Background: an optimization exercise with open tools, aiming at small area. Do not read the settings as production practice.
Function was checked by simulation only, so behaviour that the tests miss may differ from the original.
Some runs may be left out. An edit can pass the tests and still lose a function that they never use.
Power and IR drop assume default switching activity.

$ cat flow/run.sh
#!/bin/bash
# synth_recipe.tcl (not shown) runs the flow's synth.tcl, then flattens the netlist and writes it again
# the make line also repeats each setting of config.mk as NAME=value (left out here)
make -C /OpenROAD-flow-scripts/flow DESIGN_CONFIG=/design/flow/config.mk WORK_HOME=/design/flow/orfs CLKGATE_MAP_FILE= SYNTH_SCRIPT=/design/flow/synth_recipe.tcl finish
$ cat flow/config.mk
export PLATFORM = sky130hd
export DESIGN_NAME = ted
export DESIGN_NICKNAME = ted
export VERILOG_FILES = /design/flow/design.v
export SDC_FILE = /design/flow/constraint.sdc
export NUM_CORES = 4
export LEC_CHECK = 0
export CAP_MARGIN = 20
export CORE_MARGIN = 2
export CORE_UTILIZATION = 40
export SLEW_MARGIN = 20
$ cat flow/constraint.sdc
create_clock -name core_clock -period 10.0 [get_ports {clk}]
set_input_delay 2.0000 -clock core_clock [delete_from_list [all_inputs] [get_ports {clk}]]
set_output_delay 2.0000 -clock core_clock [all_outputs]
set_load 0.01 [all_outputs]
$ cat flow/design.v
`timescale 1ns / 1ps
module ted
(
	input         clk,				 
	input         reset,
	input  [15:0] addr_in,
	output [15:0] addr_out,
	input   [7:0] data_in,
	output  [7:0] data_out,
	input         rw,
	output        cpuclk,			 
	output  [6:0] color,				 
	output        csync,
	output reg    hsync,
	output reg    vsync,
	output reg    hblank,
	output reg    vblank_out,
	input         wide,
	output        ce_pix,
	output        irq,
	output        ba,
	output reg    cs_io,
	output reg    cs_ram,
	output reg    cs0,
	output reg    cs1,
	output reg    aec,
	output  [4:0] snd,
	output        pal,
	input   [7:0] k,
	input   [1:0] tvmode,
	output        cpuenable			 
);
parameter TIMER1LO=6'h00;
parameter TIMER1HI=6'h01;
parameter TIMER2LO=6'h02;
parameter TIMER2HI=6'h03;
parameter TIMER3LO=6'h04;
parameter TIMER3HI=6'h05;
parameter CONTROL1=6'h06;
parameter CONTROL2=6'h07;
parameter KEYLATCH=6'h08;
parameter IRQ		=6'h09;
parameter IRQEN	=6'h0A;
parameter RASTER	=6'h0B;
parameter CURPOSHI=6'h0C;
parameter CURPOSLO=6'h0D;
parameter CH1FREQLO=6'h0E;
parameter CH2FREQLO=6'h0F;
parameter CH2FREQHI=6'h10;
parameter SOUNDCTRL=6'h11;
parameter BMAPBASE=6'h12;
parameter CHARBASE=6'h13;
parameter VIDEOBASE=6'h14;
parameter BGCOLOR0=6'h15;
parameter BGCOLOR1=6'h16;
parameter BGCOLOR2=6'h17;
parameter BGCOLOR3=6'h18;
parameter EXCOLOR=6'h19;
parameter CHARPOSRELOADHI=6'h1A;
parameter CHARPOSRELOADLO=6'h1B;
parameter VSCANPOSHI=6'h1C;
parameter VSCANPOSLO=6'h1D;
parameter HSCANPOS=6'h1E;
parameter FLASH_VERTSUB=6'h1F;
parameter ROMEN=6'h3E;
parameter RAMEN=6'h3F;
localparam IDLE=3'b000,THALT1=3'b001,THALT2=3'b010,THALT3=3'b011,TDMA=3'b100;
reg [2:0] dma_state,dma_nextstate;			 
reg [15:0] timer1,timer1_reload;													 
reg [15:0] timer2;																			 
reg [15:0] timer3;																			 
reg test,ecm,bmm,den,rsel;										 
reg [2:0] yscroll;																				 
reg bmm_reg,ecm_reg;																	 
reg reverse,stop,mcm,csel;									          
reg [2:0] xscroll;																				 
reg reverse_reg,mcm_reg;																 
reg [7:0] keylatch;																			 
reg Cnt1Irq,Cnt2Irq,Cnt3Irq,RasterIrq;
wire LPIrq=1'b1;				 
reg enCnt1Irq,enCnt2Irq,enCnt3Irq,enRasterIrq;
wire enLPIrq=1'b0; 	 
reg [8:0] RasterCmp;																			 
reg [9:0] CursorPos;																			 
reg [9:0] Ch1Freq;																			 
reg [9:0] Ch2Freq;																			 
reg damode,ch2noise,ch2en,ch1en;										 
reg [3:0] volume;																				 
reg [2:0] bmapbase;																			 
reg charrom;																						 
reg [5:0] charbase;																			 
reg clkmode;																						 
reg [4:0] vmbase;																				 
reg [6:0] bgcolor0,bgcolor1,bgcolor2,bgcolor3,excolor;	 
reg [9:0] CharPosReload;																	 
reg [8:0] vcounter;							   											 
reg [8:0] hcounter;							   											 
reg [4:0] FlashCount;																			 
reg [2:0] VertSubCount;																		 
reg [7:0] refreshcounter;
reg refresh;
reg [3:0] phicounter;				    			 
reg phi;												 
reg singleclock;									 
reg [8:0] hcounter_next;
reg [8:0] vcounter_next;
reg [8:0] videoline;								 
reg [7:0] dataout_reg;							 
reg [7:0] data_in_reg;									 
reg [5:0] addr_in_reg;									 
reg [6:0] colorreg;								 
reg ramen;											 
reg t1stop,t2stop,t3stop;			 
reg resetRasterIrq, resetCnt1Irq,resetCnt2Irq,resetCnt3Irq;  
reg RasterIrqDone;									 
reg enabledisplay;									 
reg badline2;										 
reg ext_fetch;										 
reg char_fetch;										 
reg dma_window;										 
reg char_window;									 
reg inc_flashcount_window;						 
reg inc_vertsub_window;							 
reg inc_vertline_window;							 
reg hpos_0,hpos_8,hpos_154,hpos_172,hpos_288,hpos_295,hpos_296,hpos_303,hpos_304;
reg hpos_312,hpos_320,hpos_336,hpos_343,hpos_348,hpos_352,hpos_359,hpos_380,hpos_382;
reg hpos_384,hpos_391,hpos_392,hpos_400,hpos_407,hpos_424,hpos_431,hpos_432,hpos_440,hpos_1,hpos_321;
reg inc_charpos;									 
reg [15:0] addr_out_reg;								 
reg [15:0] tedaddress;									 
reg datahold;										 
reg VertSubActive;									 
reg tedwrite_delay;								 
reg csyncreg,palreg,equalization,eq1,eq2;		 
reg [9:0] videocounter;							 
reg inc_videocounter;								 
reg [9:0] videocounter_reload;				 
reg [9:0] CharPosition;							 
reg CharPosLatch;									 
reg latch_window;									 
reg latch_charposition;							 
reg [7:0] attr_buf [0:39];								 
reg [7:0] char_buf [0:39];								 
reg [7:0] nextchar,currentchar,waitingchar,pixelchar;	 
reg [7:0] nextattr,currentattr,waitingattr,pixelattr;	
reg [7:0] nextpixels,currentpixels,waitingpixels;
reg [7:0] pixelshiftreg;							 
reg [5:0] shiftcount;								 
reg verticalscreen;								 
reg widescreen,narrowscreen;				 
reg videoshift;										 
reg nextcursor,currentcursor,waitingcursor;   
reg [6:0] pixelcolor;									 
reg doubleshift;									 
reg dotfetch;												 
reg dotfetch_reg;									 
reg [2:0] xscroll_latch;							 
reg [2:0] yscroll_latch;							 
reg vblank;							 
reg refresh_inc;									 
reg stopreg;											 
reg [1:0] audiocycle;								 
reg [9:0] ch1count,ch2count;			 
reg ch1state,ch2state;						 
reg ch1stateclk_prev,ch2stateclk_prev;
reg [7:0] noisegen;								 
reg [4:0] digivolume;								 
reg [17:0] watchdog_ch1,watchdog_ch2;	 
integer i;
integer j;
integer n;
wire dphi;													 
wire [8:0] EOS,VS_START,VS_STOP,EQ_START,EQ_STOP,VBLANK_START,VBLANK_STOP;		 
wire tick8;													 
wire blanking;												 
wire lowrom,highrom;										 
wire irqpos;												 
wire io,tedreg,tedwrite;								 
wire badline;												 
wire attr_fetch_line;									 
wire tedlatch;												 
wire [7:0] charpointer,attrpointer;
wire multicolor;											 
wire pixelscreen;											 
wire ch1clk,ch2clk;										 
wire ch1stateclk,ch2stateclk;							 
wire ch1audio,ch2audio;									 
wire noise;													 
wire watchdog_ch1max,watchdog_ch2max;				 
wire cycle_end=(phicounter==15)?1'b1:1'b0;				 
wire single_cycle_end=(cycle_end & phi)?1'b1:1'b0;	 
always @(posedge clk) begin									 
	phicounter<=phicounter+1'd1;
	if(reset) begin								 
		phicounter<=4'b0;
	end
end
assign cpuclk = singleclock?phi:dphi;						 
assign dphi = phicounter[3];									 
assign cpuenable=(single_cycle_end)?1'b1:					 
						(cycle_end && !singleclock)?1'b1:
						1'b0;
always @(posedge clk) begin									 
	if (cycle_end)	phi<=~phi;											
	if(reset) begin								 
		phi<=1'b0;
	end
end
always @(posedge clk)											 
	begin
	if(single_cycle_end)											 
		singleclock<=((enabledisplay & ext_fetch) | refresh | clkmode | stop);		 
		if(reset) begin								 
		singleclock<=1'b0;
	end
end
always @(posedge clk)
	begin
	if(single_cycle_end)
		stopreg<=stop;
		if(reset) begin								 
		stopreg<=1'b0;
	end
end
always @(posedge clk)											 
	begin
	if(hpos_296)
		ext_fetch<=0;
	else if(hpos_400)
		ext_fetch<=1;
		if(reset) begin								 
		ext_fetch<=1'b0;
	end
end
assign attr_fetch_line=(videoline>=0 && videoline<203);
always @(posedge clk)											 
	begin
	if(hpos_336)
		refresh<=0;
	else if(hpos_296)
		refresh<=1;
		if(reset) begin								 
		refresh<=1'b0;
	end
end
always @(posedge clk)											 
	begin
	if(hpos_343)
		refresh_inc<=0;
	else if(hpos_303)
		refresh_inc<=1;
		if(reset) begin								 
		refresh_inc<=1'b0;
	end
end
always @(posedge clk)
	begin
		if(single_cycle_end & (refresh_inc|stopreg))
					refreshcounter<=refreshcounter+1'd1;
		else	if(hpos_431 & (videoline==0|refresh_inc|stopreg))
			refreshcounter<=8'h00;
		if(reset) begin								 
		refreshcounter<=8'h00;
	end
end
assign tick8=(phicounter[1:0]==3)?1'b1:1'b0;  
assign ce_pix = tick8;
always @(posedge clk)
	begin
		hcounter<=hcounter_next;
		vcounter<=vcounter_next;
		if(hpos_392)
			videoline<=vcounter;
		if(reset) begin								 
		hcounter<=9'b0;
		vcounter<=9'b0;
		videoline<=9'b0;
	end
end
always @*									 
	begin
	hcounter_next=hcounter;
		if (tedlatch & addr_in_reg[5:0]==HSCANPOS)								 
			begin
				hcounter_next=hcounter+1'd1;
				hcounter_next[8:3]=~data_in_reg[7:2];		 
			end
		else if (tick8 & ~stopreg)
			begin
				if (hcounter==9'd455)
					hcounter_next=9'd0;
				else
					hcounter_next=hcounter+1'd1;
			end
	end
always @*									 
	begin
	vcounter_next=vcounter;
		if(tedwrite & addr_in[5:1]==5'b01110)								 
			begin
			if(addr_in[0]==0)
				vcounter_next={data_in[0],vcounter[7:0]};
			else vcounter_next={vcounter[8],data_in};
			end
		else if(inc_vertline_window & single_cycle_end)
				begin
					if (vcounter==EOS)
							vcounter_next=0;
					else	vcounter_next=vcounter+1'd1;
				end
	end
always @(posedge clk)
	begin
	if(hpos_384)
		inc_vertline_window<=1;
	else if (single_cycle_end)
		inc_vertline_window<=0;
		if(reset) begin								 
		inc_vertline_window<=1'b0;
	end
end
always @(posedge clk) begin
	if(tedwrite)												 
		begin
		if (addr_in[5:0]==TIMER1LO)
			begin
				timer1[7:0]<=data_in;
				timer1_reload[7:0]<=data_in;
				t1stop<=1;
			end
		if (addr_in[5:0]==TIMER1HI)
			begin
				timer1[15:8]<=data_in;
				timer1_reload[15:8]<=data_in;
				t1stop<=0;
			end
		end
	if(phicounter==7 && ~phi & ~t1stop & ~stopreg)			 
		begin															
		if(timer1==0)											
			timer1<=timer1_reload-1'd1;
		else
			timer1<=timer1-1'd1;
		end
	if(reset) begin
		t1stop <= 1;
		timer1 <= 16'hFFFF;
	end
	if(reset) begin								 
		timer1_reload<=16'b0;
	end
end
always @(posedge clk) begin
	if(tedwrite)													 
		begin
		if (addr_in[5:0]==TIMER2LO)
			begin
				timer2[7:0]<=data_in;
				t2stop<=1;
			end
		if (addr_in[5:0]==TIMER2HI)
			begin
				timer2[15:8]<=data_in;
				t2stop<=0;
			end
		end
	else if(phicounter==15 && phi==0 && t2stop==0 && stopreg==0)		 
	begin
		timer2<=timer2-1'd1;
	end
	if(reset) begin
		t2stop <= 1;
		timer2 <= 16'hFFFF;
	end
end
always @(posedge clk) begin
	if(tedwrite)
		begin
		if (addr_in[5:0]==TIMER3LO)							 
			begin
				timer3[7:0]<=data_in;
				t3stop<=1;
			end
		if (addr_in[5:0]==TIMER3HI)
			begin
				timer3[15:8]<=data_in;
				t3stop<=0;
			end
		end
	if(phicounter==7 && phi==1 && t3stop==0 && stopreg==0)				 
		begin
		timer3<=timer3-1'd1;
		end
	if(reset) begin
		t3stop <= 1;
		timer3 <= 16'hFFFF;
	end
end
assign irqpos=(phicounter==4 & ~phi)?1'b1:1'b0;
always @(posedge clk)
	begin
	if(reset|resetCnt1Irq)
		Cnt1Irq<=0;
	else if(irqpos && timer1==0)
		Cnt1Irq<=1;
	end
always @(posedge clk)
	begin
	if(reset|resetCnt2Irq)
		Cnt2Irq<=0;
	else if(irqpos && timer2==0)
		Cnt2Irq<=1;
	end
always @(posedge clk)
	begin
	if(reset|resetCnt3Irq)
		Cnt3Irq<=0;
	else if(irqpos && timer3==0) 
		Cnt3Irq<=1;
	end
always @(posedge clk)
	begin
	if (reset|resetRasterIrq)
		RasterIrq<=0;
	else	if (RasterCmp==vcounter)
		begin
		if(~RasterIrqDone & tick8)			 
			begin
			RasterIrq<=1;
			RasterIrqDone<=1;
			end
		end
	else RasterIrqDone<=0;
		if(reset) begin								 
		RasterIrqDone<=1'b0;
	end
end
assign irq=~((enCnt1Irq & Cnt1Irq)|(enCnt2Irq & Cnt2Irq)| (enCnt3Irq & Cnt3Irq) | (enRasterIrq & RasterIrq) | (enLPIrq & LPIrq));
always @(posedge clk)
	begin
		if((singleclock & ~phi) | (dma_state==TDMA))
			aec<=0;
		else aec<=1;
		if(reset) begin								 
		aec<=0;
	end
end
assign ba=(dma_state==IDLE)?1'b1:1'b0;
assign badline=((yscroll_latch==videoline[2:0]) & enabledisplay & attr_fetch_line)?1'b1:1'b0;			 
always @(posedge clk)
	begin
	if(inc_vertline_window & single_cycle_end)
		begin
		if(badline)
			badline2<=1;
		else if(badline2)
			badline2<=0;
		end
		if(reset) begin								 
		badline2<=1'b0;
	end
end
always @(posedge clk)										 
	begin
	if(single_cycle_end)
		yscroll_latch<=yscroll;
		if(reset) begin								 
		yscroll_latch<=3'b0;
	end
end
always @(posedge clk)
	begin
	if(videoline==0 && den==1)
		enabledisplay<=1;
	if(videoline==204)
		enabledisplay<=0;
		if(reset) begin								 
		enabledisplay<=1'b0;
	end
end
always @(posedge clk)					 
	begin
	if(videoline==9'd204)
		char_fetch<=0;
	else if(badline2)
		char_fetch<=1;
		if(reset) begin								 
		char_fetch<=1'b0;
	end
end
always @(posedge clk)					 
	begin
	if(hpos_296)
		inc_charpos<=0;
	else if(hpos_432)
		inc_charpos<=1;
		if(reset) begin								 
		inc_charpos<=1'b0;
	end
end
always @(posedge clk)					 
	begin
	latch_charposition<=0;
	if(hpos_288)
		latch_window<=1;
	else if(single_cycle_end & latch_window)
		begin
		latch_window<=0;
		latch_charposition<=1;			 
		end
		if(reset) begin								 
		latch_charposition<=1'b0;
		latch_window<=1'b0;
	end
end
always @(posedge clk)
	begin
	if(hpos_392)
		begin
		if(VertSubCount==6)
			CharPosLatch<=1;				 
		else 
			CharPosLatch<=0;
		end
		if(reset) begin								 
		CharPosLatch<=1'b0;
	end
end
always @(posedge clk)					 
	begin
	if(tedwrite & addr_in[5:0]==CHARPOSRELOADHI)
			CharPosReload[9:8]<=data_in[1:0];
	else if(tedwrite & addr_in[5:0]==CHARPOSRELOADLO)
			CharPosReload[7:0]<=data_in;
	else if(hpos_392 & videoline==EOS)		 
			CharPosReload<=0;
	else if(CharPosLatch & latch_charposition & VertSubActive)				 
			CharPosReload<=CharPosition;
		if(reset) begin								 
		CharPosReload<=10'b0;
	end
end
always @(posedge clk)									 
	begin
	if(hpos_392)											 
		CharPosition<=0;
	else
		begin
		if(hpos_432 & enabledisplay & VertSubActive)										 
			CharPosition<=CharPosReload;
		else if(inc_charpos & single_cycle_end)
			CharPosition<=CharPosition+1'd1;
		end
		if(reset) begin								 
		CharPosition<=10'b0;
	end
end
always @(posedge clk)
	begin
	dma_state<=dma_nextstate;
		if(reset) begin								 
		dma_state<=IDLE;
	end
end
always @*
	begin
	dma_nextstate=dma_state;
	case(dma_state)
	IDLE:		begin	
				if((badline|badline2) & dma_window)
					dma_nextstate=THALT1;
				end
	THALT1:	begin
				if((badline|badline2) & dma_window & single_cycle_end)
					dma_nextstate=THALT2;
				else if (~dma_window | ~(badline|badline2))
					dma_nextstate=IDLE;
				end
	THALT2:	begin
				if((badline|badline2) & dma_window & single_cycle_end)
					dma_nextstate=THALT3;
				else if (~dma_window | ~(badline|badline2))
					dma_nextstate=IDLE;
				end
	THALT3:	begin
				if((badline|badline2) & dma_window & single_cycle_end)
					dma_nextstate=TDMA;
				else if (~dma_window | ~(badline|badline2))
					dma_nextstate=IDLE;
				end
	TDMA:		begin
				if (~dma_window | ~(badline|badline2))
					dma_nextstate=IDLE;
				end
	default:	dma_nextstate=IDLE;
	endcase	
	end
always @(posedge clk)
	begin
	if(hpos_407 & tick8)
		dma_window<=1;
	else if(hpos_295 & tick8)
		dma_window<=0;
		if(reset) begin								 
		dma_window<=1'b0;
	end
end
always @(posedge clk)				 
	begin
	if(enabledisplay)
		begin
		if(hpos_296 | shiftcount==6'd40)
			inc_videocounter<=0;
		else if(hpos_432)
			inc_videocounter<=1;
		end
		if(reset) begin								 
		inc_videocounter<=1'b0;
	end
end
always @(posedge clk)
	begin
	if(hpos_392 & videoline==EOS)	 
		videocounter_reload<=0;
		else if(inc_videocounter && hcounter_next == 9'd432 && tick8)  
		videocounter_reload<=videocounter+1'd1;
	else if(VertSubCount==6 && latch_charposition && enabledisplay)			 
		videocounter_reload<=videocounter;
		if(reset) begin								 
		videocounter_reload<=10'b0;
	end
end	
always @(posedge clk)						 
	begin
	if(enabledisplay)
		begin
		if(hpos_432)
			videocounter<=videocounter_reload;
		else if(inc_videocounter & single_cycle_end)							 
			videocounter<=videocounter+1'd1;
		end
		if(reset) begin								 
		videocounter<=10'b0;
	end
end
always @(posedge clk)
	begin
	if(single_cycle_end)
		begin
		if(inc_videocounter)
			begin
			if(badline)	begin									 
				attr_buf[0]<=data_in;
				end
			else begin
				attr_buf[0]<=attr_buf[39];
				end
			for(i=1;i<40;i=i+1) begin
				attr_buf[i]<=attr_buf[i-1];
				end
			nextattr<=attr_buf[39];
			shiftcount<=shiftcount+1'd1;
			if(((CursorPos==CharPosition) && VertSubActive) || (CursorPos==0 && CharPosition==0))					 
				nextcursor<=1;
			else nextcursor<=0;
			end
		else begin
			nextattr<=0;
			shiftcount<=0;
			end
		end
		if(reset) begin								 
		for(i=0;i<=39;i=i+1) attr_buf[i]<=8'd0;
		nextattr<=8'b0;
		shiftcount<=6'b0;
		nextcursor<=1'b0;
	end
end
always @(posedge clk)
	begin
	if(single_cycle_end)
		begin
		if(inc_videocounter)
			begin
			if(badline2) begin
				char_buf[0]<=data_in;
				nextchar<=data_in;
				end
			else begin
				char_buf[0]<=char_buf[39];
				nextchar<=char_buf[39];
				end
			for(j=1;j<40;j=j+1) begin
				char_buf[j]<=char_buf[j-1];
				end
			end 	
		else begin
			nextchar<=0;
			end
		end
		if(reset) begin								 
		for(i=0;i<=39;i=i+1) char_buf[i]<=8'd0;
		nextchar<=8'b0;
	end
end
always @(posedge clk)							 
	begin
	if(hpos_304)
		char_window<=0;
	else if(hpos_440 & enabledisplay)
		char_window<=1;
		if(reset) begin								 
		char_window<=1'b0;
	end
end
always @(posedge clk)								 
	begin
	if(char_window)
		begin
		if(hpos_440)
			nextpixels<=0;
		else if(cycle_end & ~phi)
			nextpixels<=data_in;
		end
		if(reset) begin								 
		nextpixels<=8'b0;
	end
end
always @(posedge clk)
	begin
	if(hpos_392)					
		inc_vertsub_window<=1;
	else if(single_cycle_end)
		inc_vertsub_window<=0;
	if (hpos_380 & badline)													 
		VertSubActive<=1;
	else if (~enabledisplay)												 
		VertSubActive<=0;
		if(reset) begin								 
		inc_vertsub_window<=1'b0;
		VertSubActive<=1'b0;
	end
end
always @(posedge clk)
		begin
			if(tedwrite && addr_in[5:0]==FLASH_VERTSUB)					 
				VertSubCount<=data_in[2:0];
			else 
				if(inc_vertsub_window & single_cycle_end)					 
						if (videoline==0)											 
							VertSubCount<=3'd7;
						else if(enabledisplay & VertSubActive) 
							VertSubCount<=VertSubCount+1'd1;					 
			if(reset) begin								 
		VertSubCount<=3'b0;
	end
end
always @(posedge clk)
	begin
	if(hpos_348)
		inc_flashcount_window<=1;
	else if(single_cycle_end)
		inc_flashcount_window<=0;
	if(tedwrite && addr_in[5:0]==FLASH_VERTSUB)
			FlashCount[3:0]<=data_in[6:3];
	else if(videoline==205 & inc_flashcount_window & single_cycle_end)
			FlashCount<=FlashCount+1'd1;
		if(reset) begin								 
		inc_flashcount_window<=1'b0;
		FlashCount<=5'b0;
	end
end
always @(hcounter)
	begin
	hpos_0=0;
	hpos_1=0;
	hpos_8=0;
	hpos_154=0;
	hpos_172=0;
	hpos_288=0;
	hpos_295=0;
	hpos_296=0;
	hpos_303=0;
	hpos_304=0;
	hpos_312=0;
	hpos_320=0;
	hpos_321=0;
	hpos_336=0;
	hpos_343=0;
	hpos_348=0;
	hpos_352=0;
	hpos_359=0;
	hpos_380=0;
	hpos_382=0;
	hpos_384=0;
	hpos_391=0;
	hpos_392=0;
	hpos_400=0;
	hpos_407=0;
	hpos_424=0;
	hpos_431=0;
	hpos_432=0;
	hpos_440=0;
	case (hcounter)
				0:		hpos_0=1;				 
				1:    hpos_1=1;
				8:		hpos_8=1;				 
				154:  hpos_154=1;				 
				172:	hpos_172=1;				 
				288:	hpos_288=1;				 
				295:	hpos_295=1;				 
				296:	hpos_296=1;				 
				303:	hpos_303=1;				 
				304:  hpos_304=1;				 
				312:	hpos_312=1;				 
				320: 	hpos_320=1;				 
				321:  hpos_321=1;
				336:  hpos_336=1;				 
				343:	hpos_343=1;				 
				348:	hpos_348=1;				 
				352:	hpos_352=1;				 
				359:	hpos_359=1;				 
				380:	hpos_380=1;
				382:	hpos_382=1;				 
				384:	hpos_384=1;				 
				391: 	hpos_391=1;	
				392:	hpos_392=1;				 
				400:  hpos_400=1;				 
				407:	hpos_407=1;				 
				424:	hpos_424=1;				 
				431:	hpos_431=1;				 
				432:	hpos_432=1;				 
				440:  hpos_440=1;				 
				default:;
	endcase				
end
always @(posedge clk)									 
	begin
		if(rsel==1) begin
			if(videoline==9'd4)					 
				verticalscreen<=1;
			else if (videoline==9'd204)			 
				verticalscreen<=0;
		 end
		else begin
			if(videoline==9'd8)					 
				verticalscreen<=1;
			else if(videoline==9'd200)			 
				verticalscreen<=0;
		end
		if(reset) begin								 
		verticalscreen<=1'b0;
	end
end
always @(posedge clk)									 
	begin
		if(enabledisplay & verticalscreen) 
			begin 
				if(hpos_320 & tick8)
					widescreen<=0;
				else if (hpos_0 & tick8)
					widescreen<=1;
				if(hpos_312 & tick8)
					narrowscreen<=0;
				else if (hpos_8 & tick8)
					narrowscreen<=1;
			end
		if(reset) begin								 
		widescreen<=1'b0;
		narrowscreen<=1'b0;
	end
end
always @(posedge clk)
	begin
	if (hpos_312)
		videoshift<=0;
	else if(enabledisplay & hpos_440)
		videoshift<=1;
		if(reset) begin								 
		videoshift<=1'b0;
	end
end
always @(posedge clk)						 
	begin
	if(hpos_440)
		begin
		waitingattr<=0;
		waitingchar<=0;
		waitingpixels<=0;
		currentattr<=0;
		currentchar<=0;
		currentpixels<=0;
		end
	else if(cycle_end & videoshift)
		begin
		if(phi)
			begin
			currentchar<=nextchar;
			waitingchar<=currentchar;
			currentattr<=nextattr;
			waitingattr<=currentattr;
			waitingpixels<=currentpixels;
			currentcursor<=nextcursor;
			waitingcursor<=currentcursor;
			end
		else if(~phi)
			currentpixels<=nextpixels;
		end
		if(reset) begin								 
		waitingattr<=8'b0;
		waitingchar<=8'b0;
		waitingpixels<=8'b0;
		currentattr<=8'b0;
		currentchar<=8'b0;
		currentpixels<=8'b0;
		currentcursor<=1'b0;
		waitingcursor<=1'b0;
	end
end
wire cursor=(waitingcursor & ~FlashCount[4]);
always @(posedge clk)										 
	begin
	if (single_cycle_end)
		begin
		xscroll_latch<=xscroll;
		ecm<=ecm_reg;
		bmm<=bmm_reg;
		reverse<=reverse_reg;
		mcm<=mcm_reg;
		end
		if(reset) begin								 
		xscroll_latch<=3'b0;
		ecm<=1'b0;
		bmm<=1'b0;
		reverse<=1'b0;
		mcm<=1'b0;
	end
end
always @(posedge clk)										 
	begin
	if(videoshift | widescreen)												 
		begin
		if(tick8)									
			begin
				doubleshift<=~doubleshift;
				if(hcounter[2:0] == xscroll_latch)				 
					begin
					doubleshift<=0;
					if(cursor & ~bmm & ~ecm & ~mcm)		 
						pixelshiftreg<=waitingpixels^8'hFF;
					else pixelshiftreg<=waitingpixels;
					pixelattr<=waitingattr;					 
					pixelchar<=waitingchar;
					end
				else
					begin
					if(~multicolor)
						pixelshiftreg<={pixelshiftreg[6:0],1'b0};
					else if(doubleshift)											 
						pixelshiftreg<={pixelshiftreg[5:0],2'b0};
					end
			end
		end
	else pixelshiftreg<=0;									 
		if(reset) begin								 
		doubleshift<=1'b0;
		pixelshiftreg<=8'b0;
		pixelattr<=8'b0;
		pixelchar<=8'b0;
	end
end
assign pixelscreen=(csel)?widescreen:narrowscreen;					 
assign multicolor= mcm & (ecm | pixelattr[3] | bmm);			 
always @*									 
	begin
	pixelcolor=bgcolor0;
	if(pixelscreen & enabledisplay)
		begin
			if (~bmm & ~ecm) 				 
				begin
				if(~multicolor)					 
					begin
					if((reverse|mcm)?pixelshiftreg[7]:(pixelshiftreg[7]& ~(pixelattr[7] & FlashCount[4]))^pixelchar[7])
						pixelcolor=pixelattr[6:0];
					end
				else 
					begin						 
						case(pixelshiftreg[7:6])
							2'b00:	pixelcolor=bgcolor0;
							2'b01:	pixelcolor=bgcolor1;
							2'b10:	pixelcolor=bgcolor2;
							2'b11:	pixelcolor={pixelattr[6:4],1'b0,pixelattr[2:0]};
						endcase
					end				
				end
			else if (~mcm & ~bmm & ecm)		 
				begin
					if(pixelshiftreg[7])
						pixelcolor=pixelattr[6:0];
					else begin
						case(pixelchar[7:6])
							2'b00:	pixelcolor=bgcolor0;
							2'b01:	pixelcolor=bgcolor1;
							2'b10:	pixelcolor=bgcolor2;
							2'b11:	pixelcolor=bgcolor3;
						endcase
					end	
				end
			else if(~mcm & bmm & ~ecm)			 
				begin
				if(pixelshiftreg[7])
					pixelcolor={pixelattr[2:0],pixelchar[7:4]};
				else pixelcolor={pixelattr[6:4],pixelchar[3:0]};
				end
			else if(mcm & bmm & ~ecm)		  
				begin
				case(pixelshiftreg[7:6])
							2'b00:	pixelcolor=bgcolor0;
							2'b01:	pixelcolor={pixelattr[2:0],pixelchar[7:4]};
							2'b10:	pixelcolor={pixelattr[6:4],pixelchar[3:0]};
							2'b11:	pixelcolor=bgcolor1;
						endcase
				end
			else										 
				begin
				pixelcolor=7'b0;
				end
		end
	else
			pixelcolor=excolor;
	end
always @(posedge clk)						 
	begin
	if (tick8)
		if(~blanking)
		colorreg<=pixelcolor;
		else colorreg<=0;
		if(reset) begin								 
		colorreg<=7'b0;
	end
end
assign pal = !tvmode ? !palreg : tvmode[0];
assign EOS = pal?9'd311:9'd261;					 
assign VS_START = pal?9'd254:9'd229;			 
assign VS_STOP = pal?9'd257:9'd232; 			 
assign EQ_START = pal?9'd251:9'd226;			 
assign EQ_STOP = pal?9'd260:9'd235;				 
assign VBLANK_START = pal?9'd251:9'd226; 		 
assign VBLANK_STOP = pal?9'd269:9'd244;		 
always @(posedge clk)								 
	begin
	csyncreg<=(equalization)?(eq1&eq2)^vsync:hsync;
		if(reset) begin								 
		csyncreg<=1'b0;
	end
end
always @(posedge clk)								 
	begin
	if (videoline==VS_START && hpos_400)
		vsync<=1;
	else if (videoline==VS_STOP && hpos_400)
		vsync<=0;
		if(reset) begin								 
		vsync<=0;
	end
end
always @(posedge clk)								 
	begin
	if(videoline==EQ_START && hpos_400)
		equalization<=1;
	else if (videoline==EQ_STOP && hpos_400)
		equalization<=0;
		if(reset) begin								 
		equalization<=1'b0;
	end
end
always @(posedge clk)								 
	begin
	if(hpos_154)
		eq1<=0;
	else if (hpos_172)
		eq1<=1;
	if(hpos_382)
		eq2<=0;
	else if (hpos_400)
		eq2<=1;
		if(reset) begin								 
		eq1<=1'b1;
		eq2<=1'b1;
	end
end
always @(posedge clk)								 
	begin
	if(hpos_359)
		hsync<=0;
	else if (hpos_391)
		hsync<=1;
		if(reset) begin								 
		hsync<=0;
	end
end
always @(posedge clk) begin							 
	if((wide && hpos_1) || (~wide && hpos_424)) begin										
		if(videoline==VBLANK_STOP) vblank_out<=0;
		hblank<=0;
	end else if((wide && hpos_321) || (~wide && hpos_352)) begin		 
		if(videoline==VBLANK_START) vblank_out<=1;
		hblank<=1;
	end
	if(reset) begin								 
		vblank_out<=0;
		hblank<=0;
	end
end
always @(posedge clk)							 
	begin
	if(videoline==VBLANK_STOP)
		vblank<=0;
	else if(videoline==VBLANK_START)
		vblank<=1;
		if(reset) begin								 
		vblank<=1'b0;
	end
end
assign blanking=hblank|vblank;
assign csync=csyncreg;
assign color=colorreg;
always @(posedge clk)		 
	begin
case (phicounter)			 
	1:		begin	
				cs_io<=1;
				cs_ram<=1;
				cs0<=1;
				cs1<=1;
			end
	7:		if(io) cs_io<=0;
			else if(~tedreg) begin
				cs_ram<=0;
				if(rw & ((~ramen & ~dotfetch_reg) | (charrom & dotfetch_reg ))) begin	 
					cs0<=~lowrom;	          
					cs1<=~highrom;           
					cs_ram<=lowrom|highrom;  
				end
			end
	endcase
	if(reset) begin								 
		cs_io<=1;
		cs_ram<=1;
		cs0<=1;
		cs1<=1;
	end
	end
assign lowrom=(addr_in[15:14]==2'b10);							 
assign highrom=(addr_in[15:14]==2'b11);							 
assign io=(addr_in[15:8]==8'hFD || addr_in[15:8]==8'hFE);	 
assign tedreg=(addr_in[15:6]==10'b1111111100 && (addr_in[5]==0 || addr_in[5:1]==7'b11111));		 
assign addr_out=(~aec)?addr_out_reg:16'hffff;
always @(posedge clk)
	begin
		if(cycle_end)
			begin
			addr_out_reg<=tedaddress;
			dotfetch_reg<=dotfetch;
			end
		if(reset) begin								 
		addr_out_reg<=0;
		dotfetch_reg<=1'b0;
	end
end
assign charpointer=(inc_videocounter)?((badline2)?data_in:char_buf[39]):8'd0;	
always @*
	begin
	tedaddress=16'hffff;
	dotfetch=0;
	if(phi==0)						 
		begin
		if(dma_state==TDMA)
			tedaddress={vmbase,(badline)?1'b0:1'b1,videocounter};				 
		end
	else  
		begin						  
		if(refresh_inc|stopreg)				 
			tedaddress={8'hff,refreshcounter};
		else if(inc_charpos & char_fetch)
			begin
			dotfetch=1;
			if(~bmm)				 
				begin
				tedaddress=(~reverse)?{charbase[5:0],charpointer[6:0],VertSubCount}:{charbase[5:1],charpointer,VertSubCount};
				tedaddress[10:9]=(ecm)?2'b00:tedaddress[10:9];
				end
			else
				tedaddress={bmapbase,CharPosition,VertSubCount};	 
			end
		end
	end
assign tedwrite=tedreg&~rw&cycle_end;		 
assign tedlatch=tedwrite_delay & (phicounter==3);		 
always @(posedge clk)
	begin
		if(tedwrite)
			tedwrite_delay<=1;
		else if (phicounter==3)
			tedwrite_delay<=0;
		if(reset) begin								 
		tedwrite_delay<=1'b0;
	end
end
always @(posedge clk)
	begin
	if(reset) ramen <= 0;
	resetRasterIrq<=1'b0;
	resetCnt1Irq<=1'b0;
	resetCnt2Irq<=1'b0;
	resetCnt3Irq<=1'b0;
	if (tedwrite)											 
		begin
		data_in_reg<=data_in;
		addr_in_reg<=addr_in[5:0];
			case(addr_in[5:0])
				CONTROL1:	 
							begin
							test<=data_in[7];
							ecm_reg<=data_in[6];
							bmm_reg<=data_in[5];
							den<=data_in[4];
							rsel<=data_in[3];
							yscroll<=data_in[2:0];
							end
				CONTROL2:	 
							begin
							reverse_reg<=data_in[7];
							palreg<=data_in[6];
							stop<=data_in[5];
							mcm_reg<=data_in[4];
							csel<=data_in[3];
							xscroll<=data_in[2:0];
							end
				KEYLATCH:	 
							keylatch<=k[7:0];
				IRQ:			 
							begin
							resetCnt3Irq<=data_in[6];
							resetCnt2Irq<=data_in[4];
							resetCnt1Irq<=data_in[3];
							resetRasterIrq<=data_in[1];
							end
				IRQEN:		 
							begin
							enCnt3Irq<=data_in[6];
							enCnt2Irq<=data_in[4];
							enCnt1Irq<=data_in[3];
							enRasterIrq<=data_in[1];
							RasterCmp[8]<=data_in[0];
							end
				RASTER:		 
							RasterCmp[7:0]<=data_in;
				CURPOSHI:	 
							CursorPos[9:8]<=data_in[1:0];
				CURPOSLO:	 
							CursorPos[7:0]<=data_in;
				CH1FREQLO:	 
							Ch1Freq[7:0]<=data_in;
				CH2FREQLO:	 
							Ch2Freq[7:0]<=data_in;
				CH2FREQHI:	 
							Ch2Freq[9:8]<=data_in[1:0];
				SOUNDCTRL:	 
							begin
							damode<=data_in[7];
							ch2noise<=data_in[6];
							ch2en<=data_in[5];
							ch1en<=data_in[4];
							volume<=data_in[3:0];
							end
				BMAPBASE:	 
							begin
							bmapbase<=data_in[5:3];
							charrom<=data_in[2];
							Ch1Freq[9:8]<=data_in[1:0];
							end
				CHARBASE:	 
							begin
							charbase<=data_in[7:2];
							clkmode<=data_in[1];
							end
				VIDEOBASE:	 
							vmbase<=data_in[7:3];
				BGCOLOR0:	 
							bgcolor0<=7'h7f;
				BGCOLOR1:	 
							bgcolor1<=7'h7f;
				BGCOLOR2:	 
							bgcolor2<=7'h7f;
				BGCOLOR3:	 
							bgcolor3<=7'h7f;
				EXCOLOR:		 
							excolor<=7'h7f;
				ROMEN:		ramen<=1'b0;
				RAMEN:		ramen<=1'b1;
				default:;
			endcase
		end
	else if (tedlatch)			 
		case(addr_in_reg[5:0])
				BGCOLOR0:	 
							bgcolor0<=data_in_reg[6:0];
				BGCOLOR1:	 
							bgcolor1<=data_in_reg[6:0];
				BGCOLOR2:	 
							bgcolor2<=data_in_reg[6:0];
				BGCOLOR3:	 
							bgcolor3<=data_in_reg[6:0];
				EXCOLOR:		 
							excolor<=data_in_reg[6:0];
				default:;
		endcase
		if(reset) begin								 
		resetRasterIrq<=0;
		resetCnt1Irq<=0;
		resetCnt2Irq<=0;
		resetCnt3Irq<=0;
		data_in_reg<=0;
		addr_in_reg<=0;
		test<=1'b0;
		ecm_reg<=1'b0;
		bmm_reg<=1'b0;
		den<=1'b0;
		rsel<=1'b0;
		yscroll<=3'b0;
		reverse_reg<=1'b0;
		palreg<=1'b0;
		stop<=1'b0;
		mcm_reg<=1'b0;
		csel<=1'b0;
		xscroll<=3'b0;
		keylatch<=8'hff;
		enCnt3Irq<=1'b0;
		enCnt2Irq<=1'b0;
		enCnt1Irq<=1'b0;
		enRasterIrq<=1'b0;
		RasterCmp<=9'b0;
		CursorPos<=10'b0;
		Ch1Freq<=10'b0;
		Ch2Freq<=10'b0;
		damode<=1'b0;
		ch2noise<=1'b0;
		ch2en<=1'b0;
		ch1en<=1'b0;
		volume<=4'b0;
		bmapbase<=3'b0;
		charrom<=1'b0;
		charbase<=6'b0;
		clkmode<=1'b0;
		vmbase<=5'b0;
		bgcolor0<=7'b0;
		bgcolor1<=7'b0;
		bgcolor2<=7'b0;
		bgcolor3<=7'b0;
		excolor<=7'b0;
	end
end
always @(posedge clk)
	begin
	if(tedreg & rw)
		begin
		if(phicounter==7)										 
			begin
				case(addr_in[5:0])
				TIMER1LO:	 
							dataout_reg<=timer1[7:0];
				TIMER1HI:	 
							dataout_reg<=timer1[15:8];
				TIMER2LO:	 
							dataout_reg<=timer2[7:0];
				TIMER2HI:	 
							dataout_reg<=timer2[15:8];
				TIMER3LO:	 
							dataout_reg<=timer3[7:0];
				TIMER3HI:	 
							dataout_reg<=timer3[15:8];
				CONTROL1:	 
							begin
							dataout_reg[7]<=test;
							dataout_reg[6]<=ecm;
							dataout_reg[5]<=bmm;
							dataout_reg[4]<=den;
							dataout_reg[3]<=rsel;
							dataout_reg[2:0]<=yscroll;
							end
				CONTROL2:	 
							begin
							dataout_reg[7]<=reverse;
							dataout_reg[6]<=~pal;
							dataout_reg[5]<=stop;
							dataout_reg[4]<=mcm;
							dataout_reg[3]<=csel;
							dataout_reg[2:0]<=xscroll;
							end
				KEYLATCH:	 
							begin
							dataout_reg<=keylatch;
							end
				IRQ:			 
							begin
							dataout_reg[7]<=~irq;
							dataout_reg[6]<=Cnt3Irq;
							dataout_reg[4]<=Cnt2Irq;
							dataout_reg[3]<=Cnt1Irq;
							dataout_reg[2]<=LPIrq;			 
							dataout_reg[1]<=RasterIrq;
							end
				IRQEN:		 
							begin
							dataout_reg[6]<=enCnt3Irq;
							dataout_reg[4]<=enCnt2Irq;
							dataout_reg[3]<=enCnt1Irq;
							dataout_reg[2]<=enLPIrq;			 
							dataout_reg[1]<=enRasterIrq;
							dataout_reg[0]<=RasterCmp[8];
							end
				RASTER:		 
							dataout_reg<=RasterCmp[7:0];
				CURPOSHI:	 
							dataout_reg[1:0]<=CursorPos[9:8];
				CURPOSLO:	 
							dataout_reg<=CursorPos[7:0];
				CH1FREQLO:	 
							dataout_reg<=Ch1Freq[7:0];
				CH2FREQLO:	 
							dataout_reg<=Ch2Freq[7:0];
				CH2FREQHI:	 
							begin
							dataout_reg[7]<=1'b0;				 
							dataout_reg[1:0]<=Ch2Freq[9:8];
							end
				SOUNDCTRL:  
							begin
							dataout_reg[7]<=damode;
							dataout_reg[6]<=ch2noise;
							dataout_reg[5]<=ch2en;
							dataout_reg[4]<=ch1en;
							dataout_reg[3:0]<=volume;
							end
				BMAPBASE:   
							begin
							dataout_reg[5:3]<=bmapbase;
							dataout_reg[2]<=charrom;
							dataout_reg[1:0]<=Ch1Freq[9:8];
							end
				CHARBASE:   
							begin
							dataout_reg[7:2]<=charbase;
							dataout_reg[1]<=clkmode;
							dataout_reg[0]<=~ramen;
							end
				VIDEOBASE:  
							dataout_reg[7:3]<=vmbase;
				BGCOLOR0:  
							dataout_reg[6:0]<=bgcolor0;
				BGCOLOR1:  
							dataout_reg[6:0]<=bgcolor1;
				BGCOLOR2:  
							dataout_reg[6:0]<=bgcolor2;
				BGCOLOR3:  
							dataout_reg[6:0]<=bgcolor3;
				EXCOLOR:  
							dataout_reg[6:0]<=excolor;
				CHARPOSRELOADHI:  
							dataout_reg[1:0]<=CharPosReload[9:8];
				CHARPOSRELOADLO:  
							dataout_reg<=CharPosReload[7:0];
				VSCANPOSHI:	 
							dataout_reg[0]<=vcounter[8];
				VSCANPOSLO:  
							dataout_reg<=vcounter[7:0];
				HSCANPOS:	 
							dataout_reg<={hcounter[8:2],1'b0};
				FLASH_VERTSUB:  
							begin
							dataout_reg[6:3]<=FlashCount[3:0];
							dataout_reg[2:0]<=VertSubCount;
							end
				ROMEN:	 
							dataout_reg<=8'h00;
				RAMEN:	 
							dataout_reg<=8'h00;
				default:;
				endcase
			end
		else if(phicounter==10)								 
			datahold<=1;
		end
	if(phicounter==1)
		begin
		datahold<=0;
		dataout_reg<=8'hff;
		end
		if(reset) begin								 
		dataout_reg<=8'hff;
		datahold<=1'b0;
	end
end
assign data_out=(datahold)?dataout_reg:8'hff;
assign snd=(ch1audio ? digivolume : 5'd0)+(ch2audio ? digivolume : 5'd0);  
always @(posedge clk)						 
	begin
	if(single_cycle_end)
		audiocycle<=audiocycle+1'd1;
		if(reset) begin								 
		audiocycle<=2'b0;
	end
end
assign ch1clk=single_cycle_end&(audiocycle==2'b11);		 
assign ch2clk=single_cycle_end&(audiocycle==2'b01);		 
always @(posedge clk)
	begin
	if(ch1clk)
		begin
		if((ch1count==10'h3ff) || damode)
			ch1count<=Ch1Freq+1'd1;
		else	ch1count<=ch1count+1'd1;
		end
		if(reset) begin								 
		ch1count<=10'b0;
	end
end
assign ch1stateclk=(ch1count==10'h3ff)?1'b1:1'b0;
always @(posedge clk)	 
	begin
	ch1stateclk_prev<=ch1stateclk;
	if(damode|watchdog_ch1max)							 
		ch1state<=0;
	else if(~ch1stateclk_prev & ch1stateclk)		 
				ch1state<=~ch1state;						 
		if(reset) begin								 
		ch1stateclk_prev<=1'b0;
		ch1state<=1'b0;
	end
end
assign ch1audio=(ch1en)?~ch1state:1'b0;		 
always @(posedge clk)									 
	begin
	if((~ch1stateclk_prev & ch1stateclk)|watchdog_ch1max)		 
		watchdog_ch1<=0;
	else if(ch1clk)										 
		watchdog_ch1<=watchdog_ch1+1'd1;
		if(reset) begin								 
		watchdog_ch1<=18'b0;
	end
end
assign watchdog_ch1max=(watchdog_ch1==18'd188416)?1'b1:1'b0;	
always @(posedge clk)
	begin
	if(ch2clk)
		begin
		if((ch2count==10'h3ff) || damode)
			ch2count<=Ch2Freq+1'd1;
		else	ch2count<=ch2count+1'd1;
		end
		if(reset) begin								 
		ch2count<=10'b0;
	end
end
assign ch2stateclk=(ch2count==10'h3ff)?1'b1:1'b0;
always @(posedge clk)	 
	begin
	ch2stateclk_prev<=ch2stateclk;
	if(damode)												 
		ch2state<=0;
	else if(~ch2stateclk_prev & ch2stateclk)		 
				ch2state<=~ch2state;						 
		if(reset) begin								 
		ch2stateclk_prev<=1'b0;
		ch2state<=1'b0;
	end
end
assign ch2audio=(ch2en)?~ch2state:noise;		 
always @(posedge clk)									 
	begin
	if((~ch2stateclk_prev & ch2stateclk)|watchdog_ch2max)		 
		watchdog_ch2<=0;
	else if(ch2clk)										 
		watchdog_ch2<=watchdog_ch2+1'd1;
		if(reset) begin								 
		watchdog_ch2<=18'b0;
	end
end
assign watchdog_ch2max=(watchdog_ch2==18'd188416)?1'b1:1'b0;	
always @(posedge clk)
	begin
	if(damode)
		noisegen<=0;
	else if(~ch2stateclk_prev & ch2stateclk)
		begin
		for(n=1;n<8;n=n+1)
			begin
			noisegen[n]<=noisegen[n-1];
			end
		noisegen[0]<=1'b1^noisegen[7]^noisegen[5]^noisegen[4]^noisegen[1];
		end
		if(reset) begin								 
		noisegen<=8'b0;
	end
end
assign noise=(ch2noise)?noisegen[0]:1'b0;		 
always @*								 
	begin
	case (volume)
				0: digivolume=0;
				1: digivolume=1;
				2: digivolume=3;
				3: digivolume=5;
				4: digivolume=7;
				5: digivolume=9;
				6: digivolume=11;
				7: digivolume=13;
		default:	digivolume=15;
	endcase
	end
endmodule
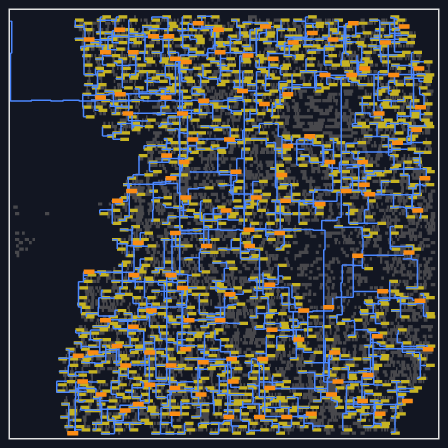
run_1/clock_map.png
blue -> clock wires  # length 14900 um
orange -> cells driving clock nets  # count 120
yellow -> flip-flops  # count 1191
routed clock nets = 121
Worst Skew: 0.0586 ns
Clock Latency Late Sink: 0.77 ns
Clk. pwr: 4800 uW

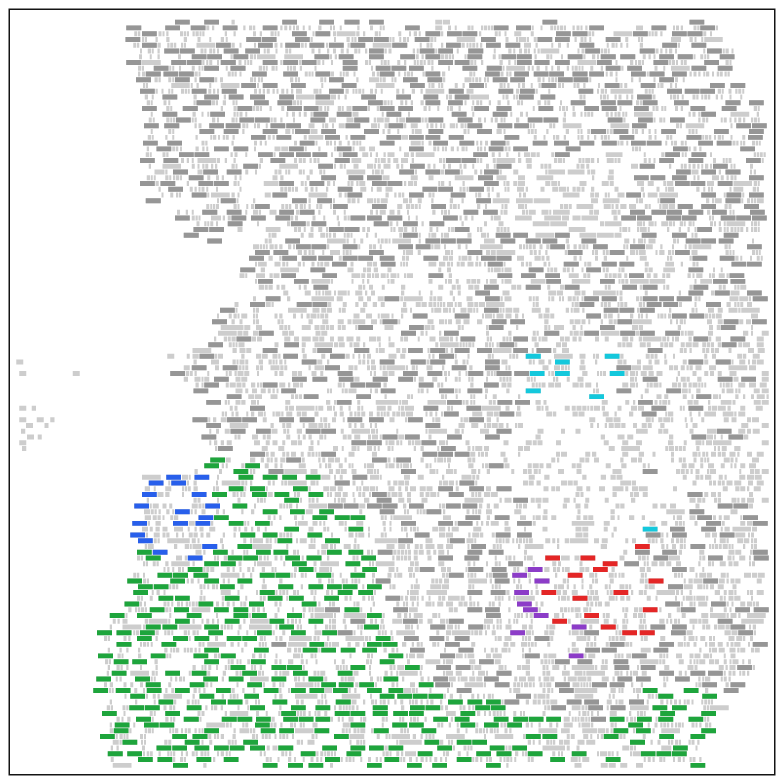
run_1/registers.png
Other sequential cells in the stronger grey, the rest of the logic in the fainter grey.
red -> timer3  # placed flops 16, where lower right
green -> char_buf  # placed flops 320
purple -> Ch2Freq  # placed flops 10
blue -> watchdog_ch1  # placed flops 18
cyan -> RasterCmp  # placed flops 9, where middle right
not coloured = 818
Register Area: 23800 sq um
Seq/total area: 41.9%

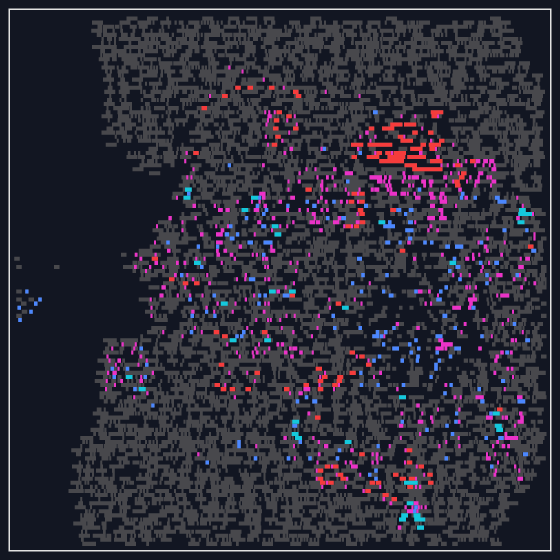
run_1/gate_families.png
magenta -> NOR gates  # cells 571, most used nor2_1
blue -> AND and OR gates  # cells 187, most used and3_1
red -> multiplexers  # cells 121, most used mux2i_1
cyan -> adder and majority cells  # cells 37, most used ha_1
multi-input combinational area share: 43.9%
fin cells: 8070
commonest non-fill, non-tap cell in the layout: nand2_1

==> impl_metrics.py, run 1 <==
metrics = {
    "synthesis": {
        "ys.flop_type": "dfxtp_1",
        "async_reset_ff_share_pct": 0,
        "netlist_area_sq_um": 50900,
        "synth_area_per_cell_sq_um": 7.81,
        "synth_seq_area_share_pct": 46.9,
        "synth_seq_cells": 1191,
        "ys_warn_count": 3,
        "synth-edff-count": 0,
        "yosysTopAreaCellShare_pct": 46.9,
        "syn-instance-count": 6517,
        "synth.distinct_cells": 96,
        "syn-num-nets": 6592,
        "synth_top_cell_by_area": "dfxtp_1",
        "synth_area_leaders": "dfxtp_1 (47%), nand2_1 (14%), a21oi_1 (9.5%)",
    },
    "floorplanning": {
        "start_util_pct": 40.4,
        "ioPinCount": 90,
        "core_area_sq_um": 126000,
        "fp.dieArea_sq_um": 130000,
        "die_height_um": 361,
        "die_width_um": 361,
        "row_count": 130,
    },
    "timing": {
        "hold_viol": 0,
        "max_slew.worst_pin.slew_ns": 1.12,
        "relSlewSlack_pct": 24.7,
        "finalWorstSetupSlack_ns": 4.35,
        "clock.fmax_ghz": 0.177,
        "finalSetupViolCount": 0,
        "min_period_ns": 5.65,
        "drv_slew": 0,
        "period_share_pct": 56.5,
        "rsz0062_at_grt": "false",
        "fin_setup_tns_ns": 0,
    },
    "clocking": {
        "root_buffer": "clkbuf_16",
        "cts_buffers": 120,
        "cts.clk_slew.worst_paths_ns": 0.07,
        "htreeDepth": 3,
        "tritoncts": "built",
        "cts_resized": 0,
        "cts_sinks": 1191,
        "cts_hold_buf": 0,
        "clk_path_buf_depth": 3,
        "post-cts-setup-buffer-count": 0,
    },
    "flow_run": {
        "max_cap_viol_count": 0,
    },
    "setup_path": {
        "crit_top_cell": "clkdlybuf4s50_1",
        "worst-path-buf-inv": 3,
        "worstPathArrival_ns": 3.65,
        "critPathRequiredTime_ns": 8.00,
        "crit_chain": "clkdlybuf4s50_1, o21ba_2, inv_2, clkdlybuf4s50_1",
        "crit_slowest_cell": "clkdlybuf4s50_1",
        "critPathMaxStageDelay_ns": 0.61,
        "cp-end-kind": "primary output",
        "startpoint_type": "primary input",
        "path_max_fanout": 11,
    },
    "global_routing": {
        "antenna_found_initial": 3,
        "grt_max_degree": 220,
        "grt-ovfl-total": 0,
        "grt_pass1_wl_um": 241000,
        "grt_pass1_vias": 40695,
        "grtUsageTotal_pct": 23.0,
    },
    "detailed_routing": {
        "via_count": 44690,
        "viasPerCell": 5.54,
        "detail-route-antenna-nets": 0,
        "wl_um": 155000,
        "first_pass_iters": 7,
        "wire_per_inst_um": 19.2,
        "drt_iter0_markers": 4731,
        "drc": 0,
    },
    "placed_design": {
        "dp_hpwl_um": 102000,
        "place_congestion": 0.987,
        "port_buffers": 89,
        "place_ws_ns": 3.99,
    },
    "status": {
        "status": "timing/DRC/antenna clean",
    },
    "pwr": {
        "p_int_uw": 7610,
        "power_frac_comb_pct": 2.4,
        "power_density_nw_per_um2": 172,
        "ir_drop_mv": 0.150,
        "swShare_pct": 22.2,
        "clockPowerShare_pct": 49.0,
        "power_switching_uw": 2170,
        "power.leakage_uw": 0.0188,
        "seqPwrFrac_pct": 48.6,
    },
    "finish": {
        "area_growth_pct": 11.9,
        "drive_above_1_share_pct": 5.97,
        "top_regs": "attr_buf x320, char_buf x320, watchdog_ch1 x18",
        "nets": 6391,
        "fill_cells": 12524,
    },
    "hold_path": {
        "min-delay-path-class": "reg -> reg",
    },
}
## run 1: layout make-up
cell class              instances  area, sq um  area share [%]
multi-input cells            4779        25000            43.9
flip-flops and latches       1191        23800            41.9
clock buffers                 177         3510            6.16
well taps                    1650         2060            3.63
repair buffers                163         1540            2.70
clock inverters                48          774            1.36
inverters                      61          229           0.402
diodes                          1         2.50         0.00439
## run 1: Yosys cell counts, drive strengths merged, types with 46 or more instances
cell type,instances
nor3,120
inv,61
and3,59
nand4,46
clkbuf,434
buf,52
a21oi,968
o21ai,127
a31oi,46
dfxtp,1191
nand2,1884
a211oi,71
a22oi,59
nand2b,50
xnor2,75
nand3,153
mux2i,91
nor2,365
## run 1: power by group through the flow
stage,registers [uW],logic (uW),clock network (uW)
after floorplan,4850,136,0
after global placement,4860,230,0
after detailed placement,4860,229,0
after CTS,4750,230,4900
after global routing,4750,246,5100
final,4750,233,4800
## run 1: metrics by stage
stage	instance area (sq um)	hold slack, ns	std cells	power [uW]	util, %
2_1_floorplan	50900	0.373	6517	4990	-
3_3_place_gp	52700	0.375	7844	5090	41.8
3_5_place_dp	52700	0.380	7844	5090	41.8
4_1_cts	56900	0.389	8069	9880	45.2
5_1_grt	56900	0.398	8069	10100	45.2
6_report	56900	0.387	8070	9780	45.2
## run 1: per-layer routing
metal / global-route usage (%) / vias to the layer above / share of wire, %
met3: 3.60 / 333 / 6.8
li1: - / 21864 / -
met2: 34.8 / 1438 / 43
met1: 32.4 / 21053 / 46
met4: 9.92 / 2 / 4.1
met5: 0 / - / 0.010
## run 1: placed cells by master (no fill, tap or decap), types with 19 or more instances in the layout
cell             instances
a211oi_1                71
a21o_1                  21
a21oi_1                968
a22o_1                  20
a22oi_1                 59
a31oi_1                 46
and2_1                  30
and3_1                  58
buf_4                   67
clkbuf_1                28
clkbuf_16              120
clkbuf_8                29
clkdlybuf4s50_1         88
dfxtp_1               1191
ha_1                    36
inv_1                   60
mux2i_1                 91
mux4_2                  20
nand2_1               1883
nand2b_1                50
nand3_1                153
nand3b_1                24
nand4_1                 44
nor2_1                 362
nor2b_1                 33
nor3_1                 117
nor4_1                  24
o211ai_1                33
o21ai_0                123
o21bai_1                19
o22ai_1                 28
or2_2                   31
or3_1                   23
xnor2_1                 75
xor2_1                  40
## run 1: cell families after synthesis
logic type               after synthesis  synth area share (%)
AO/OA/AOI/OAI                       1573                  18.2
AND/OR/NAND/NOR                     2933                  25.0
buffers and inverters                547                  4.15
multiplexers                         121                  2.90
XOR/XNOR                             115                  1.98
flip-flops                          1191                  46.9
adder cells (fa/ha/maj)               37                 0.924
## run 1: final timing paths
kind / from / to / slack (ns) / cells after the start
worst max register to register: phicounter[3] / char_buf[3][4] / 5.60 / 7
worst max-delay path: tvmode[0] / pal / 4.35 / 4
worst min register to register: resetCnt2Irq / Cnt2Irq / 0.39 / 1
worst min-delay path: resetCnt2Irq / Cnt2Irq / 0.39 / 1
run_1/final_placement.png
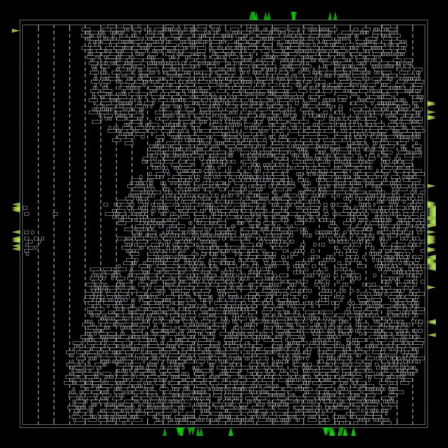

==> run 2, diff against run 1 <==
--- a/flow/design.v
+++ b/flow/design.v
@@ -166,5 +166,5 @@
 reg [7:0] noisegen;								 
 reg [4:0] digivolume;								 
-reg [17:0] watchdog_ch1,watchdog_ch2;	 
+reg [17:0] watchdog_ch1;	 
 integer i;
 integer j;
@@ -187,5 +187,5 @@
 wire ch1audio,ch2audio;									 
 wire noise;													 
-wire watchdog_ch1max,watchdog_ch2max;				 
+wire watchdog_ch1max;				 
 wire cycle_end=(phicounter==15)?1'b1:1'b0;				 
 wire single_cycle_end=(cycle_end & phi)?1'b1:1'b0;	 
@@ -338,8 +338,5 @@
 	if(phicounter==7 && ~phi & ~t1stop & ~stopreg)			 
 		begin															
-		if(timer1==0)											
-			timer1<=timer1_reload-1'd1;
-		else
-			timer1<=timer1-1'd1;
+		timer1<=((timer1==0)?timer1_reload:timer1)-1'd1;
 		end
 	if(reset) begin
@@ -644,4 +641,21 @@
 	end
 end
+wire inc_videocounter_nx = reset ? 1'b0 :
+		(enabledisplay ? ((hpos_296 | shiftcount==6'd40) ? 1'b0 : (hpos_432 ? 1'b1 : inc_videocounter)) : inc_videocounter);
+wire buf_shift_nx = ~reset & (phicounter==4'd14) & phi & inc_videocounter_nx;
+reg buf_shift,buf_hold;
+always @(posedge clk) begin
+	buf_shift<=buf_shift_nx;
+	buf_hold<=~reset & ~buf_shift_nx;
+end
+always @(posedge clk)
+	begin
+	attr_buf[0]<=({8{buf_shift}} & (badline ? data_in : attr_buf[39])) | ({8{buf_hold}} & attr_buf[0]);
+	char_buf[0]<=({8{buf_shift}} & (badline2 ? data_in : char_buf[39])) | ({8{buf_hold}} & char_buf[0]);
+	for(i=1;i<40;i=i+1) begin
+		attr_buf[i]<=({8{buf_shift}} & attr_buf[i-1]) | ({8{buf_hold}} & attr_buf[i]);
+		char_buf[i]<=({8{buf_shift}} & char_buf[i-1]) | ({8{buf_hold}} & char_buf[i]);
+		end
+	end
 always @(posedge clk)
 	begin
@@ -650,13 +664,4 @@
 		if(inc_videocounter)
 			begin
-			if(badline)	begin									 
-				attr_buf[0]<=data_in;
-				end
-			else begin
-				attr_buf[0]<=attr_buf[39];
-				end
-			for(i=1;i<40;i=i+1) begin
-				attr_buf[i]<=attr_buf[i-1];
-				end
 			nextattr<=attr_buf[39];
 			shiftcount<=shiftcount+1'd1;
@@ -664,41 +669,19 @@
 				nextcursor<=1;
 			else nextcursor<=0;
+			if(badline2)
+				nextchar<=data_in;
+			else
+				nextchar<=char_buf[39];
 			end
 		else begin
 			nextattr<=0;
 			shiftcount<=0;
+			nextchar<=0;
 			end
 		end
-		if(reset) begin								 
-		for(i=0;i<=39;i=i+1) attr_buf[i]<=8'd0;
+		if(reset) begin
 		nextattr<=8'b0;
 		shiftcount<=6'b0;
 		nextcursor<=1'b0;
-	end
-end
-always @(posedge clk)
-	begin
-	if(single_cycle_end)
-		begin
-		if(inc_videocounter)
-			begin
-			if(badline2) begin
-				char_buf[0]<=data_in;
-				nextchar<=data_in;
-				end
-			else begin
-				char_buf[0]<=char_buf[39];
-				nextchar<=char_buf[39];
-				end
-			for(j=1;j<40;j=j+1) begin
-				char_buf[j]<=char_buf[j-1];
-				end
-			end 	
-		else begin
-			nextchar<=0;
-			end
-		end
-		if(reset) begin								 
-		for(i=0;i<=39;i=i+1) char_buf[i]<=8'd0;
 		nextchar<=8'b0;
 	end
@@ -1504,5 +1487,5 @@
 end
 assign data_out=(datahold)?dataout_reg:8'hff;
-assign snd=(ch1audio ? digivolume : 5'd0)+(ch2audio ? digivolume : 5'd0);  
+assign snd=(ch1audio & ch2audio) ? {digivolume[3:0],1'b0} : ((ch1audio | ch2audio) ? digivolume : 5'd0);  
 always @(posedge clk)						 
 	begin
@@ -1519,13 +1502,13 @@
 	if(ch1clk)
 		begin
-		if((ch1count==10'h3ff) || damode)
-			ch1count<=Ch1Freq+1'd1;
+		if((ch1count==10'h3fe) || damode)
+			ch1count<=Ch1Freq;
 		else	ch1count<=ch1count+1'd1;
 		end
 		if(reset) begin								 
-		ch1count<=10'b0;
+		ch1count<=10'h3ff;
 	end
 end
-assign ch1stateclk=(ch1count==10'h3ff)?1'b1:1'b0;
+assign ch1stateclk=(ch1count==10'h3fe)?1'b1:1'b0;
 always @(posedge clk)	 
 	begin
@@ -1546,23 +1529,23 @@
 		watchdog_ch1<=0;
 	else if(ch1clk)										 
-		watchdog_ch1<=watchdog_ch1+1'd1;
+		watchdog_ch1<={watchdog_ch1[16:0],~(watchdog_ch1[17]^watchdog_ch1[10])};
 		if(reset) begin								 
 		watchdog_ch1<=18'b0;
 	end
 end
-assign watchdog_ch1max=(watchdog_ch1==18'd188416)?1'b1:1'b0;	
+assign watchdog_ch1max=(watchdog_ch1==18'h2833d)?1'b1:1'b0;	
 always @(posedge clk)
 	begin
 	if(ch2clk)
 		begin
-		if((ch2count==10'h3ff) || damode)
-			ch2count<=Ch2Freq+1'd1;
+		if((ch2count==10'h3fe) || damode)
+			ch2count<=Ch2Freq;
 		else	ch2count<=ch2count+1'd1;
 		end
 		if(reset) begin								 
-		ch2count<=10'b0;
+		ch2count<=10'h3ff;
 	end
 end
-assign ch2stateclk=(ch2count==10'h3ff)?1'b1:1'b0;
+assign ch2stateclk=(ch2count==10'h3fe)?1'b1:1'b0;
 always @(posedge clk)	 
 	begin
@@ -1578,15 +1561,4 @@
 end
 assign ch2audio=(ch2en)?~ch2state:noise;		 
-always @(posedge clk)									 
-	begin
-	if((~ch2stateclk_prev & ch2stateclk)|watchdog_ch2max)		 
-		watchdog_ch2<=0;
-	else if(ch2clk)										 
-		watchdog_ch2<=watchdog_ch2+1'd1;
-		if(reset) begin								 
-		watchdog_ch2<=18'b0;
-	end
-end
-assign watchdog_ch2max=(watchdog_ch2==18'd188416)?1'b1:1'b0;	
 always @(posedge clk)
 	begin
--- a/flow/config.mk
+++ b/flow/config.mk
@@ -9,3 +9,4 @@
 export CORE_MARGIN = 2
 export CORE_UTILIZATION = 40
+export CTS_BUF_LIST = sky130_fd_sc_hd__clkbuf_4
 export SLEW_MARGIN = 20
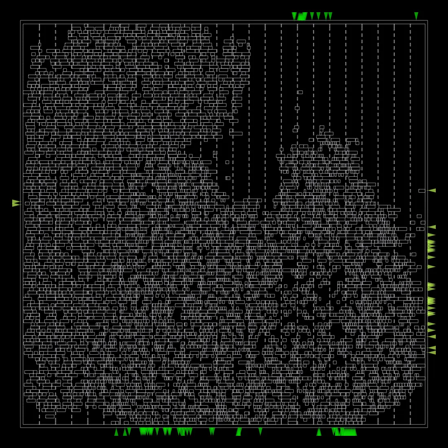
run_2/final_placement.png
final sequential cell count: 1193
Seq/total area: 45.0%
fill count: 11561

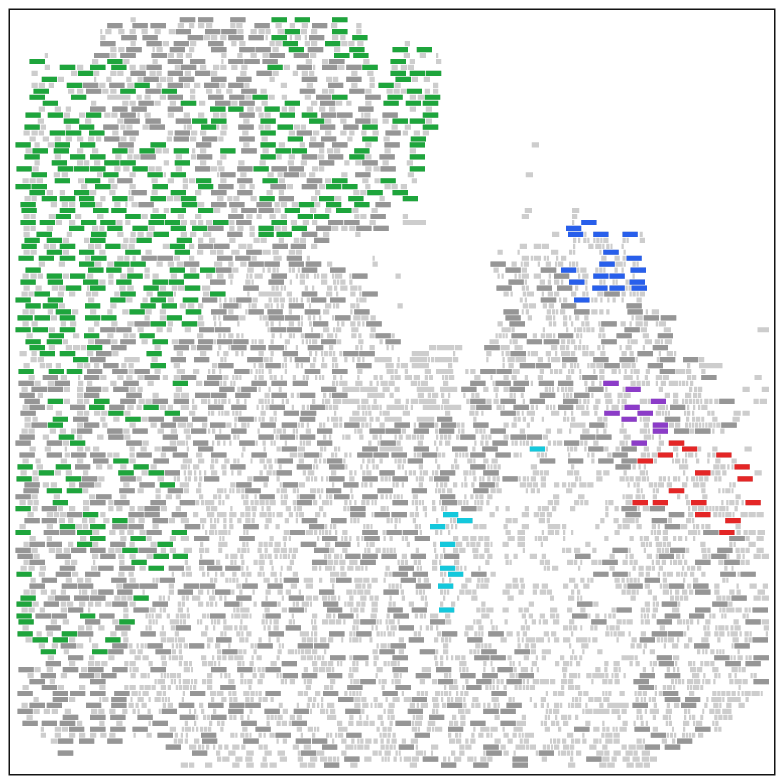
run_2/registers.png
Other sequential cells in the stronger grey, the rest of the logic in the fainter grey.
blue -> watchdog_ch1  # placed flops 18
green -> char_buf  # placed flops 320
purple -> Ch2Freq  # placed flops 10, where middle right
red -> timer3  # placed flops 16
cyan -> RasterCmp  # placed flops 9
not coloured = 820
sequential power: 4760 uW
post-route core utilization: 45.0%
Register Area: 23900 sq um

==> run 2 against run 1 <==
Effect of this change:
- still clean on timing, DRC and antenna
- critical endpoint unchanged
- sequential power about the same
- die area down 6.6%
- clock power down 13%
- cell count down 15%
- clock skew up 0.063 ns
- first-iteration DRC count down 11%
- cell area down 6.9%
- largest power group is now sequential cells
- critical path type unchanged
- register-to-register slack better by 0.18 ns
==> impl_metrics.py, run 2 <==
metrics = {
    "status": {
        "status": "timing/DRC/antenna clean",
    },
    "floorplanning": {
        "die_height_um": 349,
        "die_width_um": 349,
        "ioPinCount": 90,
        "core_area_sq_um": 118000,
        "row_count": 126,
    },
    "clocking": {
        "cts.clk_slew.worst_paths_ns": 0.06,
        "post-cts-setup-buffer-count": 0,
        "root_buffer": "clkbuf_4",
        "tritoncts": "built",
        "cts_sinks": 1193,
        "cts_buffers": 328,
        "htreeDepth": 5,
        "clk_path_buf_depth": 4,
    },
    "pwr": {
        "ir_drop_mv": 0.133,
    },
    "finish": {
        "nets": 5206,
        "top_regs": "attr_buf x320, char_buf x320, watchdog_ch1 x18",
        "final_cell_mix": "dfxtp_1 (1191), a22o_1 (668), nand2_1 (616)",
    },
    "hold_path": {
        "min-delay-path-class": "reg -> reg",
        "hold_end": "char_buf[15][6]",
    },
    "timing": {
        "min_period_ns": 5.72,
        "fin_setup_tns_ns": 0,
        "hold_viol": 0,
    },
    "setup_path": {
        "cp-end-kind": "primary output",
        "critPathRequiredTime_ns": 8.00,
        "reg2reg_slack_ns": 5.78,
        "r2r-start": "timer1[11]",
        "rr_worst_depth": 12,
    },
    "synthesis": {
        "synth-edff-count": 0,
        "synth.distinct_cells": 95,
        "synth_area_per_cell_sq_um": 9.36,
        "synth_top_family_by_area": "compound AO/OA/AOI/OAI gates",
        "synth_seq_area_share_pct": 50.3,
        "yosys.cell_count.top_type": "dfxtp_1",
        "netlist_area_sq_um": 47500,
        "async_reset_ff_share_pct": 0,
        "synth_xor_area_share_pct": 1.57,
    },
    "placed_design": {
        "place_congestion": 1.03,
        "placed_area_sq_um": 49200,
    },
    "flow_run": {
        "max_cap_viol_count": 0,
    },
    "global_routing": {
        "grt_pass1_vias": 37215,
        "grt_pass1_wl_um": 221000,
    },
    "detailed_routing": {
        "drt_iter0_markers": 4192,
        "first_pass_iters": 7,
        "wire_per_inst_um": 20.9,
    },
}
-- run 2: cells by family after synthesis --
kind of cell	count (synthesis)
compound gates	1541
xor+xnor	85
fa+ha+maj	30
buf+inv	462
flops	1193
mux	119
simple gates	1644
-- run 2: worst max path at each step --
stage,startpoint,to,slack (ns),cells past startpoint
after floorplan,tvmode[0],pal,5.59,2
after global placement,addr_in[2],timer1[0],4.23,9
after detailed placement,addr_in[2],rsel,4.29,8
after CTS,tvmode[0],pal,4.31,4
after global routing,tvmode[0],pal,4.22,4
final,tvmode[0],pal,4.28,4
-- run 2: per-stage QoR --
step | hold WS, ns | std cells | worst slack, ns | util [%]
floorplan | 0.373 | 5074 | 5.59 | -
global placement | 0.377 | 6344 | 4.23 | 41.7
detailed placement | 0.386 | 6344 | 4.29 | 41.7
CTS | 0.360 | 6864 | 4.31 | 44.9
global route | 0.362 | 6875 | 4.22 | 45.0
finish | 0.363 | 6876 | 4.28 | 45.0
-- run 2: area by class of cell --
| class | instances | area (sq um) | share of cell area, % |
|---|---|---|---|
| Clock inverter | 67 | 394 | 0.743 |
| Multi-Input combinational cell | 3419 | 21800 | 41.2 |
| Tap cell | 1536 | 1920 | 3.62 |
| Timing Repair Buffer | 152 | 1390 | 2.63 |
| Clock buffer | 453 | 3400 | 6.41 |
| Inverter | 44 | 165 | 0.311 |
| Antenna cell | 12 | 30.0 | 0.0566 |
| Sequential cell | 1193 | 23900 | 45.0 |
-- run 2: critical path, stage by stage --
cell             delay [ns]
clkdlybuf4s50_1        0.39
o21ba_2                0.45
clkinv_1               0.32
clkdlybuf4s50_1        0.56
-- run 2: layer usage --
layer	GRT usage, %	wire length, um	share of wire (%)
met1	31.7	63400	44
met2	33.8	61500	43
met3	5.68	12900	9.0
met4	10.8	6140	4.3
met5	0	9	0.0063
-- run 2: report_power, final --
group	total (uW)	internal, uW	leakage, uW	switching, uW
sequential	4760	4750	0.00961	11.7
clock	4170	2190	0.00228	1970
combinational	234	61.8	0.00787	172
total	9170	7010	0.0198	2160
run_2/clock_map.png
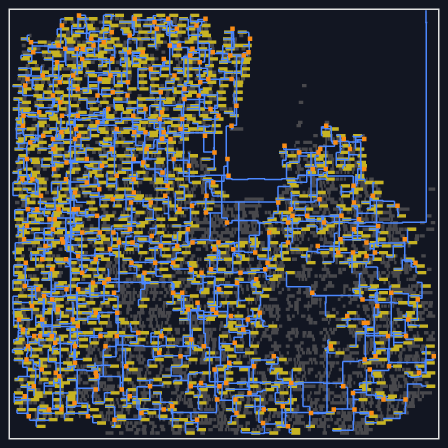

--- run 3: outline of the changes from run 2 ---
flow/design.v: 1594 -> 1388 lines; modules unchanged: 0
  ted: edited, 1593 -> 1387 lines
==> flow/flow/run.sh (new file) <==
#!/bin/bash
export BUFFER_PORTS_ARGS="-buffer_cell sky130_fd_sc_hd__buf_1"
bash standard.sh > standard.log 2>&1
==> flow/standard.sh (new file) <==
#!/bin/bash
# synth_recipe.tcl (not shown) runs the flow's synth.tcl, then flattens the netlist and writes it again
# the make line also repeats each setting of config.mk as NAME=value (left out here)
make -C /OpenROAD-flow-scripts/flow DESIGN_CONFIG=/design/flow/config.mk WORK_HOME=/design/flow/orfs CLKGATE_MAP_FILE= SYNTH_SCRIPT=/design/flow/synth_recipe.tcl "${@:-finish}"
--- a/flow/config.mk
+++ b/flow/config.mk
@@ -8,5 +8,8 @@
 export CAP_MARGIN = 20
 export CORE_MARGIN = 2
-export CORE_UTILIZATION = 40
-export CTS_BUF_LIST = sky130_fd_sc_hd__clkbuf_4
+export CORE_UTILIZATION = 70
+export CTS_BUF_LIST = sky130_fd_sc_hd__clkbuf_16
+export CTS_CLUSTER_DIAMETER = 100
+export CTS_CLUSTER_SIZE = 24
+export PLACE_DENSITY = 0.85
 export SLEW_MARGIN = 20
removed: flow/run.sh
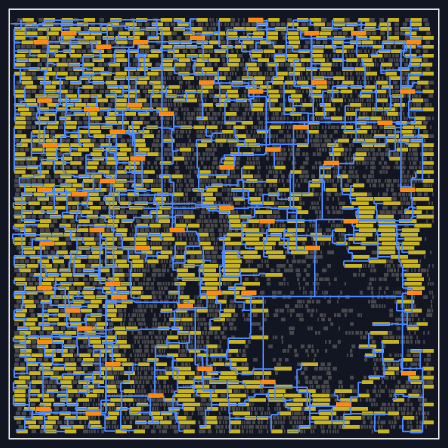
run_3/clock_map.png
blue -> clock wires  # length 11000 um
orange -> cells driving clock nets  # count 55
yellow -> flip-flops  # count 1193
flops lie = spread over the die
Clk network pwr share: 31.9%
Worst Skew: 0.0202 ns

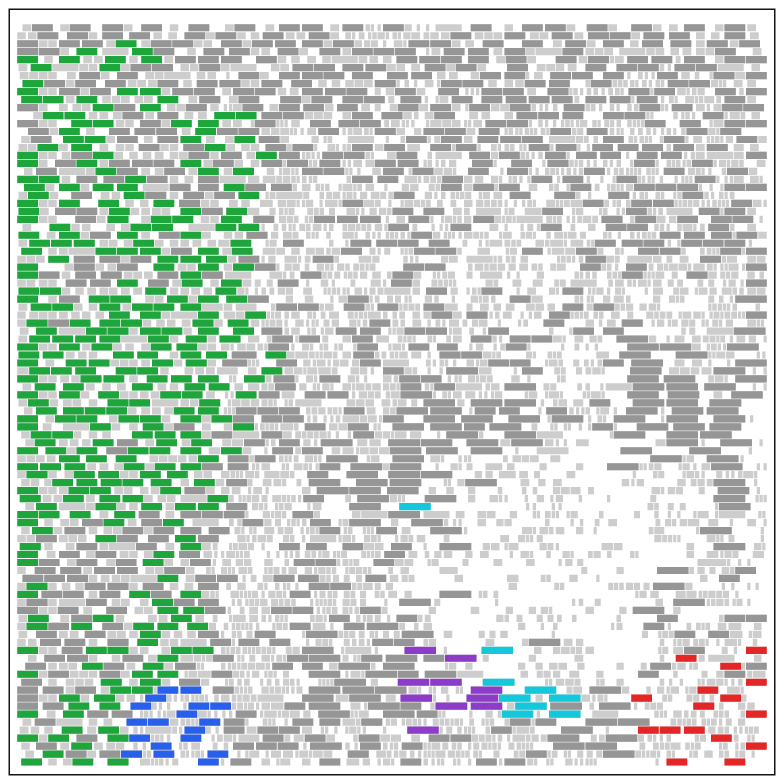
run_3/registers.png
Other sequential cells in the stronger grey, the rest of the logic in the fainter grey.
green -> char_buf  # placed flops 320, where a vertical strip on the left
cyan -> RasterCmp  # placed flops 9
purple -> Ch2Freq  # placed flops 10, where bottom centre
red -> timer3  # placed flops 16, where lower right
blue -> watchdog_ch1  # placed flops 18, where lower left
not coloured = 820
sequential power: 4980 uW
Seq/total area: 53.0%
Register Area: 25500 sq um
post-route core utilization: 74.3%

==> run 3 against run 2 <==
Effect of this change:
- still clean
- first-iteration DRC count grew 22%
- cell area shrank 9.4%
- register-to-register slack got worse by 0.02 ns
- synthesized cell count decreased by 9.9%
- critical endpoint unchanged
==> impl_metrics.py, run 3 <==
metrics = {
    "global_routing": {
        "gr-max-usage-layer": "met2",
        "met3_usage_pct": 8.98,
        "antenna_found_initial": 7,
        "grtUsageTotal_pct": 37.3,
        "grt-ovfl-total": 0,
        "use_met1_pct": 51.5,
        "grt_pass1_vias": 33007,
        "grt_pass1_wl_um": 196000,
        "grt_max_degree": 274,
        "met2_usage_pct": 55.1,
    },
    "setup_path": {
        "crit_chain": "buf_1, nor2_1, nor2_1, inv_1, buf_1",
        "crit_slowest_cell": "nor2_1",
        "critPathMaxStageDelay_ns": 0.73,
        "critPathRequiredTime_ns": 8.00,
        "rr_worst_depth": 12,
        "critical_path.startpoint": "tvmode[1]",
        "worstPathArrival_ns": 3.51,
        "startpoint_type": "primary input",
        "timing.rr.end": "timer1[14]",
        "cp-end-kind": "primary output",
        "path_max_fanout": 11,
        "reg2reg_slack_ns": 5.76,
        "r2r-start": "timer1[6]",
    },
    "hold_path": {
        "min-delay-start": "resetCnt3Irq",
        "min-delay-path-class": "reg -> reg",
        "hold_depth": 1,
        "hold_end": "Cnt3Irq",
    },
    "detailed_routing": {
        "via_count": 36013,
        "detail-route-antenna-nets": 0,
        "viasPerCell": 6.80,
        "drt_iter0_markers": 5109,
        "first_pass_iters": 8,
        "wl_um": 130000,
        "drc": 0,
        "wire_per_inst_um": 24.5,
    },
    "timing": {
        "period_share_pct": 55.1,
        "rsz0062_at_grt": "false",
        "hold_viol": 0,
        "fin_setup_tns_ns": 0,
        "drv_slew": 0,
        "max_slew.worst_pin.slew_ns": 1.17,
        "finalWorstSetupSlack_ns": 4.49,
        "clock.fmax_ghz": 0.182,
        "relSlewSlack_pct": 22.1,
        "min_period_ns": 5.51,
        "finalSetupViolCount": 0,
    },
    "clocking": {
        "clk_path_buf_depth": 3,
        "root_buffer": "clkbuf_16",
        "htreeDepth": 2,
        "cts.clk_slew.worst_paths_ns": 0.10,
        "post-cts-setup-buffer-count": 0,
        "clk_latency_ns": 0.68,
        "cts_resized": 0,
        "cts_buffers": 55,
        "cts_sinks": 1193,
        "tritoncts": "built",
        "cts_hold_buf": 0,
    },
    "synthesis": {
        "syn-instance-count": 4571,
        "synth_area_leaders": "dfxtp_1 (45%), a22o_1 (13%), edfxtp_1 (10%)",
        "synthTopCellsByCount": "dfxtp_1 (1037), a22o_1 (675), nand2_1 (533)",
        "synth_seq_cells": 1193,
        "ys_warn_count": 3,
        "yosys.cell_count.top_type": "dfxtp_1",
        "netlist_area_sq_um": 46000,
        "async_reset_ff_share_pct": 0,
        "synth_top_cell_by_area": "dfxtp_1",
        "syn-num-nets": 4639,
        "synth_area_per_cell_sq_um": 10.1,
        "ys.flop_type": "dfxtp_1",
        "yosysTopAreaCellShare_pct": 45.1,
        "synth_seq_area_share_pct": 55.3,
    },
    "placed_design": {
        "place_congestion": 1.10,
        "place_ws_ns": 4.46,
        "dp_hpwl_um": 89600,
        "port_buffers": 89,
    },
    "floorplanning": {
        "row_count": 93,
        "die_width_um": 260,
        "die_height_um": 260,
        "ioPinCount": 90,
        "fp.dieArea_sq_um": 67800,
        "core_area_sq_um": 64700,
        "start_util_pct": 71.1,
    },
    "status": {
        "status": "timing/DRC/antenna clean",
    },
    "finish": {
        "top_regs": "attr_buf x320, char_buf x320, watchdog_ch1 x18",
        "nets": 4493,
        "final_cell_mix": "dfxtp_1 (1035), a22o_1 (675), nand2_1 (533)",
        "final_common_cell": "dfxtp_1",
        "drive_above_1_share_pct": 4.80,
        "area_growth_pct": 4.44,
    },
    "pwr": {
        "power.leakage_uw": 0.0173,
        "ir_drop_mv": 0.149,
        "power_density_nw_per_um2": 161,
    },
    "flow_run": {
        "max_cap_viol_count": 0,
    },
}
-- run 3: per-layer routing --
metal / vias up / wire length [um]
met5: - / 35
met4: 6 / 7030
met3: 396 / 14400
met2: 1770 / 55700
met1: 17326 / 52600
li1: 16515 / -
-- run 3: power by group --
group | internal [uW] | total [uW] | switching, uW
clock | 997 | 2460 | 1460
sequential | 4910 | 4980 | 73.3
combinational | 67.7 | 279 | 211
total | 5970 | 7720 | 1750
-- run 3: how the worst max path moves through the flow --
stage                             endpoint  slack [ns]  cells past startpoint
after floorplan                        pal        5.36                      4
after global placement    CharPosReload[3]        4.59                      9
after detailed placement  CharPosReload[6]        4.46                      9
after CTS                              pal        4.57                      5
after global routing                   pal        4.45                      5
final                                  pal        4.49                      5
-- run 3: final cells by class --
cell class / instances / area, sq um
flip-flops and latches: 1193 / 25500
multi-input cells: 2980 / 19100
fillers: 4524 / 16600
clock buffers: 55 / 1380
well taps: 855 / 1070
repair buffers: 139 / 771
inverters: 56 / 210
clock inverters: 15 / 97.6
diodes: 2 / 5.00
-- run 3: critical path: cells and delay by family --
kind          cells  cell delay, ns
simple gates      2            0.77
buf+inv           3            0.73
-- run 3: stage by stage --
stage	cell area [sq um]	hold slack [ns]	power, uW	util, %	instances
finish	48100	0.400	7720	74.3	5295
global route	48000	0.416	7910	74.3	5294
CTS	48000	0.399	7720	74.2	5293
detailed placement	46600	0.388	5360	72.0	5223
global placement	46500	0.375	5360	71.9	5222
floorplan	46000	0.373	5220	-	4571
-- run 3: cells by family after synthesis --
family / after synthesis / share of synthesized area, %
adders and majority gates: 30 / 0.816
AOI/OAI and AO/OA: 1458 / 23.9
DFF: 1193 / 55.3
buffers and inverters: 398 / 3.34
and+or+nand+nor: 1358 / 13.9
muxes: 54 / 1.22
xor gates and xnor gates: 80 / 1.52
run_3/gate_families.png
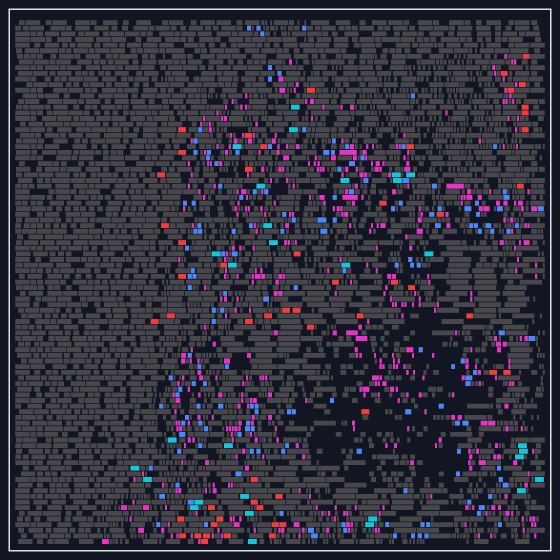

==> run 4, diff against run 3 <==
==> flow/run.sh (new file) <==
#!/bin/bash
# synth_recipe.tcl (not shown) runs the flow's synth.tcl, then flattens the netlist and writes it again
# the make line also repeats each setting of config.mk as NAME=value (left out here)
make -C /OpenROAD-flow-scripts/flow DESIGN_CONFIG=/design/flow/config.mk WORK_HOME=/design/flow/orfs CLKGATE_MAP_FILE= SYNTH_SCRIPT=/design/flow/synth_recipe.tcl finish
removed: flow/flow/run.sh
removed: flow/standard.sh
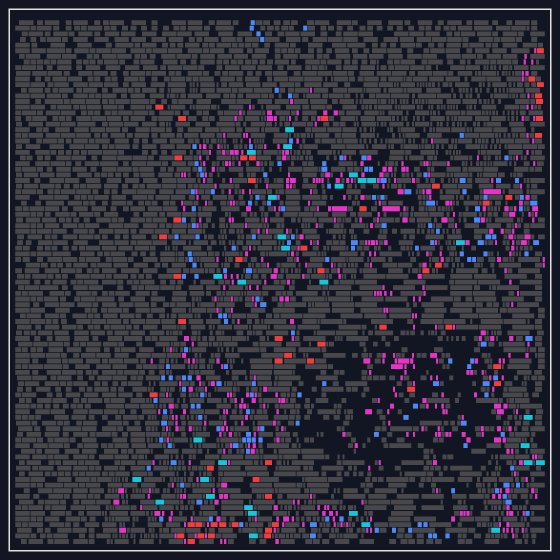
run_4/gate_families.png
blue -> AND and OR gates  # cells 160, most used or2_2
red -> multiplexers  # cells 54, most used mux2i_1, where spread over the die
cyan -> adder and majority cells  # cells 30, most used ha_1
magenta -> NOR gates  # cells 473, most used nor2_1
fin cells: 5298
multi-input combinational area share: 39.2%
commonest non-fill, non-tap cell in the layout: dfxtp_1

==> run 4 against run 3 <==
Effect of this change:
- total power up 1.1%
- cell area up 1.3%
- non-clock buffer count down 2
- wire length down 0.18%
==> impl_metrics.py, run 4 <==
metrics = {
    "clocking": {
        "clk_path_buf_depth": 3,
        "cts_hold_buf": 0,
        "cts_resized": 0,
        "clk_latency_ns": 0.69,
        "cts.clk_slew.worst_paths_ns": 0.09,
        "cts_sinks": 1193,
        "cts_buffers": 56,
        "tritoncts": "built",
    },
    "synthesis": {
        "synth_area_leaders": "dfxtp_1 (45%), a22o_1 (13%), edfxtp_1 (10%)",
        "yosysTopAreaCellShare_pct": 45.1,
        "synth_top_cell_by_area": "dfxtp_1",
        "synth-edff-count": 156,
        "synth_area_per_cell_sq_um": 10.1,
        "ys_warn_count": 3,
        "async_reset_ff_share_pct": 0,
        "syn-instance-count": 4571,
        "ys.flop_type": "dfxtp_1",
        "synthTopCellsByCount": "dfxtp_1 (1037), a22o_1 (675), nand2_1 (533)",
        "synth_seq_cells": 1193,
        "yosys.cell_count.top_type": "dfxtp_1",
        "synth.distinct_cells": 96,
        "syn-num-nets": 4639,
        "netlist_area_sq_um": 46000,
    },
    "timing": {
        "rsz0062_at_grt": "false",
        "fin_setup_tns_ns": 0,
        "min_period_ns": 6.14,
        "finalSetupViolCount": 0,
        "period_share_pct": 61.4,
        "clock_skew_ns": 0.0285,
        "relSlewSlack_pct": 27.2,
        "clock.fmax_ghz": 0.163,
    },
    "setup_path": {
        "critPathRequiredTime_ns": 8.00,
        "worstPathArrival_ns": 4.14,
        "startpoint_type": "primary input",
        "path_max_fanout": 11,
        "critPathMaxStageDelay_ns": 0.67,
        "crit_slowest_cell": "nor2_1",
        "cp-end-kind": "primary output",
        "crit_chain": "clkdlybuf4s50_1, nor2_1, nor2_1, inv_1, clkdlybuf4s50_1",
        "worst-path-buf-inv": 3,
    },
    "floorplanning": {
        "fp.dieArea_sq_um": 67800,
        "ioPinCount": 90,
        "core_area_sq_um": 64700,
        "start_util_pct": 71.1,
        "row_count": 93,
        "die_width_um": 260,
    },
    "detailed_routing": {
        "first_pass_iters": 8,
        "viasPerCell": 6.81,
        "drc": 0,
        "drt_iter0_markers": 4548,
    },
    "finish": {
        "final_cell_mix": "dfxtp_1 (1035), a22o_1 (675), nand2_1 (533)",
        "design_area_sq_um": 48700,
        "post-route-util_pct": 75.2,
        "area_growth_pct": 5.80,
        "nets": 4492,
        "drive_above_1_share_pct": 4.73,
    },
    "pwr": {
        "power_uw": 7810,
        "power.leakage_uw": 0.0176,
        "ir_drop_mv": 0.155,
        "power_density_nw_per_um2": 160,
    },
    "global_routing": {
        "grt_pass1_wl_um": 196000,
        "grt_pass1_vias": 33023,
        "grt_max_degree": 246,
        "antenna_found_initial": 3,
    },
    "placed_design": {
        "place_congestion": 1.13,
        "placed_area_sq_um": 47100,
        "port_buffers": 89,
        "dp_hpwl_um": 88800,
        "place_ws_ns": 3.90,
    },
    "hold_path": {
        "min-delay-path-class": "reg -> reg",
    },
    "status": {
        "status": "timing/DRC/antenna clean",
    },
    "flow_run": {
        "max_cap_viol_count": 0,
    },
}
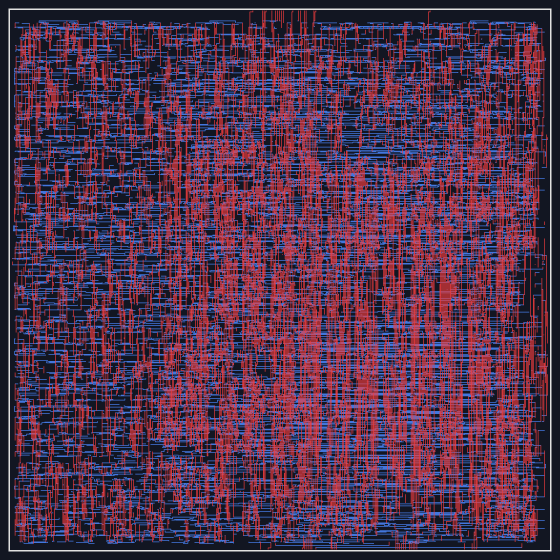
run_4/metal_stack.png
Only two layers are drawn.
blue -> met1  # wire length 53.4 mm
red -> met2  # wire length 55.5 mm
detailed-route wire length per cell: 24.4 um
routed wire length: 130000 um
gr usage total: 37.3%
Via Count: 36065

## run 4: cell count changes in the layout (fill, tap and decap cells not counted), sizes merged
| cell | previous run | this run |
|---|---|---|
| diode | 2 | 3 |
| clkdlybuf4s50 | 0 | 88 |
| clkbuf | 59 | 57 |
| clkinv | 3 | 2 |
| buf | 135 | 49 |
| inv | 68 | 71 |
## run 4: routing by layer
metal  GRT usage (%)  vias up  wire (um)
met2            55.7     1840      55500
met5               0        -         39
met3            8.69      404      13700
met1            52.0    17262      53400
met4            16.7        6       6860
li1                -    16553          -
## run 4: logic make-up after synthesis
| kind of cell | share of synthesized area, % |
|---|---|
| AND/OR/NAND/NOR | 13.9 |
| adder cells (fa/ha/maj) | 0.816 |
| buffers and inverters | 3.34 |
| flip-flops | 55.3 |
| AO/OA/AOI/OAI | 23.9 |
| XOR/XNOR | 1.52 |
| multiplexers | 1.22 |
## run 4: area by class of cell
cell class	instances	area, sq um
sequential	1193	25500
multi-input combinational	2980	19100
fill	4477	16000
clock buffer	57	1430
timing repair buffer	137	1320
tap	855	1070
inverter	56	210
clock inverter	17	131
antenna	3	7.51
## run 4: final timing paths
check	from	endpoint	slack [ns]	depth (start not counted)
setup / recovery	tvmode[1]	pal	3.86	5
hold / removal	resetCnt2Irq	Cnt2Irq	0.40	1
setup reg to reg	timer1[6]	timer1[14]	5.76	12
hold reg to reg	resetCnt2Irq	Cnt2Irq	0.40	1
## run 4: per-stage QoR
stage                     instances  hold WS [ns]
after floorplan                4571         0.373
after CTS                      5295         0.400
after global routing           5295         0.418
final                          5298         0.404
after detailed placement       5221         0.387
after global placement         5220         0.374
## run 4: where the power goes
group          internal (uW)  switching [uW]  total [uW]
logic                   88.5             209         297
clock network           1040            1490        2530
registers               4910            72.6        4980
run_4/clock_map.png
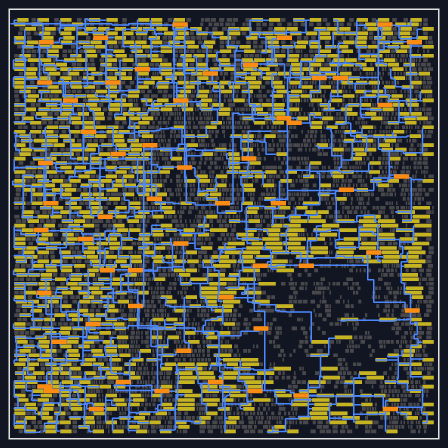

==> run 5, diff against run 4 <==
--- a/flow/design.v
+++ b/flow/design.v
@@ -142,5 +142,5 @@
 reg [7:0] attr_buf [0:39];								 
 reg [7:0] char_buf [0:39];								 
-reg [7:0] nextchar,currentchar,waitingchar,pixelchar;	 
+reg [7:0] currentchar,waitingchar,pixelchar;	 
 reg [7:0] nextattr,currentattr,waitingattr,pixelattr;	
 reg [7:0] nextpixels,currentpixels,waitingpixels;
@@ -669,14 +669,10 @@
 				nextcursor<=1;
 			else nextcursor<=0;
-			if(badline2)
-				nextchar<=data_in;
-			else
-				nextchar<=char_buf[39];
 			end
 		else begin
 			nextattr<=0;
 			shiftcount<=0;
-			nextchar<=0;
 			end
+		nextchar_valid<=inc_videocounter;
 		end
 		if(reset) begin
@@ -684,7 +680,9 @@
 		shiftcount<=6'b0;
 		nextcursor<=1'b0;
-		nextchar<=8'b0;
+		nextchar_valid<=1'b0;
 	end
 end
+reg nextchar_valid;
+wire [7:0] nextchar=char_buf[0] & {8{nextchar_valid}};
 always @(posedge clk)							 
 	begin
==> flow/flow/run.sh (new file) <==
#!/bin/bash
export BUFFER_PORTS_ARGS="-buffer_cell sky130_fd_sc_hd__buf_1"
bash standard.sh > standard.log 2>&1
==> flow/standard.sh (new file) <==
#!/bin/bash
# synth_recipe.tcl (not shown) runs the flow's synth.tcl, then flattens the netlist and writes it again
# the make line also repeats each setting of config.mk as NAME=value (left out here)
make -C /OpenROAD-flow-scripts/flow DESIGN_CONFIG=/design/flow/config.mk WORK_HOME=/design/flow/orfs CLKGATE_MAP_FILE= SYNTH_SCRIPT=/design/flow/synth_recipe.tcl "${@:-finish}"
removed: flow/run.sh
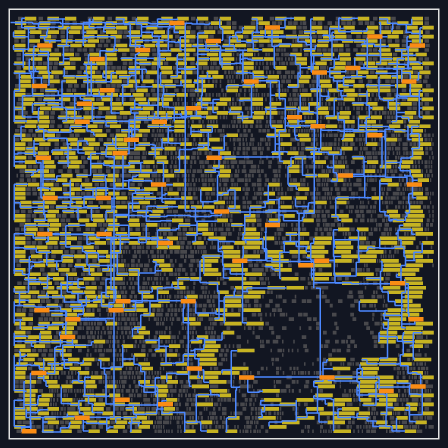
run_5/clock_map.png
blue -> clock wires  # length 11000 um
yellow -> flip-flops  # count 1186
orange -> cells driving clock nets  # count 56
flops lie = spread over the die
routed clock nets = 57
Worst Skew: 0.0441 ns
Clk. pwr: 2520 uW

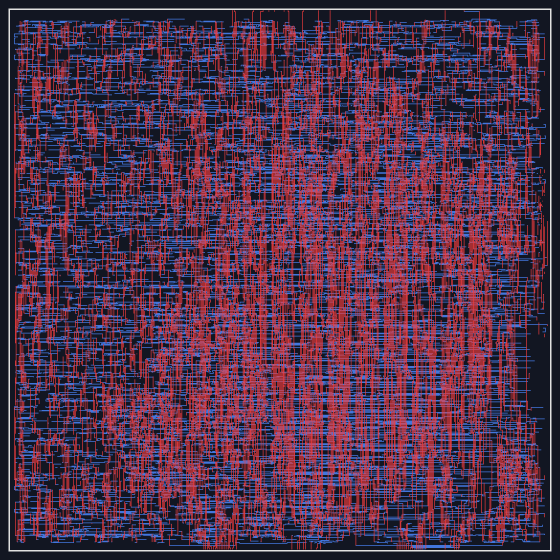
run_5/metal_stack.png
Only two layers are drawn.
red -> met2  # wire length 54.7 mm
blue -> met1  # wire length 51.6 mm
Via Count: 35913
gr usage total: 36.7%
routed wire length: 127000 um
detailed-route wire length per cell: 24.2 um

==> run 5 against run 4 <==
Effect of this change:
- worst setup slack better by 0.77 ns
- count of clock-buffer cells in the layout stayed put
- critical path depth is 4 higher
- first-iteration DRC count is 16% higher
==> impl_metrics.py, run 5 <==
metrics = {
    "status": {
        "status": "timing/DRC/antenna clean",
    },
    "setup_path": {
        "timing.rr.end": "CharPosReload[6]",
        "critPathKind": "in -> reg",
        "crit_slowest_cell": "a2111oi_4",
        "rr_worst_depth": 11,
        "critPathMaxStageDelay_ns": 0.73,
        "path_max_fanout": 28,
        "worstPathArrival_ns": 5.92,
        "startpoint_type": "primary input",
        "crit_chain": "buf_1, nand4_2, a2111oi_4, and2_2, buf_4, nand2_4, a31oi_2, nor2_1, a311oi_1",
        "critPathRequiredTime_ns": 10.55,
        "reg2reg_slack_ns": 5.98,
        "r2r-start": "phicounter[0]",
        "cp-end-kind": "register",
    },
    "global_routing": {
        "antenna_found_initial": 2,
        "grt_max_degree": 279,
        "grt_pass1_vias": 32521,
        "grt_pass1_wl_um": 193000,
        "grt-ovfl-total": 0,
    },
    "clocking": {
        "cts_sinks": 1186,
        "cts_hold_buf": 0,
        "cts.clk_slew.worst_paths_ns": 0.10,
        "clk_latency_ns": 0.69,
        "cts_resized": 0,
        "tritoncts": "built",
        "cts_buffers": 56,
        "post-cts-setup-buffer-count": 0,
        "root_buffer": "clkbuf_16",
        "clk_path_buf_depth": 3,
        "htreeDepth": 2,
    },
    "timing": {
        "fin_setup_tns_ns": 0,
        "rsz0062_at_grt": "false",
        "period_share_pct": 53.7,
        "relSlewSlack_pct": 18.3,
        "finalSetupViolCount": 0,
        "max_slew.worst_pin.slew_ns": 1.21,
        "clock.fmax_ghz": 0.186,
        "drv_slew": 0,
        "min_period_ns": 5.37,
        "hold_viol": 0,
    },
    "synthesis": {
        "synth_seq_area_share_pct": 55.4,
        "ys.flop_type": "dfxtp_1",
        "synth_area_per_cell_sq_um": 10.1,
        "yosys.cell_count.top_type": "dfxtp_1",
        "synth.distinct_cells": 89,
        "syn-num-nets": 4604,
        "synth-edff-count": 156,
        "async_reset_ff_share_pct": 0,
        "synth_area_leaders": "dfxtp_1 (45%), a22o_1 (13%), edfxtp_1 (10%)",
        "synth_seq_cells": 1186,
        "ys_warn_count": 3,
        "netlist_area_sq_um": 45700,
        "syn-instance-count": 4536,
        "synth_top_cell_by_area": "dfxtp_1",
        "yosysTopAreaCellShare_pct": 45.1,
        "synthTopCellsByCount": "dfxtp_1 (1030), a22o_1 (663), nand2_1 (490)",
    },
    "pwr": {
        "power.leakage_uw": 0.0173,
        "ir_drop_mv": 0.177,
        "power_density_nw_per_um2": 162,
    },
    "finish": {
        "post-route-util_pct": 74.2,
        "final_cell_mix": "dfxtp_1 (1028), a22o_1 (663), nand2_1 (490)",
        "area_growth_pct": 4.63,
        "stdcell_count": 5265,
        "nets": 4461,
        "final_common_cell": "dfxtp_1",
        "top_regs": "attr_buf x320, char_buf x320, watchdog_ch1 x18",
        "drive_above_1_share_pct": 4.67,
    },
    "placed_design": {
        "dp_hpwl_um": 87600,
        "place_congestion": 1.07,
        "port_buffers": 89,
        "place_inst": 5189,
    },
    "detailed_routing": {
        "viasPerCell": 6.82,
        "drt_iter0_markers": 5293,
        "first_pass_iters": 9,
        "drc": 0,
        "detail-route-antenna-nets": 0,
    },
    "hold_path": {
        "hold_depth": 1,
        "hold_end": "Cnt3Irq",
        "min-delay-path-class": "reg -> reg",
        "min-delay-start": "resetCnt3Irq",
    },
    "flow_run": {
        "max_cap_viol_count": 0,
    },
    "floorplanning": {
        "core_area_sq_um": 64500,
        "fp.dieArea_sq_um": 67400,
        "ioPinCount": 90,
        "die_height_um": 260,
        "row_count": 93,
        "die_width_um": 260,
        "start_util_pct": 70.9,
    },
}
[run 5: cell type report]
type	count	area, sq um
Tap cell	855	1070
Multi-Input combinational cell	2942	18900
Fill cell	4635	16600
Antenna cell	1	2.50
Timing Repair Buffer	142	768
Clock inverter	17	128
Sequential cell	1186	25300
Clock buffer	57	1430
Inverter	65	244
[run 5: critical path, delay by kind of cell]
family | cells | cell delay (ns)
compound gates | 3 | 1.64
buf+inv | 2 | 1.01
simple gates | 4 | 1.23
[run 5: worst max path at each step]
stage / endpoint / from / slack (ns)
after floorplan: pal / tvmode[1] / 5.37
after global placement: CharPosReload[0] / addr_in[1] / 4.22
after detailed placement: CharPosReload[5] / addr_in[1] / 4.08
after CTS: CharPosReload[5] / addr_in[1] / 4.76
after global routing: CharPosReload[5] / addr_in[1] / 4.36
final: CharPosReload[6] / addr_in[1] / 4.63
[run 5: kinds of logic after synthesis]
group | count (synthesis) | share of synthesized area (%)
XOR/XNOR | 81 | 1.55
flip-flops | 1186 | 55.4
buffers and inverters | 408 | 3.43
AND/OR/NAND/NOR | 1318 | 13.6
multiplexers | 73 | 1.68
adder cells (fa/ha/maj) | 30 | 0.821
AO/OA/AOI/OAI | 1440 | 23.6
[run 5: where the power goes]
part           internal, uW  switching (uW)  leakage, uW
logic                  65.5             200      0.00671
clock network          1040            1480     0.000807
registers              4880            68.0      0.00981
[run 5: per-stage QoR]
step / setup WS (ns) / cell area (sq um) / hold WS (ns) / total power (uW)
after floorplan: 5.37 / 45700 / 0.373 / 5180
after global placement: 4.22 / 46200 / 0.377 / 5310
after detailed placement: 4.08 / 46200 / 0.380 / 5310
after CTS: 4.76 / 47800 / 0.394 / 7730
after global routing: 4.36 / 47800 / 0.408 / 7920
final: 4.63 / 47800 / 0.393 / 7730
[run 5: layer usage]
| metal | vias up | GRT usage, % | part of all wire (%) |
|---|---|---|---|
| met5 | - | 0 | 0 |
| met4 | 0 | 16.7 | 5.2 |
| li1 | 16462 | - | - |
| met3 | 352 | 6.93 | 11 |
| met2 | 1904 | 54.6 | 43 |
| met1 | 17195 | 52.3 | 41 |
run_5/gate_families.png
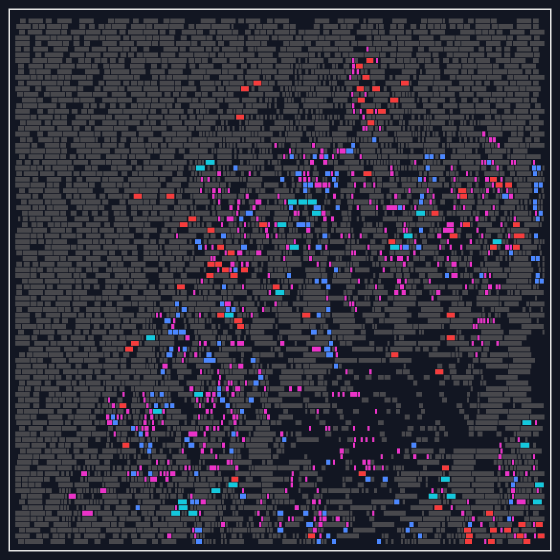

==> run 6, diff against run 5 <==
--- a/flow/design.v
+++ b/flow/design.v
@@ -320,4 +320,6 @@
 	end
 end
+wire [15:0] tdec_in=phicounter[3] ? timer2 : (phi ? timer3 : ((timer1==16'd0) ? timer1_reload : timer1));
+wire [15:0] tdec_out=tdec_in-1'd1;
 always @(posedge clk) begin
 	if(tedwrite)												 
@@ -338,5 +340,5 @@
 	if(phicounter==7 && ~phi & ~t1stop & ~stopreg)			 
 		begin															
-		timer1<=((timer1==0)?timer1_reload:timer1)-1'd1;
+		timer1<=tdec_out;
 		end
 	if(reset) begin
@@ -364,5 +366,5 @@
 	else if(phicounter==15 && phi==0 && t2stop==0 && stopreg==0)		 
 	begin
-		timer2<=timer2-1'd1;
+		timer2<=tdec_out;
 	end
 	if(reset) begin
@@ -387,5 +389,5 @@
 	if(phicounter==7 && phi==1 && t3stop==0 && stopreg==0)				 
 		begin
-		timer3<=timer3-1'd1;
+		timer3<=tdec_out;
 		end
 	if(reset) begin
@@ -1172,5 +1174,6 @@
 wire ld_charb=reset | (wr && wa==CHARBASE);
 wire ld_video=reset | (wr && wa==VIDEOBASE);
-wire ld_ram=reset | (wr && wa[5:1]==5'b11111);
+wire wr_ram=wr && wa[5:1]==5'b11111;
+wire ld_ram=reset | wr_ram;
 wire ld_inreg=reset | wr;
 wire [6:0] cdata={7{~reset}} & ({7{wr}} | data_in_reg[6:0]);
@@ -1197,5 +1200,5 @@
 	if(ld_charb) {charbase,clkmode}<=wdata[7:1];
 	if(ld_video) vmbase<=wdata[7:3];
-	if(ld_ram) ramen<=~reset & wa[0];
+	if(ld_ram) ramen<=wr_ram & wa[0];				 
 	if(ld_bg0) bgcolor0<=cdata;
 	if(ld_bg1) bgcolor1<=cdata;
@@ -1370,17 +1373,6 @@
 end
 assign noise=(ch2noise)?noisegen[0]:1'b0;		 
-always @*								 
-	begin
-	case (volume)
-				0: digivolume=0;
-				1: digivolume=1;
-				2: digivolume=3;
-				3: digivolume=5;
-				4: digivolume=7;
-				5: digivolume=9;
-				6: digivolume=11;
-				7: digivolume=13;
-		default:	digivolume=15;
-	endcase
-	end
+wire [2:0] volume_m1=volume[2:0]-3'd1;
+always @*
+	digivolume=volume[3] ? 5'd15 : ((volume[2:0]==3'd0) ? 5'd0 : {1'b0,volume_m1,1'b1});
 endmodule
==> flow/run.sh (new file) <==
#!/bin/bash
# synth_recipe.tcl (not shown) runs the flow's synth.tcl, then flattens the netlist and writes it again
# the make line also repeats each setting of config.mk as NAME=value (left out here)
make -C /OpenROAD-flow-scripts/flow DESIGN_CONFIG=/design/flow/config.mk WORK_HOME=/design/flow/orfs CLKGATE_MAP_FILE= SYNTH_SCRIPT=/design/flow/synth_recipe.tcl finish
removed: flow/flow/run.sh
removed: flow/standard.sh
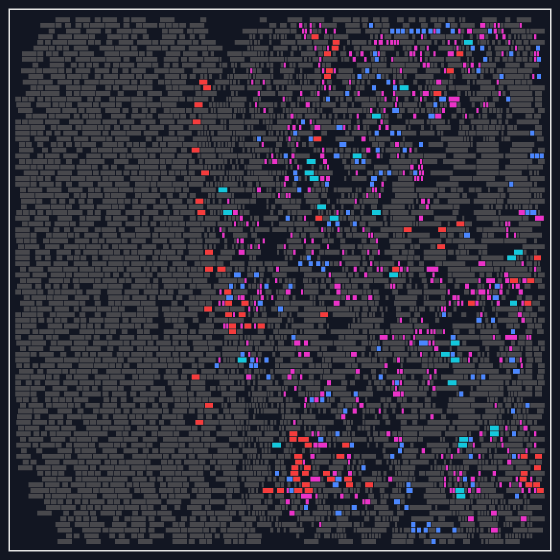
run_6/gate_families.png
blue -> AND and OR gates  # cells 155, most used or2_2
red -> multiplexers  # cells 77, most used mux2i_1
magenta -> NOR gates  # cells 426, most used nor2_1
cyan -> adder and majority cells  # cells 28, most used ha_1
fin cells: 5238
multi-input combinational area share: 39.1%

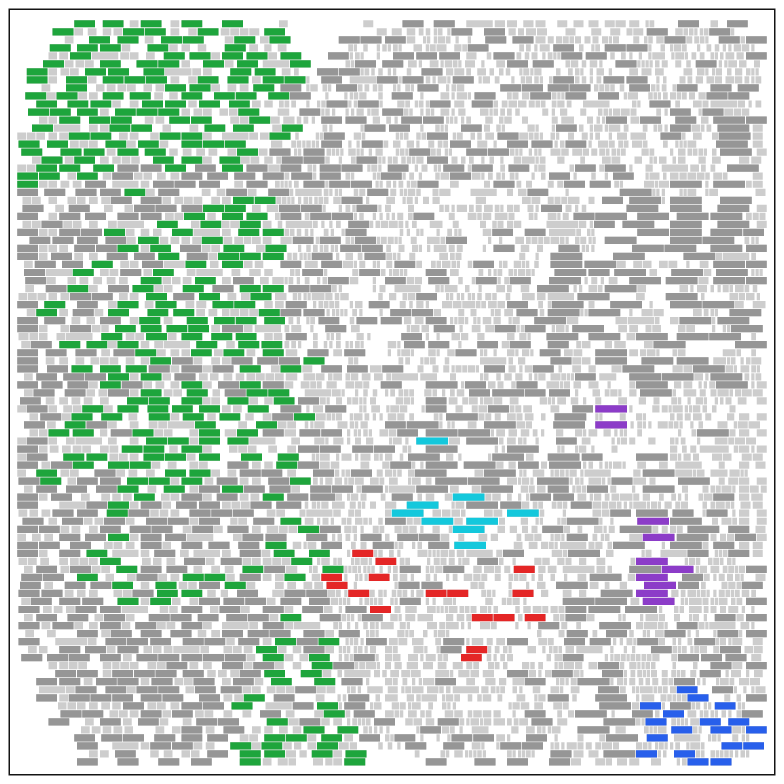
run_6/registers.png
Other sequential cells in the stronger grey, the rest of the logic in the fainter grey.
red -> timer3  # placed flops 16, where bottom centre
blue -> watchdog_ch1  # placed flops 18, where lower right
purple -> Ch2Freq  # placed flops 10, where lower right
cyan -> RasterCmp  # placed flops 9
green -> char_buf  # placed flops 320
Seq/total area: 52.3%
Register Area: 25200 sq um
sequential power: 4920 uW
post-route core utilization: 74.9%

==> run 6 against run 5 <==
Effect of this change:
- cell count shrank 0.51%
- synthesized cell count shrank 0.75%
- global-route usage shrank 2.1 points
- core utilization grew 0.73 points
- synthesized area shrank 0.43%
- fmax shrank 14%
- sequential share of layout area shrank 0.59 points
- sequential power is essentially flat
==> impl_metrics.py, run 6 <==
metrics = {
    "clocking": {
        "cts_sinks": 1182,
        "cts_hold_buf": 0,
        "htreeDepth": 2,
        "cts_resized": 0,
        "clk_latency_ns": 0.69,
        "tritoncts": "built",
        "cts_buffers": 55,
        "cts.clk_slew.worst_paths_ns": 0.10,
    },
    "pwr": {
        "ir_drop_mv": 0.163,
        "seqPwrFrac_pct": 63.9,
        "power.leakage_uw": 0.0175,
        "clockPowerShare_pct": 32.5,
        "swShare_pct": 22.4,
        "power_switching_uw": 1720,
        "power_frac_comb_pct": 3.6,
    },
    "global_routing": {
        "grt_max_degree": 119,
        "grtUsageTotal_pct": 34.6,
        "grt_pass1_wl_um": 184000,
        "met2_usage_pct": 51.7,
        "use_met1_pct": 46.9,
        "antenna_found_initial": 2,
        "grt_pass1_vias": 32251,
    },
    "setup_path": {
        "critPathKind": "in -> out",
        "worstPathArrival_ns": 4.24,
        "critical_path.startpoint": "tvmode[1]",
        "cp-end-kind": "primary output",
        "r2r-start": "phicounter[0]",
        "reg2reg_slack_ns": 5.73,
        "rr_worst_depth": 10,
        "critPathRequiredTime_ns": 8.00,
        "startpoint_type": "primary input",
        "path_max_fanout": 14,
    },
    "timing": {
        "drv_slew": 0,
        "hold_viol": 0,
        "relSlewSlack_pct": 28.5,
        "finalSetupViolCount": 0,
        "min_period_ns": 6.24,
        "max_slew.worst_pin.slew_ns": 1.07,
        "fin_setup_tns_ns": 0,
        "period_share_pct": 62.4,
        "rsz0062_at_grt": "false",
    },
    "synthesis": {
        "yosys.cell_count.top_type": "dfxtp_1",
        "synth_seq_area_share_pct": 55.4,
        "async_reset_ff_share_pct": 0,
        "synth_area_per_cell_sq_um": 10.1,
        "ys_warn_count": 3,
        "syn-instance-count": 4502,
        "netlist_area_sq_um": 45500,
        "synth_seq_cells": 1182,
        "yosysTopAreaCellShare_pct": 45.1,
        "synth-edff-count": 156,
        "synth_top_cell_by_area": "dfxtp_1",
        "ys.flop_type": "dfxtp_1",
        "synth.distinct_cells": 99,
        "syn-num-nets": 4567,
        "synthTopCellsByCount": "dfxtp_1 (1026), a22o_1 (665), nand2_1 (535)",
        "synth_area_leaders": "dfxtp_1 (45%), a22o_1 (13%), edfxtp_1 (10%)",
    },
    "finish": {
        "fill_cells": 4587,
        "top_regs": "attr_buf x320, char_buf x320, watchdog_ch1 x18",
        "final_common_cell": "dfxtp_1",
        "nets": 4432,
    },
    "placed_design": {
        "place_inst": 5162,
        "dp_hpwl_um": 80500,
        "port_buffers": 89,
    },
    "hold_path": {
        "min-delay-start": "resetCnt1Irq",
        "min-delay-path-class": "reg -> reg",
        "hold_end": "Cnt1Irq",
        "hold_depth": 1,
    },
    "flow_run": {
        "max_cap_viol_count": 0,
    },
    "detailed_routing": {
        "via_count": 35439,
        "drc": 0,
        "wire_per_inst_um": 22.9,
        "viasPerCell": 6.77,
        "drt_iter0_markers": 4490,
        "first_pass_iters": 19,
        "wl_um": 120000,
    },
    "floorplanning": {
        "start_util_pct": 70.7,
        "row_count": 93,
    },
    "status": {
        "status": "timing/DRC/antenna clean",
    },
}
## run 6: cell count changes in the layout (fill, tap and decap cells not counted), moves of 20 or more
cell,previous run,this run
nand2_1,490,534
and2_1,15,35
clkdlybuf4s50_1,0,88
a21oi_1,310,278
buf_1,88,0
nor2_1,322,276
## run 6: metrics by stage
stage	setup slack [ns]	power [uW]	cell area (sq um)	hold slack, ns	util, %
after global routing	3.64	7890	48200	0.406	74.9
final	3.76	7700	48200	0.396	74.9
after detailed placement	3.89	5290	46600	0.379	72.4
after global placement	3.92	5290	46600	0.376	72.4
after CTS	3.88	7710	48100	0.394	74.8
after floorplan	5.41	5160	45500	0.373	-
## run 6: final cells by class
type	instances	area, sq um	area share (%)
inverters	50	188	0.389
clock inverters	18	159	0.330
flip-flops and latches	1182	25200	52.3
well taps	855	1070	2.22
repair buffers	144	1320	2.74
clock buffers	55	1380	2.85
multi-input cells	2934	18900	39.1
## run 6: cell families after synthesis
family / after synthesis / synth area share [%]
AO/OA/AOI/OAI: 1403 / 23.2
AND/OR/NAND/NOR: 1345 / 13.9
flip-flops: 1182 / 55.4
buffers and inverters: 386 / 3.29
XOR/XNOR: 81 / 1.58
multiplexers: 77 / 1.81
adder cells (fa/ha/maj): 28 / 0.764
## run 6: routing by layer
metal	up-vias	part of all wire [%]	routed length, um
met5	-	0.022	26
met4	4	6.4	7640
met3	460	10	12300
met2	1812	43	51700
met1	16867	40	48300
li1	16296	-	-
## run 6: power by group through the flow
stage	clock (uW)	combinational [uW]	sequential (uW)
floorplan	0	166	4990
global placement	0	261	5020
detailed placement	0	265	5020
CTS	2530	266	4910
global route	2680	288	4920
finish	2510	276	4920
## run 6: worst max path at each step
stage / endpoint / slack (ns)
final: pal / 3.76
after global routing: pal / 3.64
after CTS: pal / 3.88
after detailed placement: pal / 3.89
after global placement: pal / 3.92
after floorplan: pal / 5.41
## run 6: critical path, cell delays in order
cell and delay, ns:
clkdlybuf4s50_1 0.45, nor2_1 0.04, nor2_1 0.63, inv_1 0.42, clkdlybuf4s50_1 0.68
run_6/metal_stack.png
Only two layers are drawn.
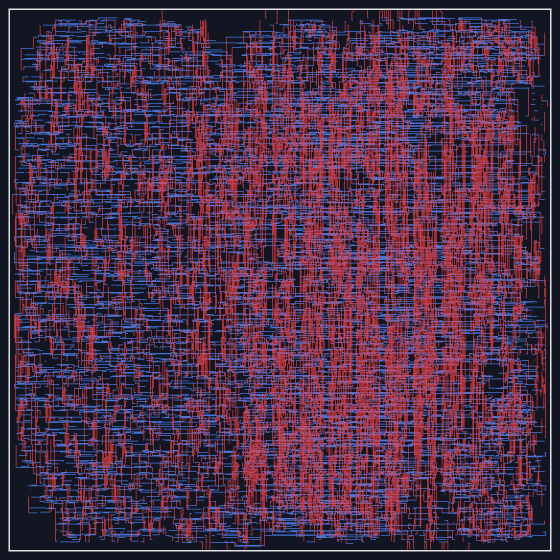

==> run 7, diff against run 6 <==
==> flow/flow/run.sh (new file) <==
#!/bin/bash
# The standard layout (standard.sh) with two changes:
#  - the logic is mapped by ABC with an area-oriented script (flow/abc_area_map.script)
#    in place of ORFS's delay-oriented abc_speed.script; everything else in synthesis,
#    including the flip-flop mapping, is ORFS's own;
#  - port buffers use the smallest buffer cell.
set -e
rm -rf scripts_local
cp -r "$FLOW_HOME/scripts" scripts_local
cp flow/abc_area_map.script scripts_local/abc_speed.script
export SCRIPTS_DIR="$PWD/scripts_local"
export BUFFER_PORTS_ARGS="-buffer_cell sky130_fd_sc_hd__buf_1"
bash standard.sh > standard.log 2>&1
==> flow/flow/abc_area_map.script (new file) <==
strash
ifraig
scorr
dc2
strash
&get -n
&st
&dch
&nf -a -R 1000
&st
&syn2
&dch
&nf -a -R 1000
&st
&syn2
&dch
&nf -a -R 1000
&st
&dch -f
&nf -a -R 1000
&put
topo
==> flow/standard.sh (new file) <==
#!/bin/bash
# synth_recipe.tcl (not shown) runs the flow's synth.tcl, then flattens the netlist and writes it again
# the make line also repeats each setting of config.mk as NAME=value (left out here)
make -C /OpenROAD-flow-scripts/flow DESIGN_CONFIG=/design/flow/config.mk WORK_HOME=/design/flow/orfs CLKGATE_MAP_FILE= SYNTH_SCRIPT=/design/flow/synth_recipe.tcl "${@:-finish}"
removed: flow/run.sh
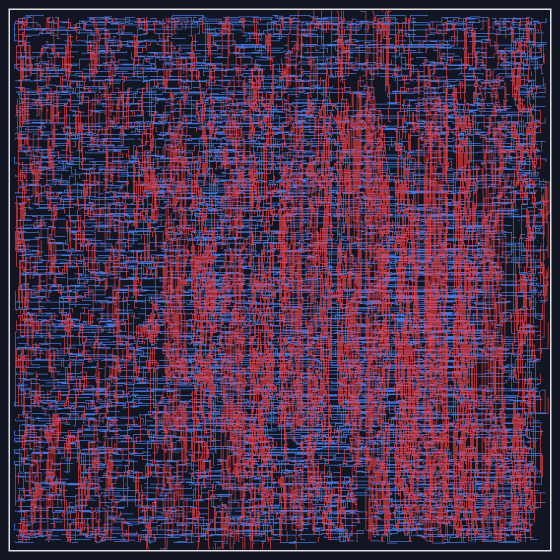
run_7/metal_stack.png
Only two layers are drawn.
blue -> met1  # wire length 48.2 mm
red -> met2  # wire length 51.2 mm
detailed-route wire length per cell: 23.5 um
gr usage total: 36.1%

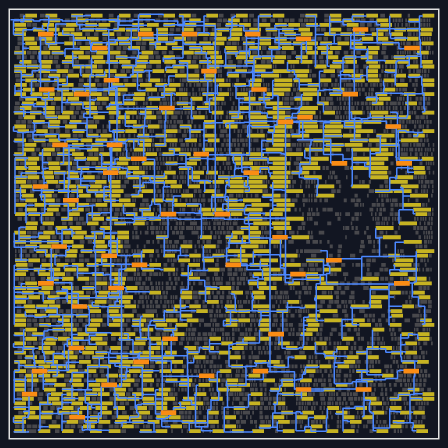
run_7/clock_map.png
blue -> clock wires  # length 11000 um
yellow -> flip-flops  # count 1182
orange -> cells driving clock nets  # count 55
flops lie = spread over the die
Clk. pwr: 2470 uW
Worst Skew: 0.0230 ns

==> run 7 against run 6 <==
Effect of this change:
- non-clock buffer count fell by 5
- total power fell by 0.67%
- first-iteration DRC count up 15%
- count of clock-buffer cells in the layout increased by 1
- synthesized area shrank 5.2%
- critical path type is now in -> reg
- largest cell class unchanged
==> impl_metrics.py, run 7 <==
metrics = {
    "status": {
        "status": "timing/DRC/antenna clean",
    },
    "finish": {
        "drive_above_1_share_pct": 2.91,
        "fill_cells": 4396,
        "nets": 4306,
        "final_cell_mix": "dfxtp_1 (1024), a22o_1 (668), nand2_1 (375)",
        "final_common_cell": "dfxtp_1",
        "top_regs": "attr_buf x320, char_buf x320, watchdog_ch1 x18",
        "stdcell_count": 5046,
        "area_growth_pct": 7.64,
    },
    "placed_design": {
        "port_buffers": 89,
        "dp_hpwl_um": 80200,
        "place_inst": 4973,
        "place_congestion": 1.08,
    },
    "synthesis": {
        "synth-compound-area-share_pct": 25.3,
        "synth_top_family_by_area": "compound AO/OA/AOI/OAI gates",
        "syn-num-nets": 4110,
        "synth_area_leaders": "dfxtp_1 (48%), a22o_1 (14%), edfxtp_1 (11%)",
        "ys.flop_type": "dfxtp_1",
        "yosysTopAreaCellShare_pct": 47.6,
        "synth.distinct_cells": 64,
        "yosys.cell_count.top_type": "dfxtp_1",
        "synthTopCellsByCount": "dfxtp_1 (1026), a22o_1 (668), nand2_1 (375)",
        "ys_warn_count": 3,
        "yosys.area_share.simple_pct": 12.9,
        "syn-instance-count": 4045,
        "netlist_area_sq_um": 43100,
        "synth_top_cell_by_area": "dfxtp_1",
        "synth_mux_area_share_pct": 0.537,
        "async_reset_ff_share_pct": 0,
        "synth_xor_area_share_pct": 1.48,
        "synth-edff-count": 156,
        "synth_seq_cells": 1182,
        "synth_seq_area_share_pct": 58.5,
    },
    "pwr": {
        "clockPowerShare_pct": 32.3,
        "swShare_pct": 22.3,
        "p_int_uw": 5940,
        "seqPwrFrac_pct": 64.5,
        "ir_drop_mv": 0.168,
        "power_frac_comb_pct": 3.3,
        "power_uw": 7650,
    },
    "clocking": {
        "cts_hold_buf": 0,
        "post-cts-setup-buffer-count": 0,
        "cts_buffers": 55,
        "root_buffer": "clkbuf_16",
        "cts.clk_slew.worst_paths_ns": 0.10,
        "cts_sinks": 1182,
        "clk_path_buf_depth": 3,
        "cts_resized": 0,
        "tritoncts": "built",
        "htreeDepth": 2,
        "clk_latency_ns": 0.66,
    },
    "global_routing": {
        "grt_pass1_vias": 31240,
        "grt-ovfl-total": 0,
        "grt_pass1_wl_um": 181000,
        "antenna_found_initial": 5,
        "grt_max_degree": 266,
    },
    "timing": {
        "fin_setup_tns_ns": 0,
        "min_period_ns": 6.38,
        "rsz0062_at_grt": "false",
        "period_share_pct": 63.8,
        "clock.fmax_ghz": 0.157,
        "max_slew.worst_pin.slew_ns": 1.13,
        "drv_slew": 0,
        "finalSetupViolCount": 0,
        "whs_ns": 0.394,
    },
    "floorplanning": {
        "die_width_um": 252,
        "fp.dieArea_sq_um": 63600,
        "die_height_um": 252,
        "core_area_sq_um": 61400,
        "start_util_pct": 70.3,
        "ioPinCount": 90,
        "row_count": 91,
    },
    "setup_path": {
        "startpoint_type": "primary input",
        "worstPathArrival_ns": 6.95,
        "path_max_fanout": 13,
        "critPathRequiredTime_ns": 10.57,
        "rr_worst_depth": 10,
        "cp-end-kind": "register",
    },
    "detailed_routing": {
        "viasPerCell": 6.83,
        "via_count": 34472,
        "first_pass_iters": 10,
        "drc": 0,
        "drt_iter0_markers": 5155,
        "detail-route-antenna-nets": 0,
    },
    "hold_path": {
        "min-delay-path-class": "reg -> reg",
        "hold_depth": 1,
    },
    "flow_run": {
        "max_cap_viol_count": 0,
    },
}
[run 7: cell types whose count changed in the layout (fill, tap and decap cells not counted), sizes merged, moves of 22 or more]
cell and delta:
a21oi +50, a222oi +28, and2 -26, buf +82
clkdlybuf4s50 -88, clkinv +59, inv -50, mux2i -38
nand2 -161, nand3 -55, nor2 +68, nor2b +22
nor3 +25, o21ai +48
[run 7: metal layers]
metal / GRT usage (%) / vias to the layer above / wire (um)
met5: 0 / - / 44
met2: 53.8 / 1709 / 51200
met4: 20.4 / 6 / 7620
li1: - / 15854 / -
met3: 6.89 / 408 / 11300
met1: 49.5 / 16495 / 48200
[run 7: final timing paths]
check | slack, ns | to | start
worst max register to register | 5.54 | CharPosReload[7] | phicounter[0]
worst max-delay path | 3.62 | CharPosReload[7] | addr_in[2]
worst min-delay path | 0.39 | Cnt2Irq | resetCnt2Irq
worst min register to register | 0.39 | Cnt2Irq | resetCnt2Irq
[run 7: layout make-up]
cell class	count	area, sq um	area share (%)
Tap cell	790	988	2.13
Inverter	61	229	0.493
Clock inverter	15	95.1	0.205
Timing Repair Buffer	139	754	1.62
Antenna cell	1	2.50	0.00539
Sequential cell	1182	25200	54.3
Clock buffer	56	1400	3.02
Multi-Input combinational cell	2802	17700	38.2
[run 7: power by group through the flow]
| stage | Combinational [uW] | Sequential (uW) | Clock, uW |
|---|---|---|---|
| detailed placement | 239 | 5030 | 0 |
| floorplan | 108 | 5020 | 0 |
| global placement | 238 | 5030 | 0 |
| CTS | 241 | 4920 | 2490 |
| global route | 264 | 4930 | 2630 |
| finish | 250 | 4930 | 2470 |
[run 7: cells by family (layout without fill, tap and decap cells)]
kind of cell	count (synthesis)	count (layout)
AOI/OAI and AO/OA	1482	1482
and+or+nand+nor	1199	1199
DFF	1182	1182
xor gates and xnor gates	73	73
buffers and inverters	61	271
adders and majority gates	27	27
muxes	21	21
other	0	1
[run 7: worst max-delay path, cell delays in order]
cell and delay [ns]:
buf_1 0.46, nand2_1 0.26, o21ai_0 0.29, and3_1 0.22, nor2b_1 0.75, nand2_1 0.65
nor3_1 1.01, nor2_1 0.39, a21oi_1 0.65, nor2_1 0.10, nor3_1 0.15
[run 7: per-stage QoR]
step | cell area, sq um | util [%] | setup WS (ns)
floorplan | 43100 | - | 3.43
global placement | 44900 | 73.2 | 3.52
detailed placement | 44900 | 73.2 | 3.32
CTS | 46400 | 75.6 | 3.98
global route | 46400 | 75.7 | 3.48
finish | 46400 | 75.7 | 3.62

==> notes/layouts.md <==
Pictures saved along the way, in no particular order.

Cell placement.
picture 1
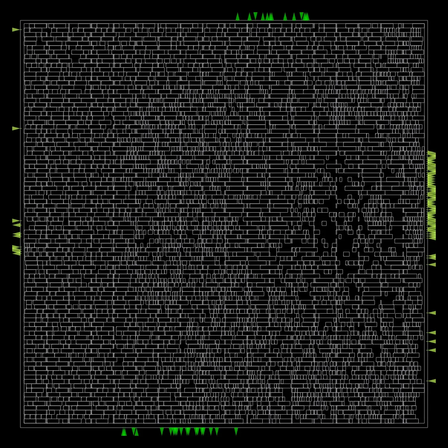
picture 2
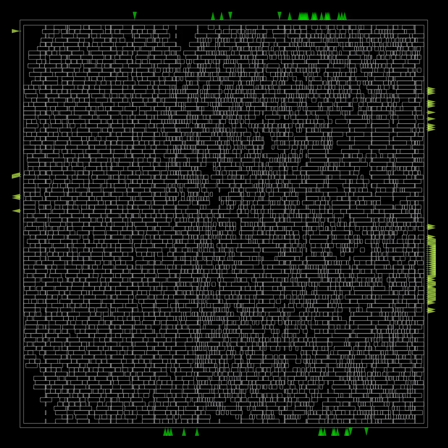
picture 3
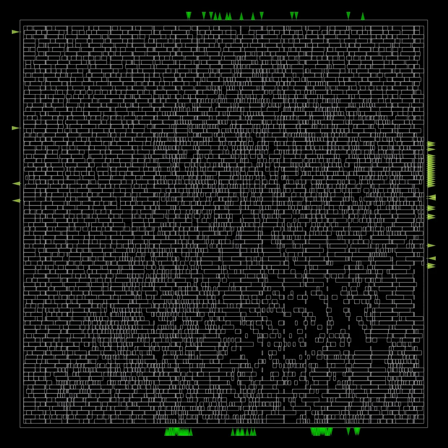
picture 4
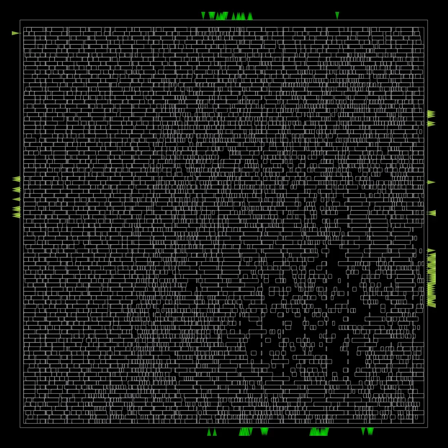
For run 7, see picture 1.
For run 6, see picture 2.
For run 5, see picture 3.
For run 3, see picture 4.

==> re-timing with driven ports <==
No port has a modelled driver above. Below, the same layouts with a new extraction and two added sets of constraints.
Step 1: set_driving_cell puts a clkbuf_16 on clk and a buf_2 on each other input, an assumption about the parent block.
Step 2, shift: input delay + t, output delay - t, t = (earliest + latest rising clock arrival at the registers) / 2. This alone moves slack from input paths to output paths.
Slacks: ideal ports / drivers / drivers and shift; pairs: ideal ports / drivers.
| run | t, ns | setup slack, ns | worst hold slack (ns) | worst setup path after step 2 | latest minus earliest clock arrival (ns) |
|---|---|---|---|---|---|
| run 1 | 0.824 | 4.348 / 4.322 / 3.774 | 0.387 / 0.387 / 0.387 | input to register | 0.058 / 0.058 |
| run 2 | 1.235 | 4.279 / 4.257 / 4.203 | 0.363 / 0.363 / 0.363 | input to register | 0.140 / 0.140 |
| run 3 | 0.730 | 4.495 / 4.470 / 4.286 | 0.400 / 0.400 / 0.400 | input to register | 0.025 / 0.025 |
| run 4 | 0.744 | 3.863 / 3.830 / 3.830 | 0.404 / 0.404 / 0.404 | input to output | 0.031 / 0.031 |
| run 5 | 0.725 | 4.629 / 4.669 / 3.944 | 0.393 / 0.393 / 0.393 | input to register | 0.052 / 0.052 |
| run 6 | 0.734 | 3.763 / 3.733 / 3.733 | 0.396 / 0.396 / 0.396 | input to output | 0.044 / 0.044 |
| run 7 | 0.706 | 3.623 / 3.646 / 2.940 | 0.394 / 0.394 / 0.394 | input to register | 0.038 / 0.038 |
After both steps every run listed still meets setup and hold. For run 5, which loses most, drivers alone change the setup slack by +0.040 ns; drivers and shift together by -0.685 ns.
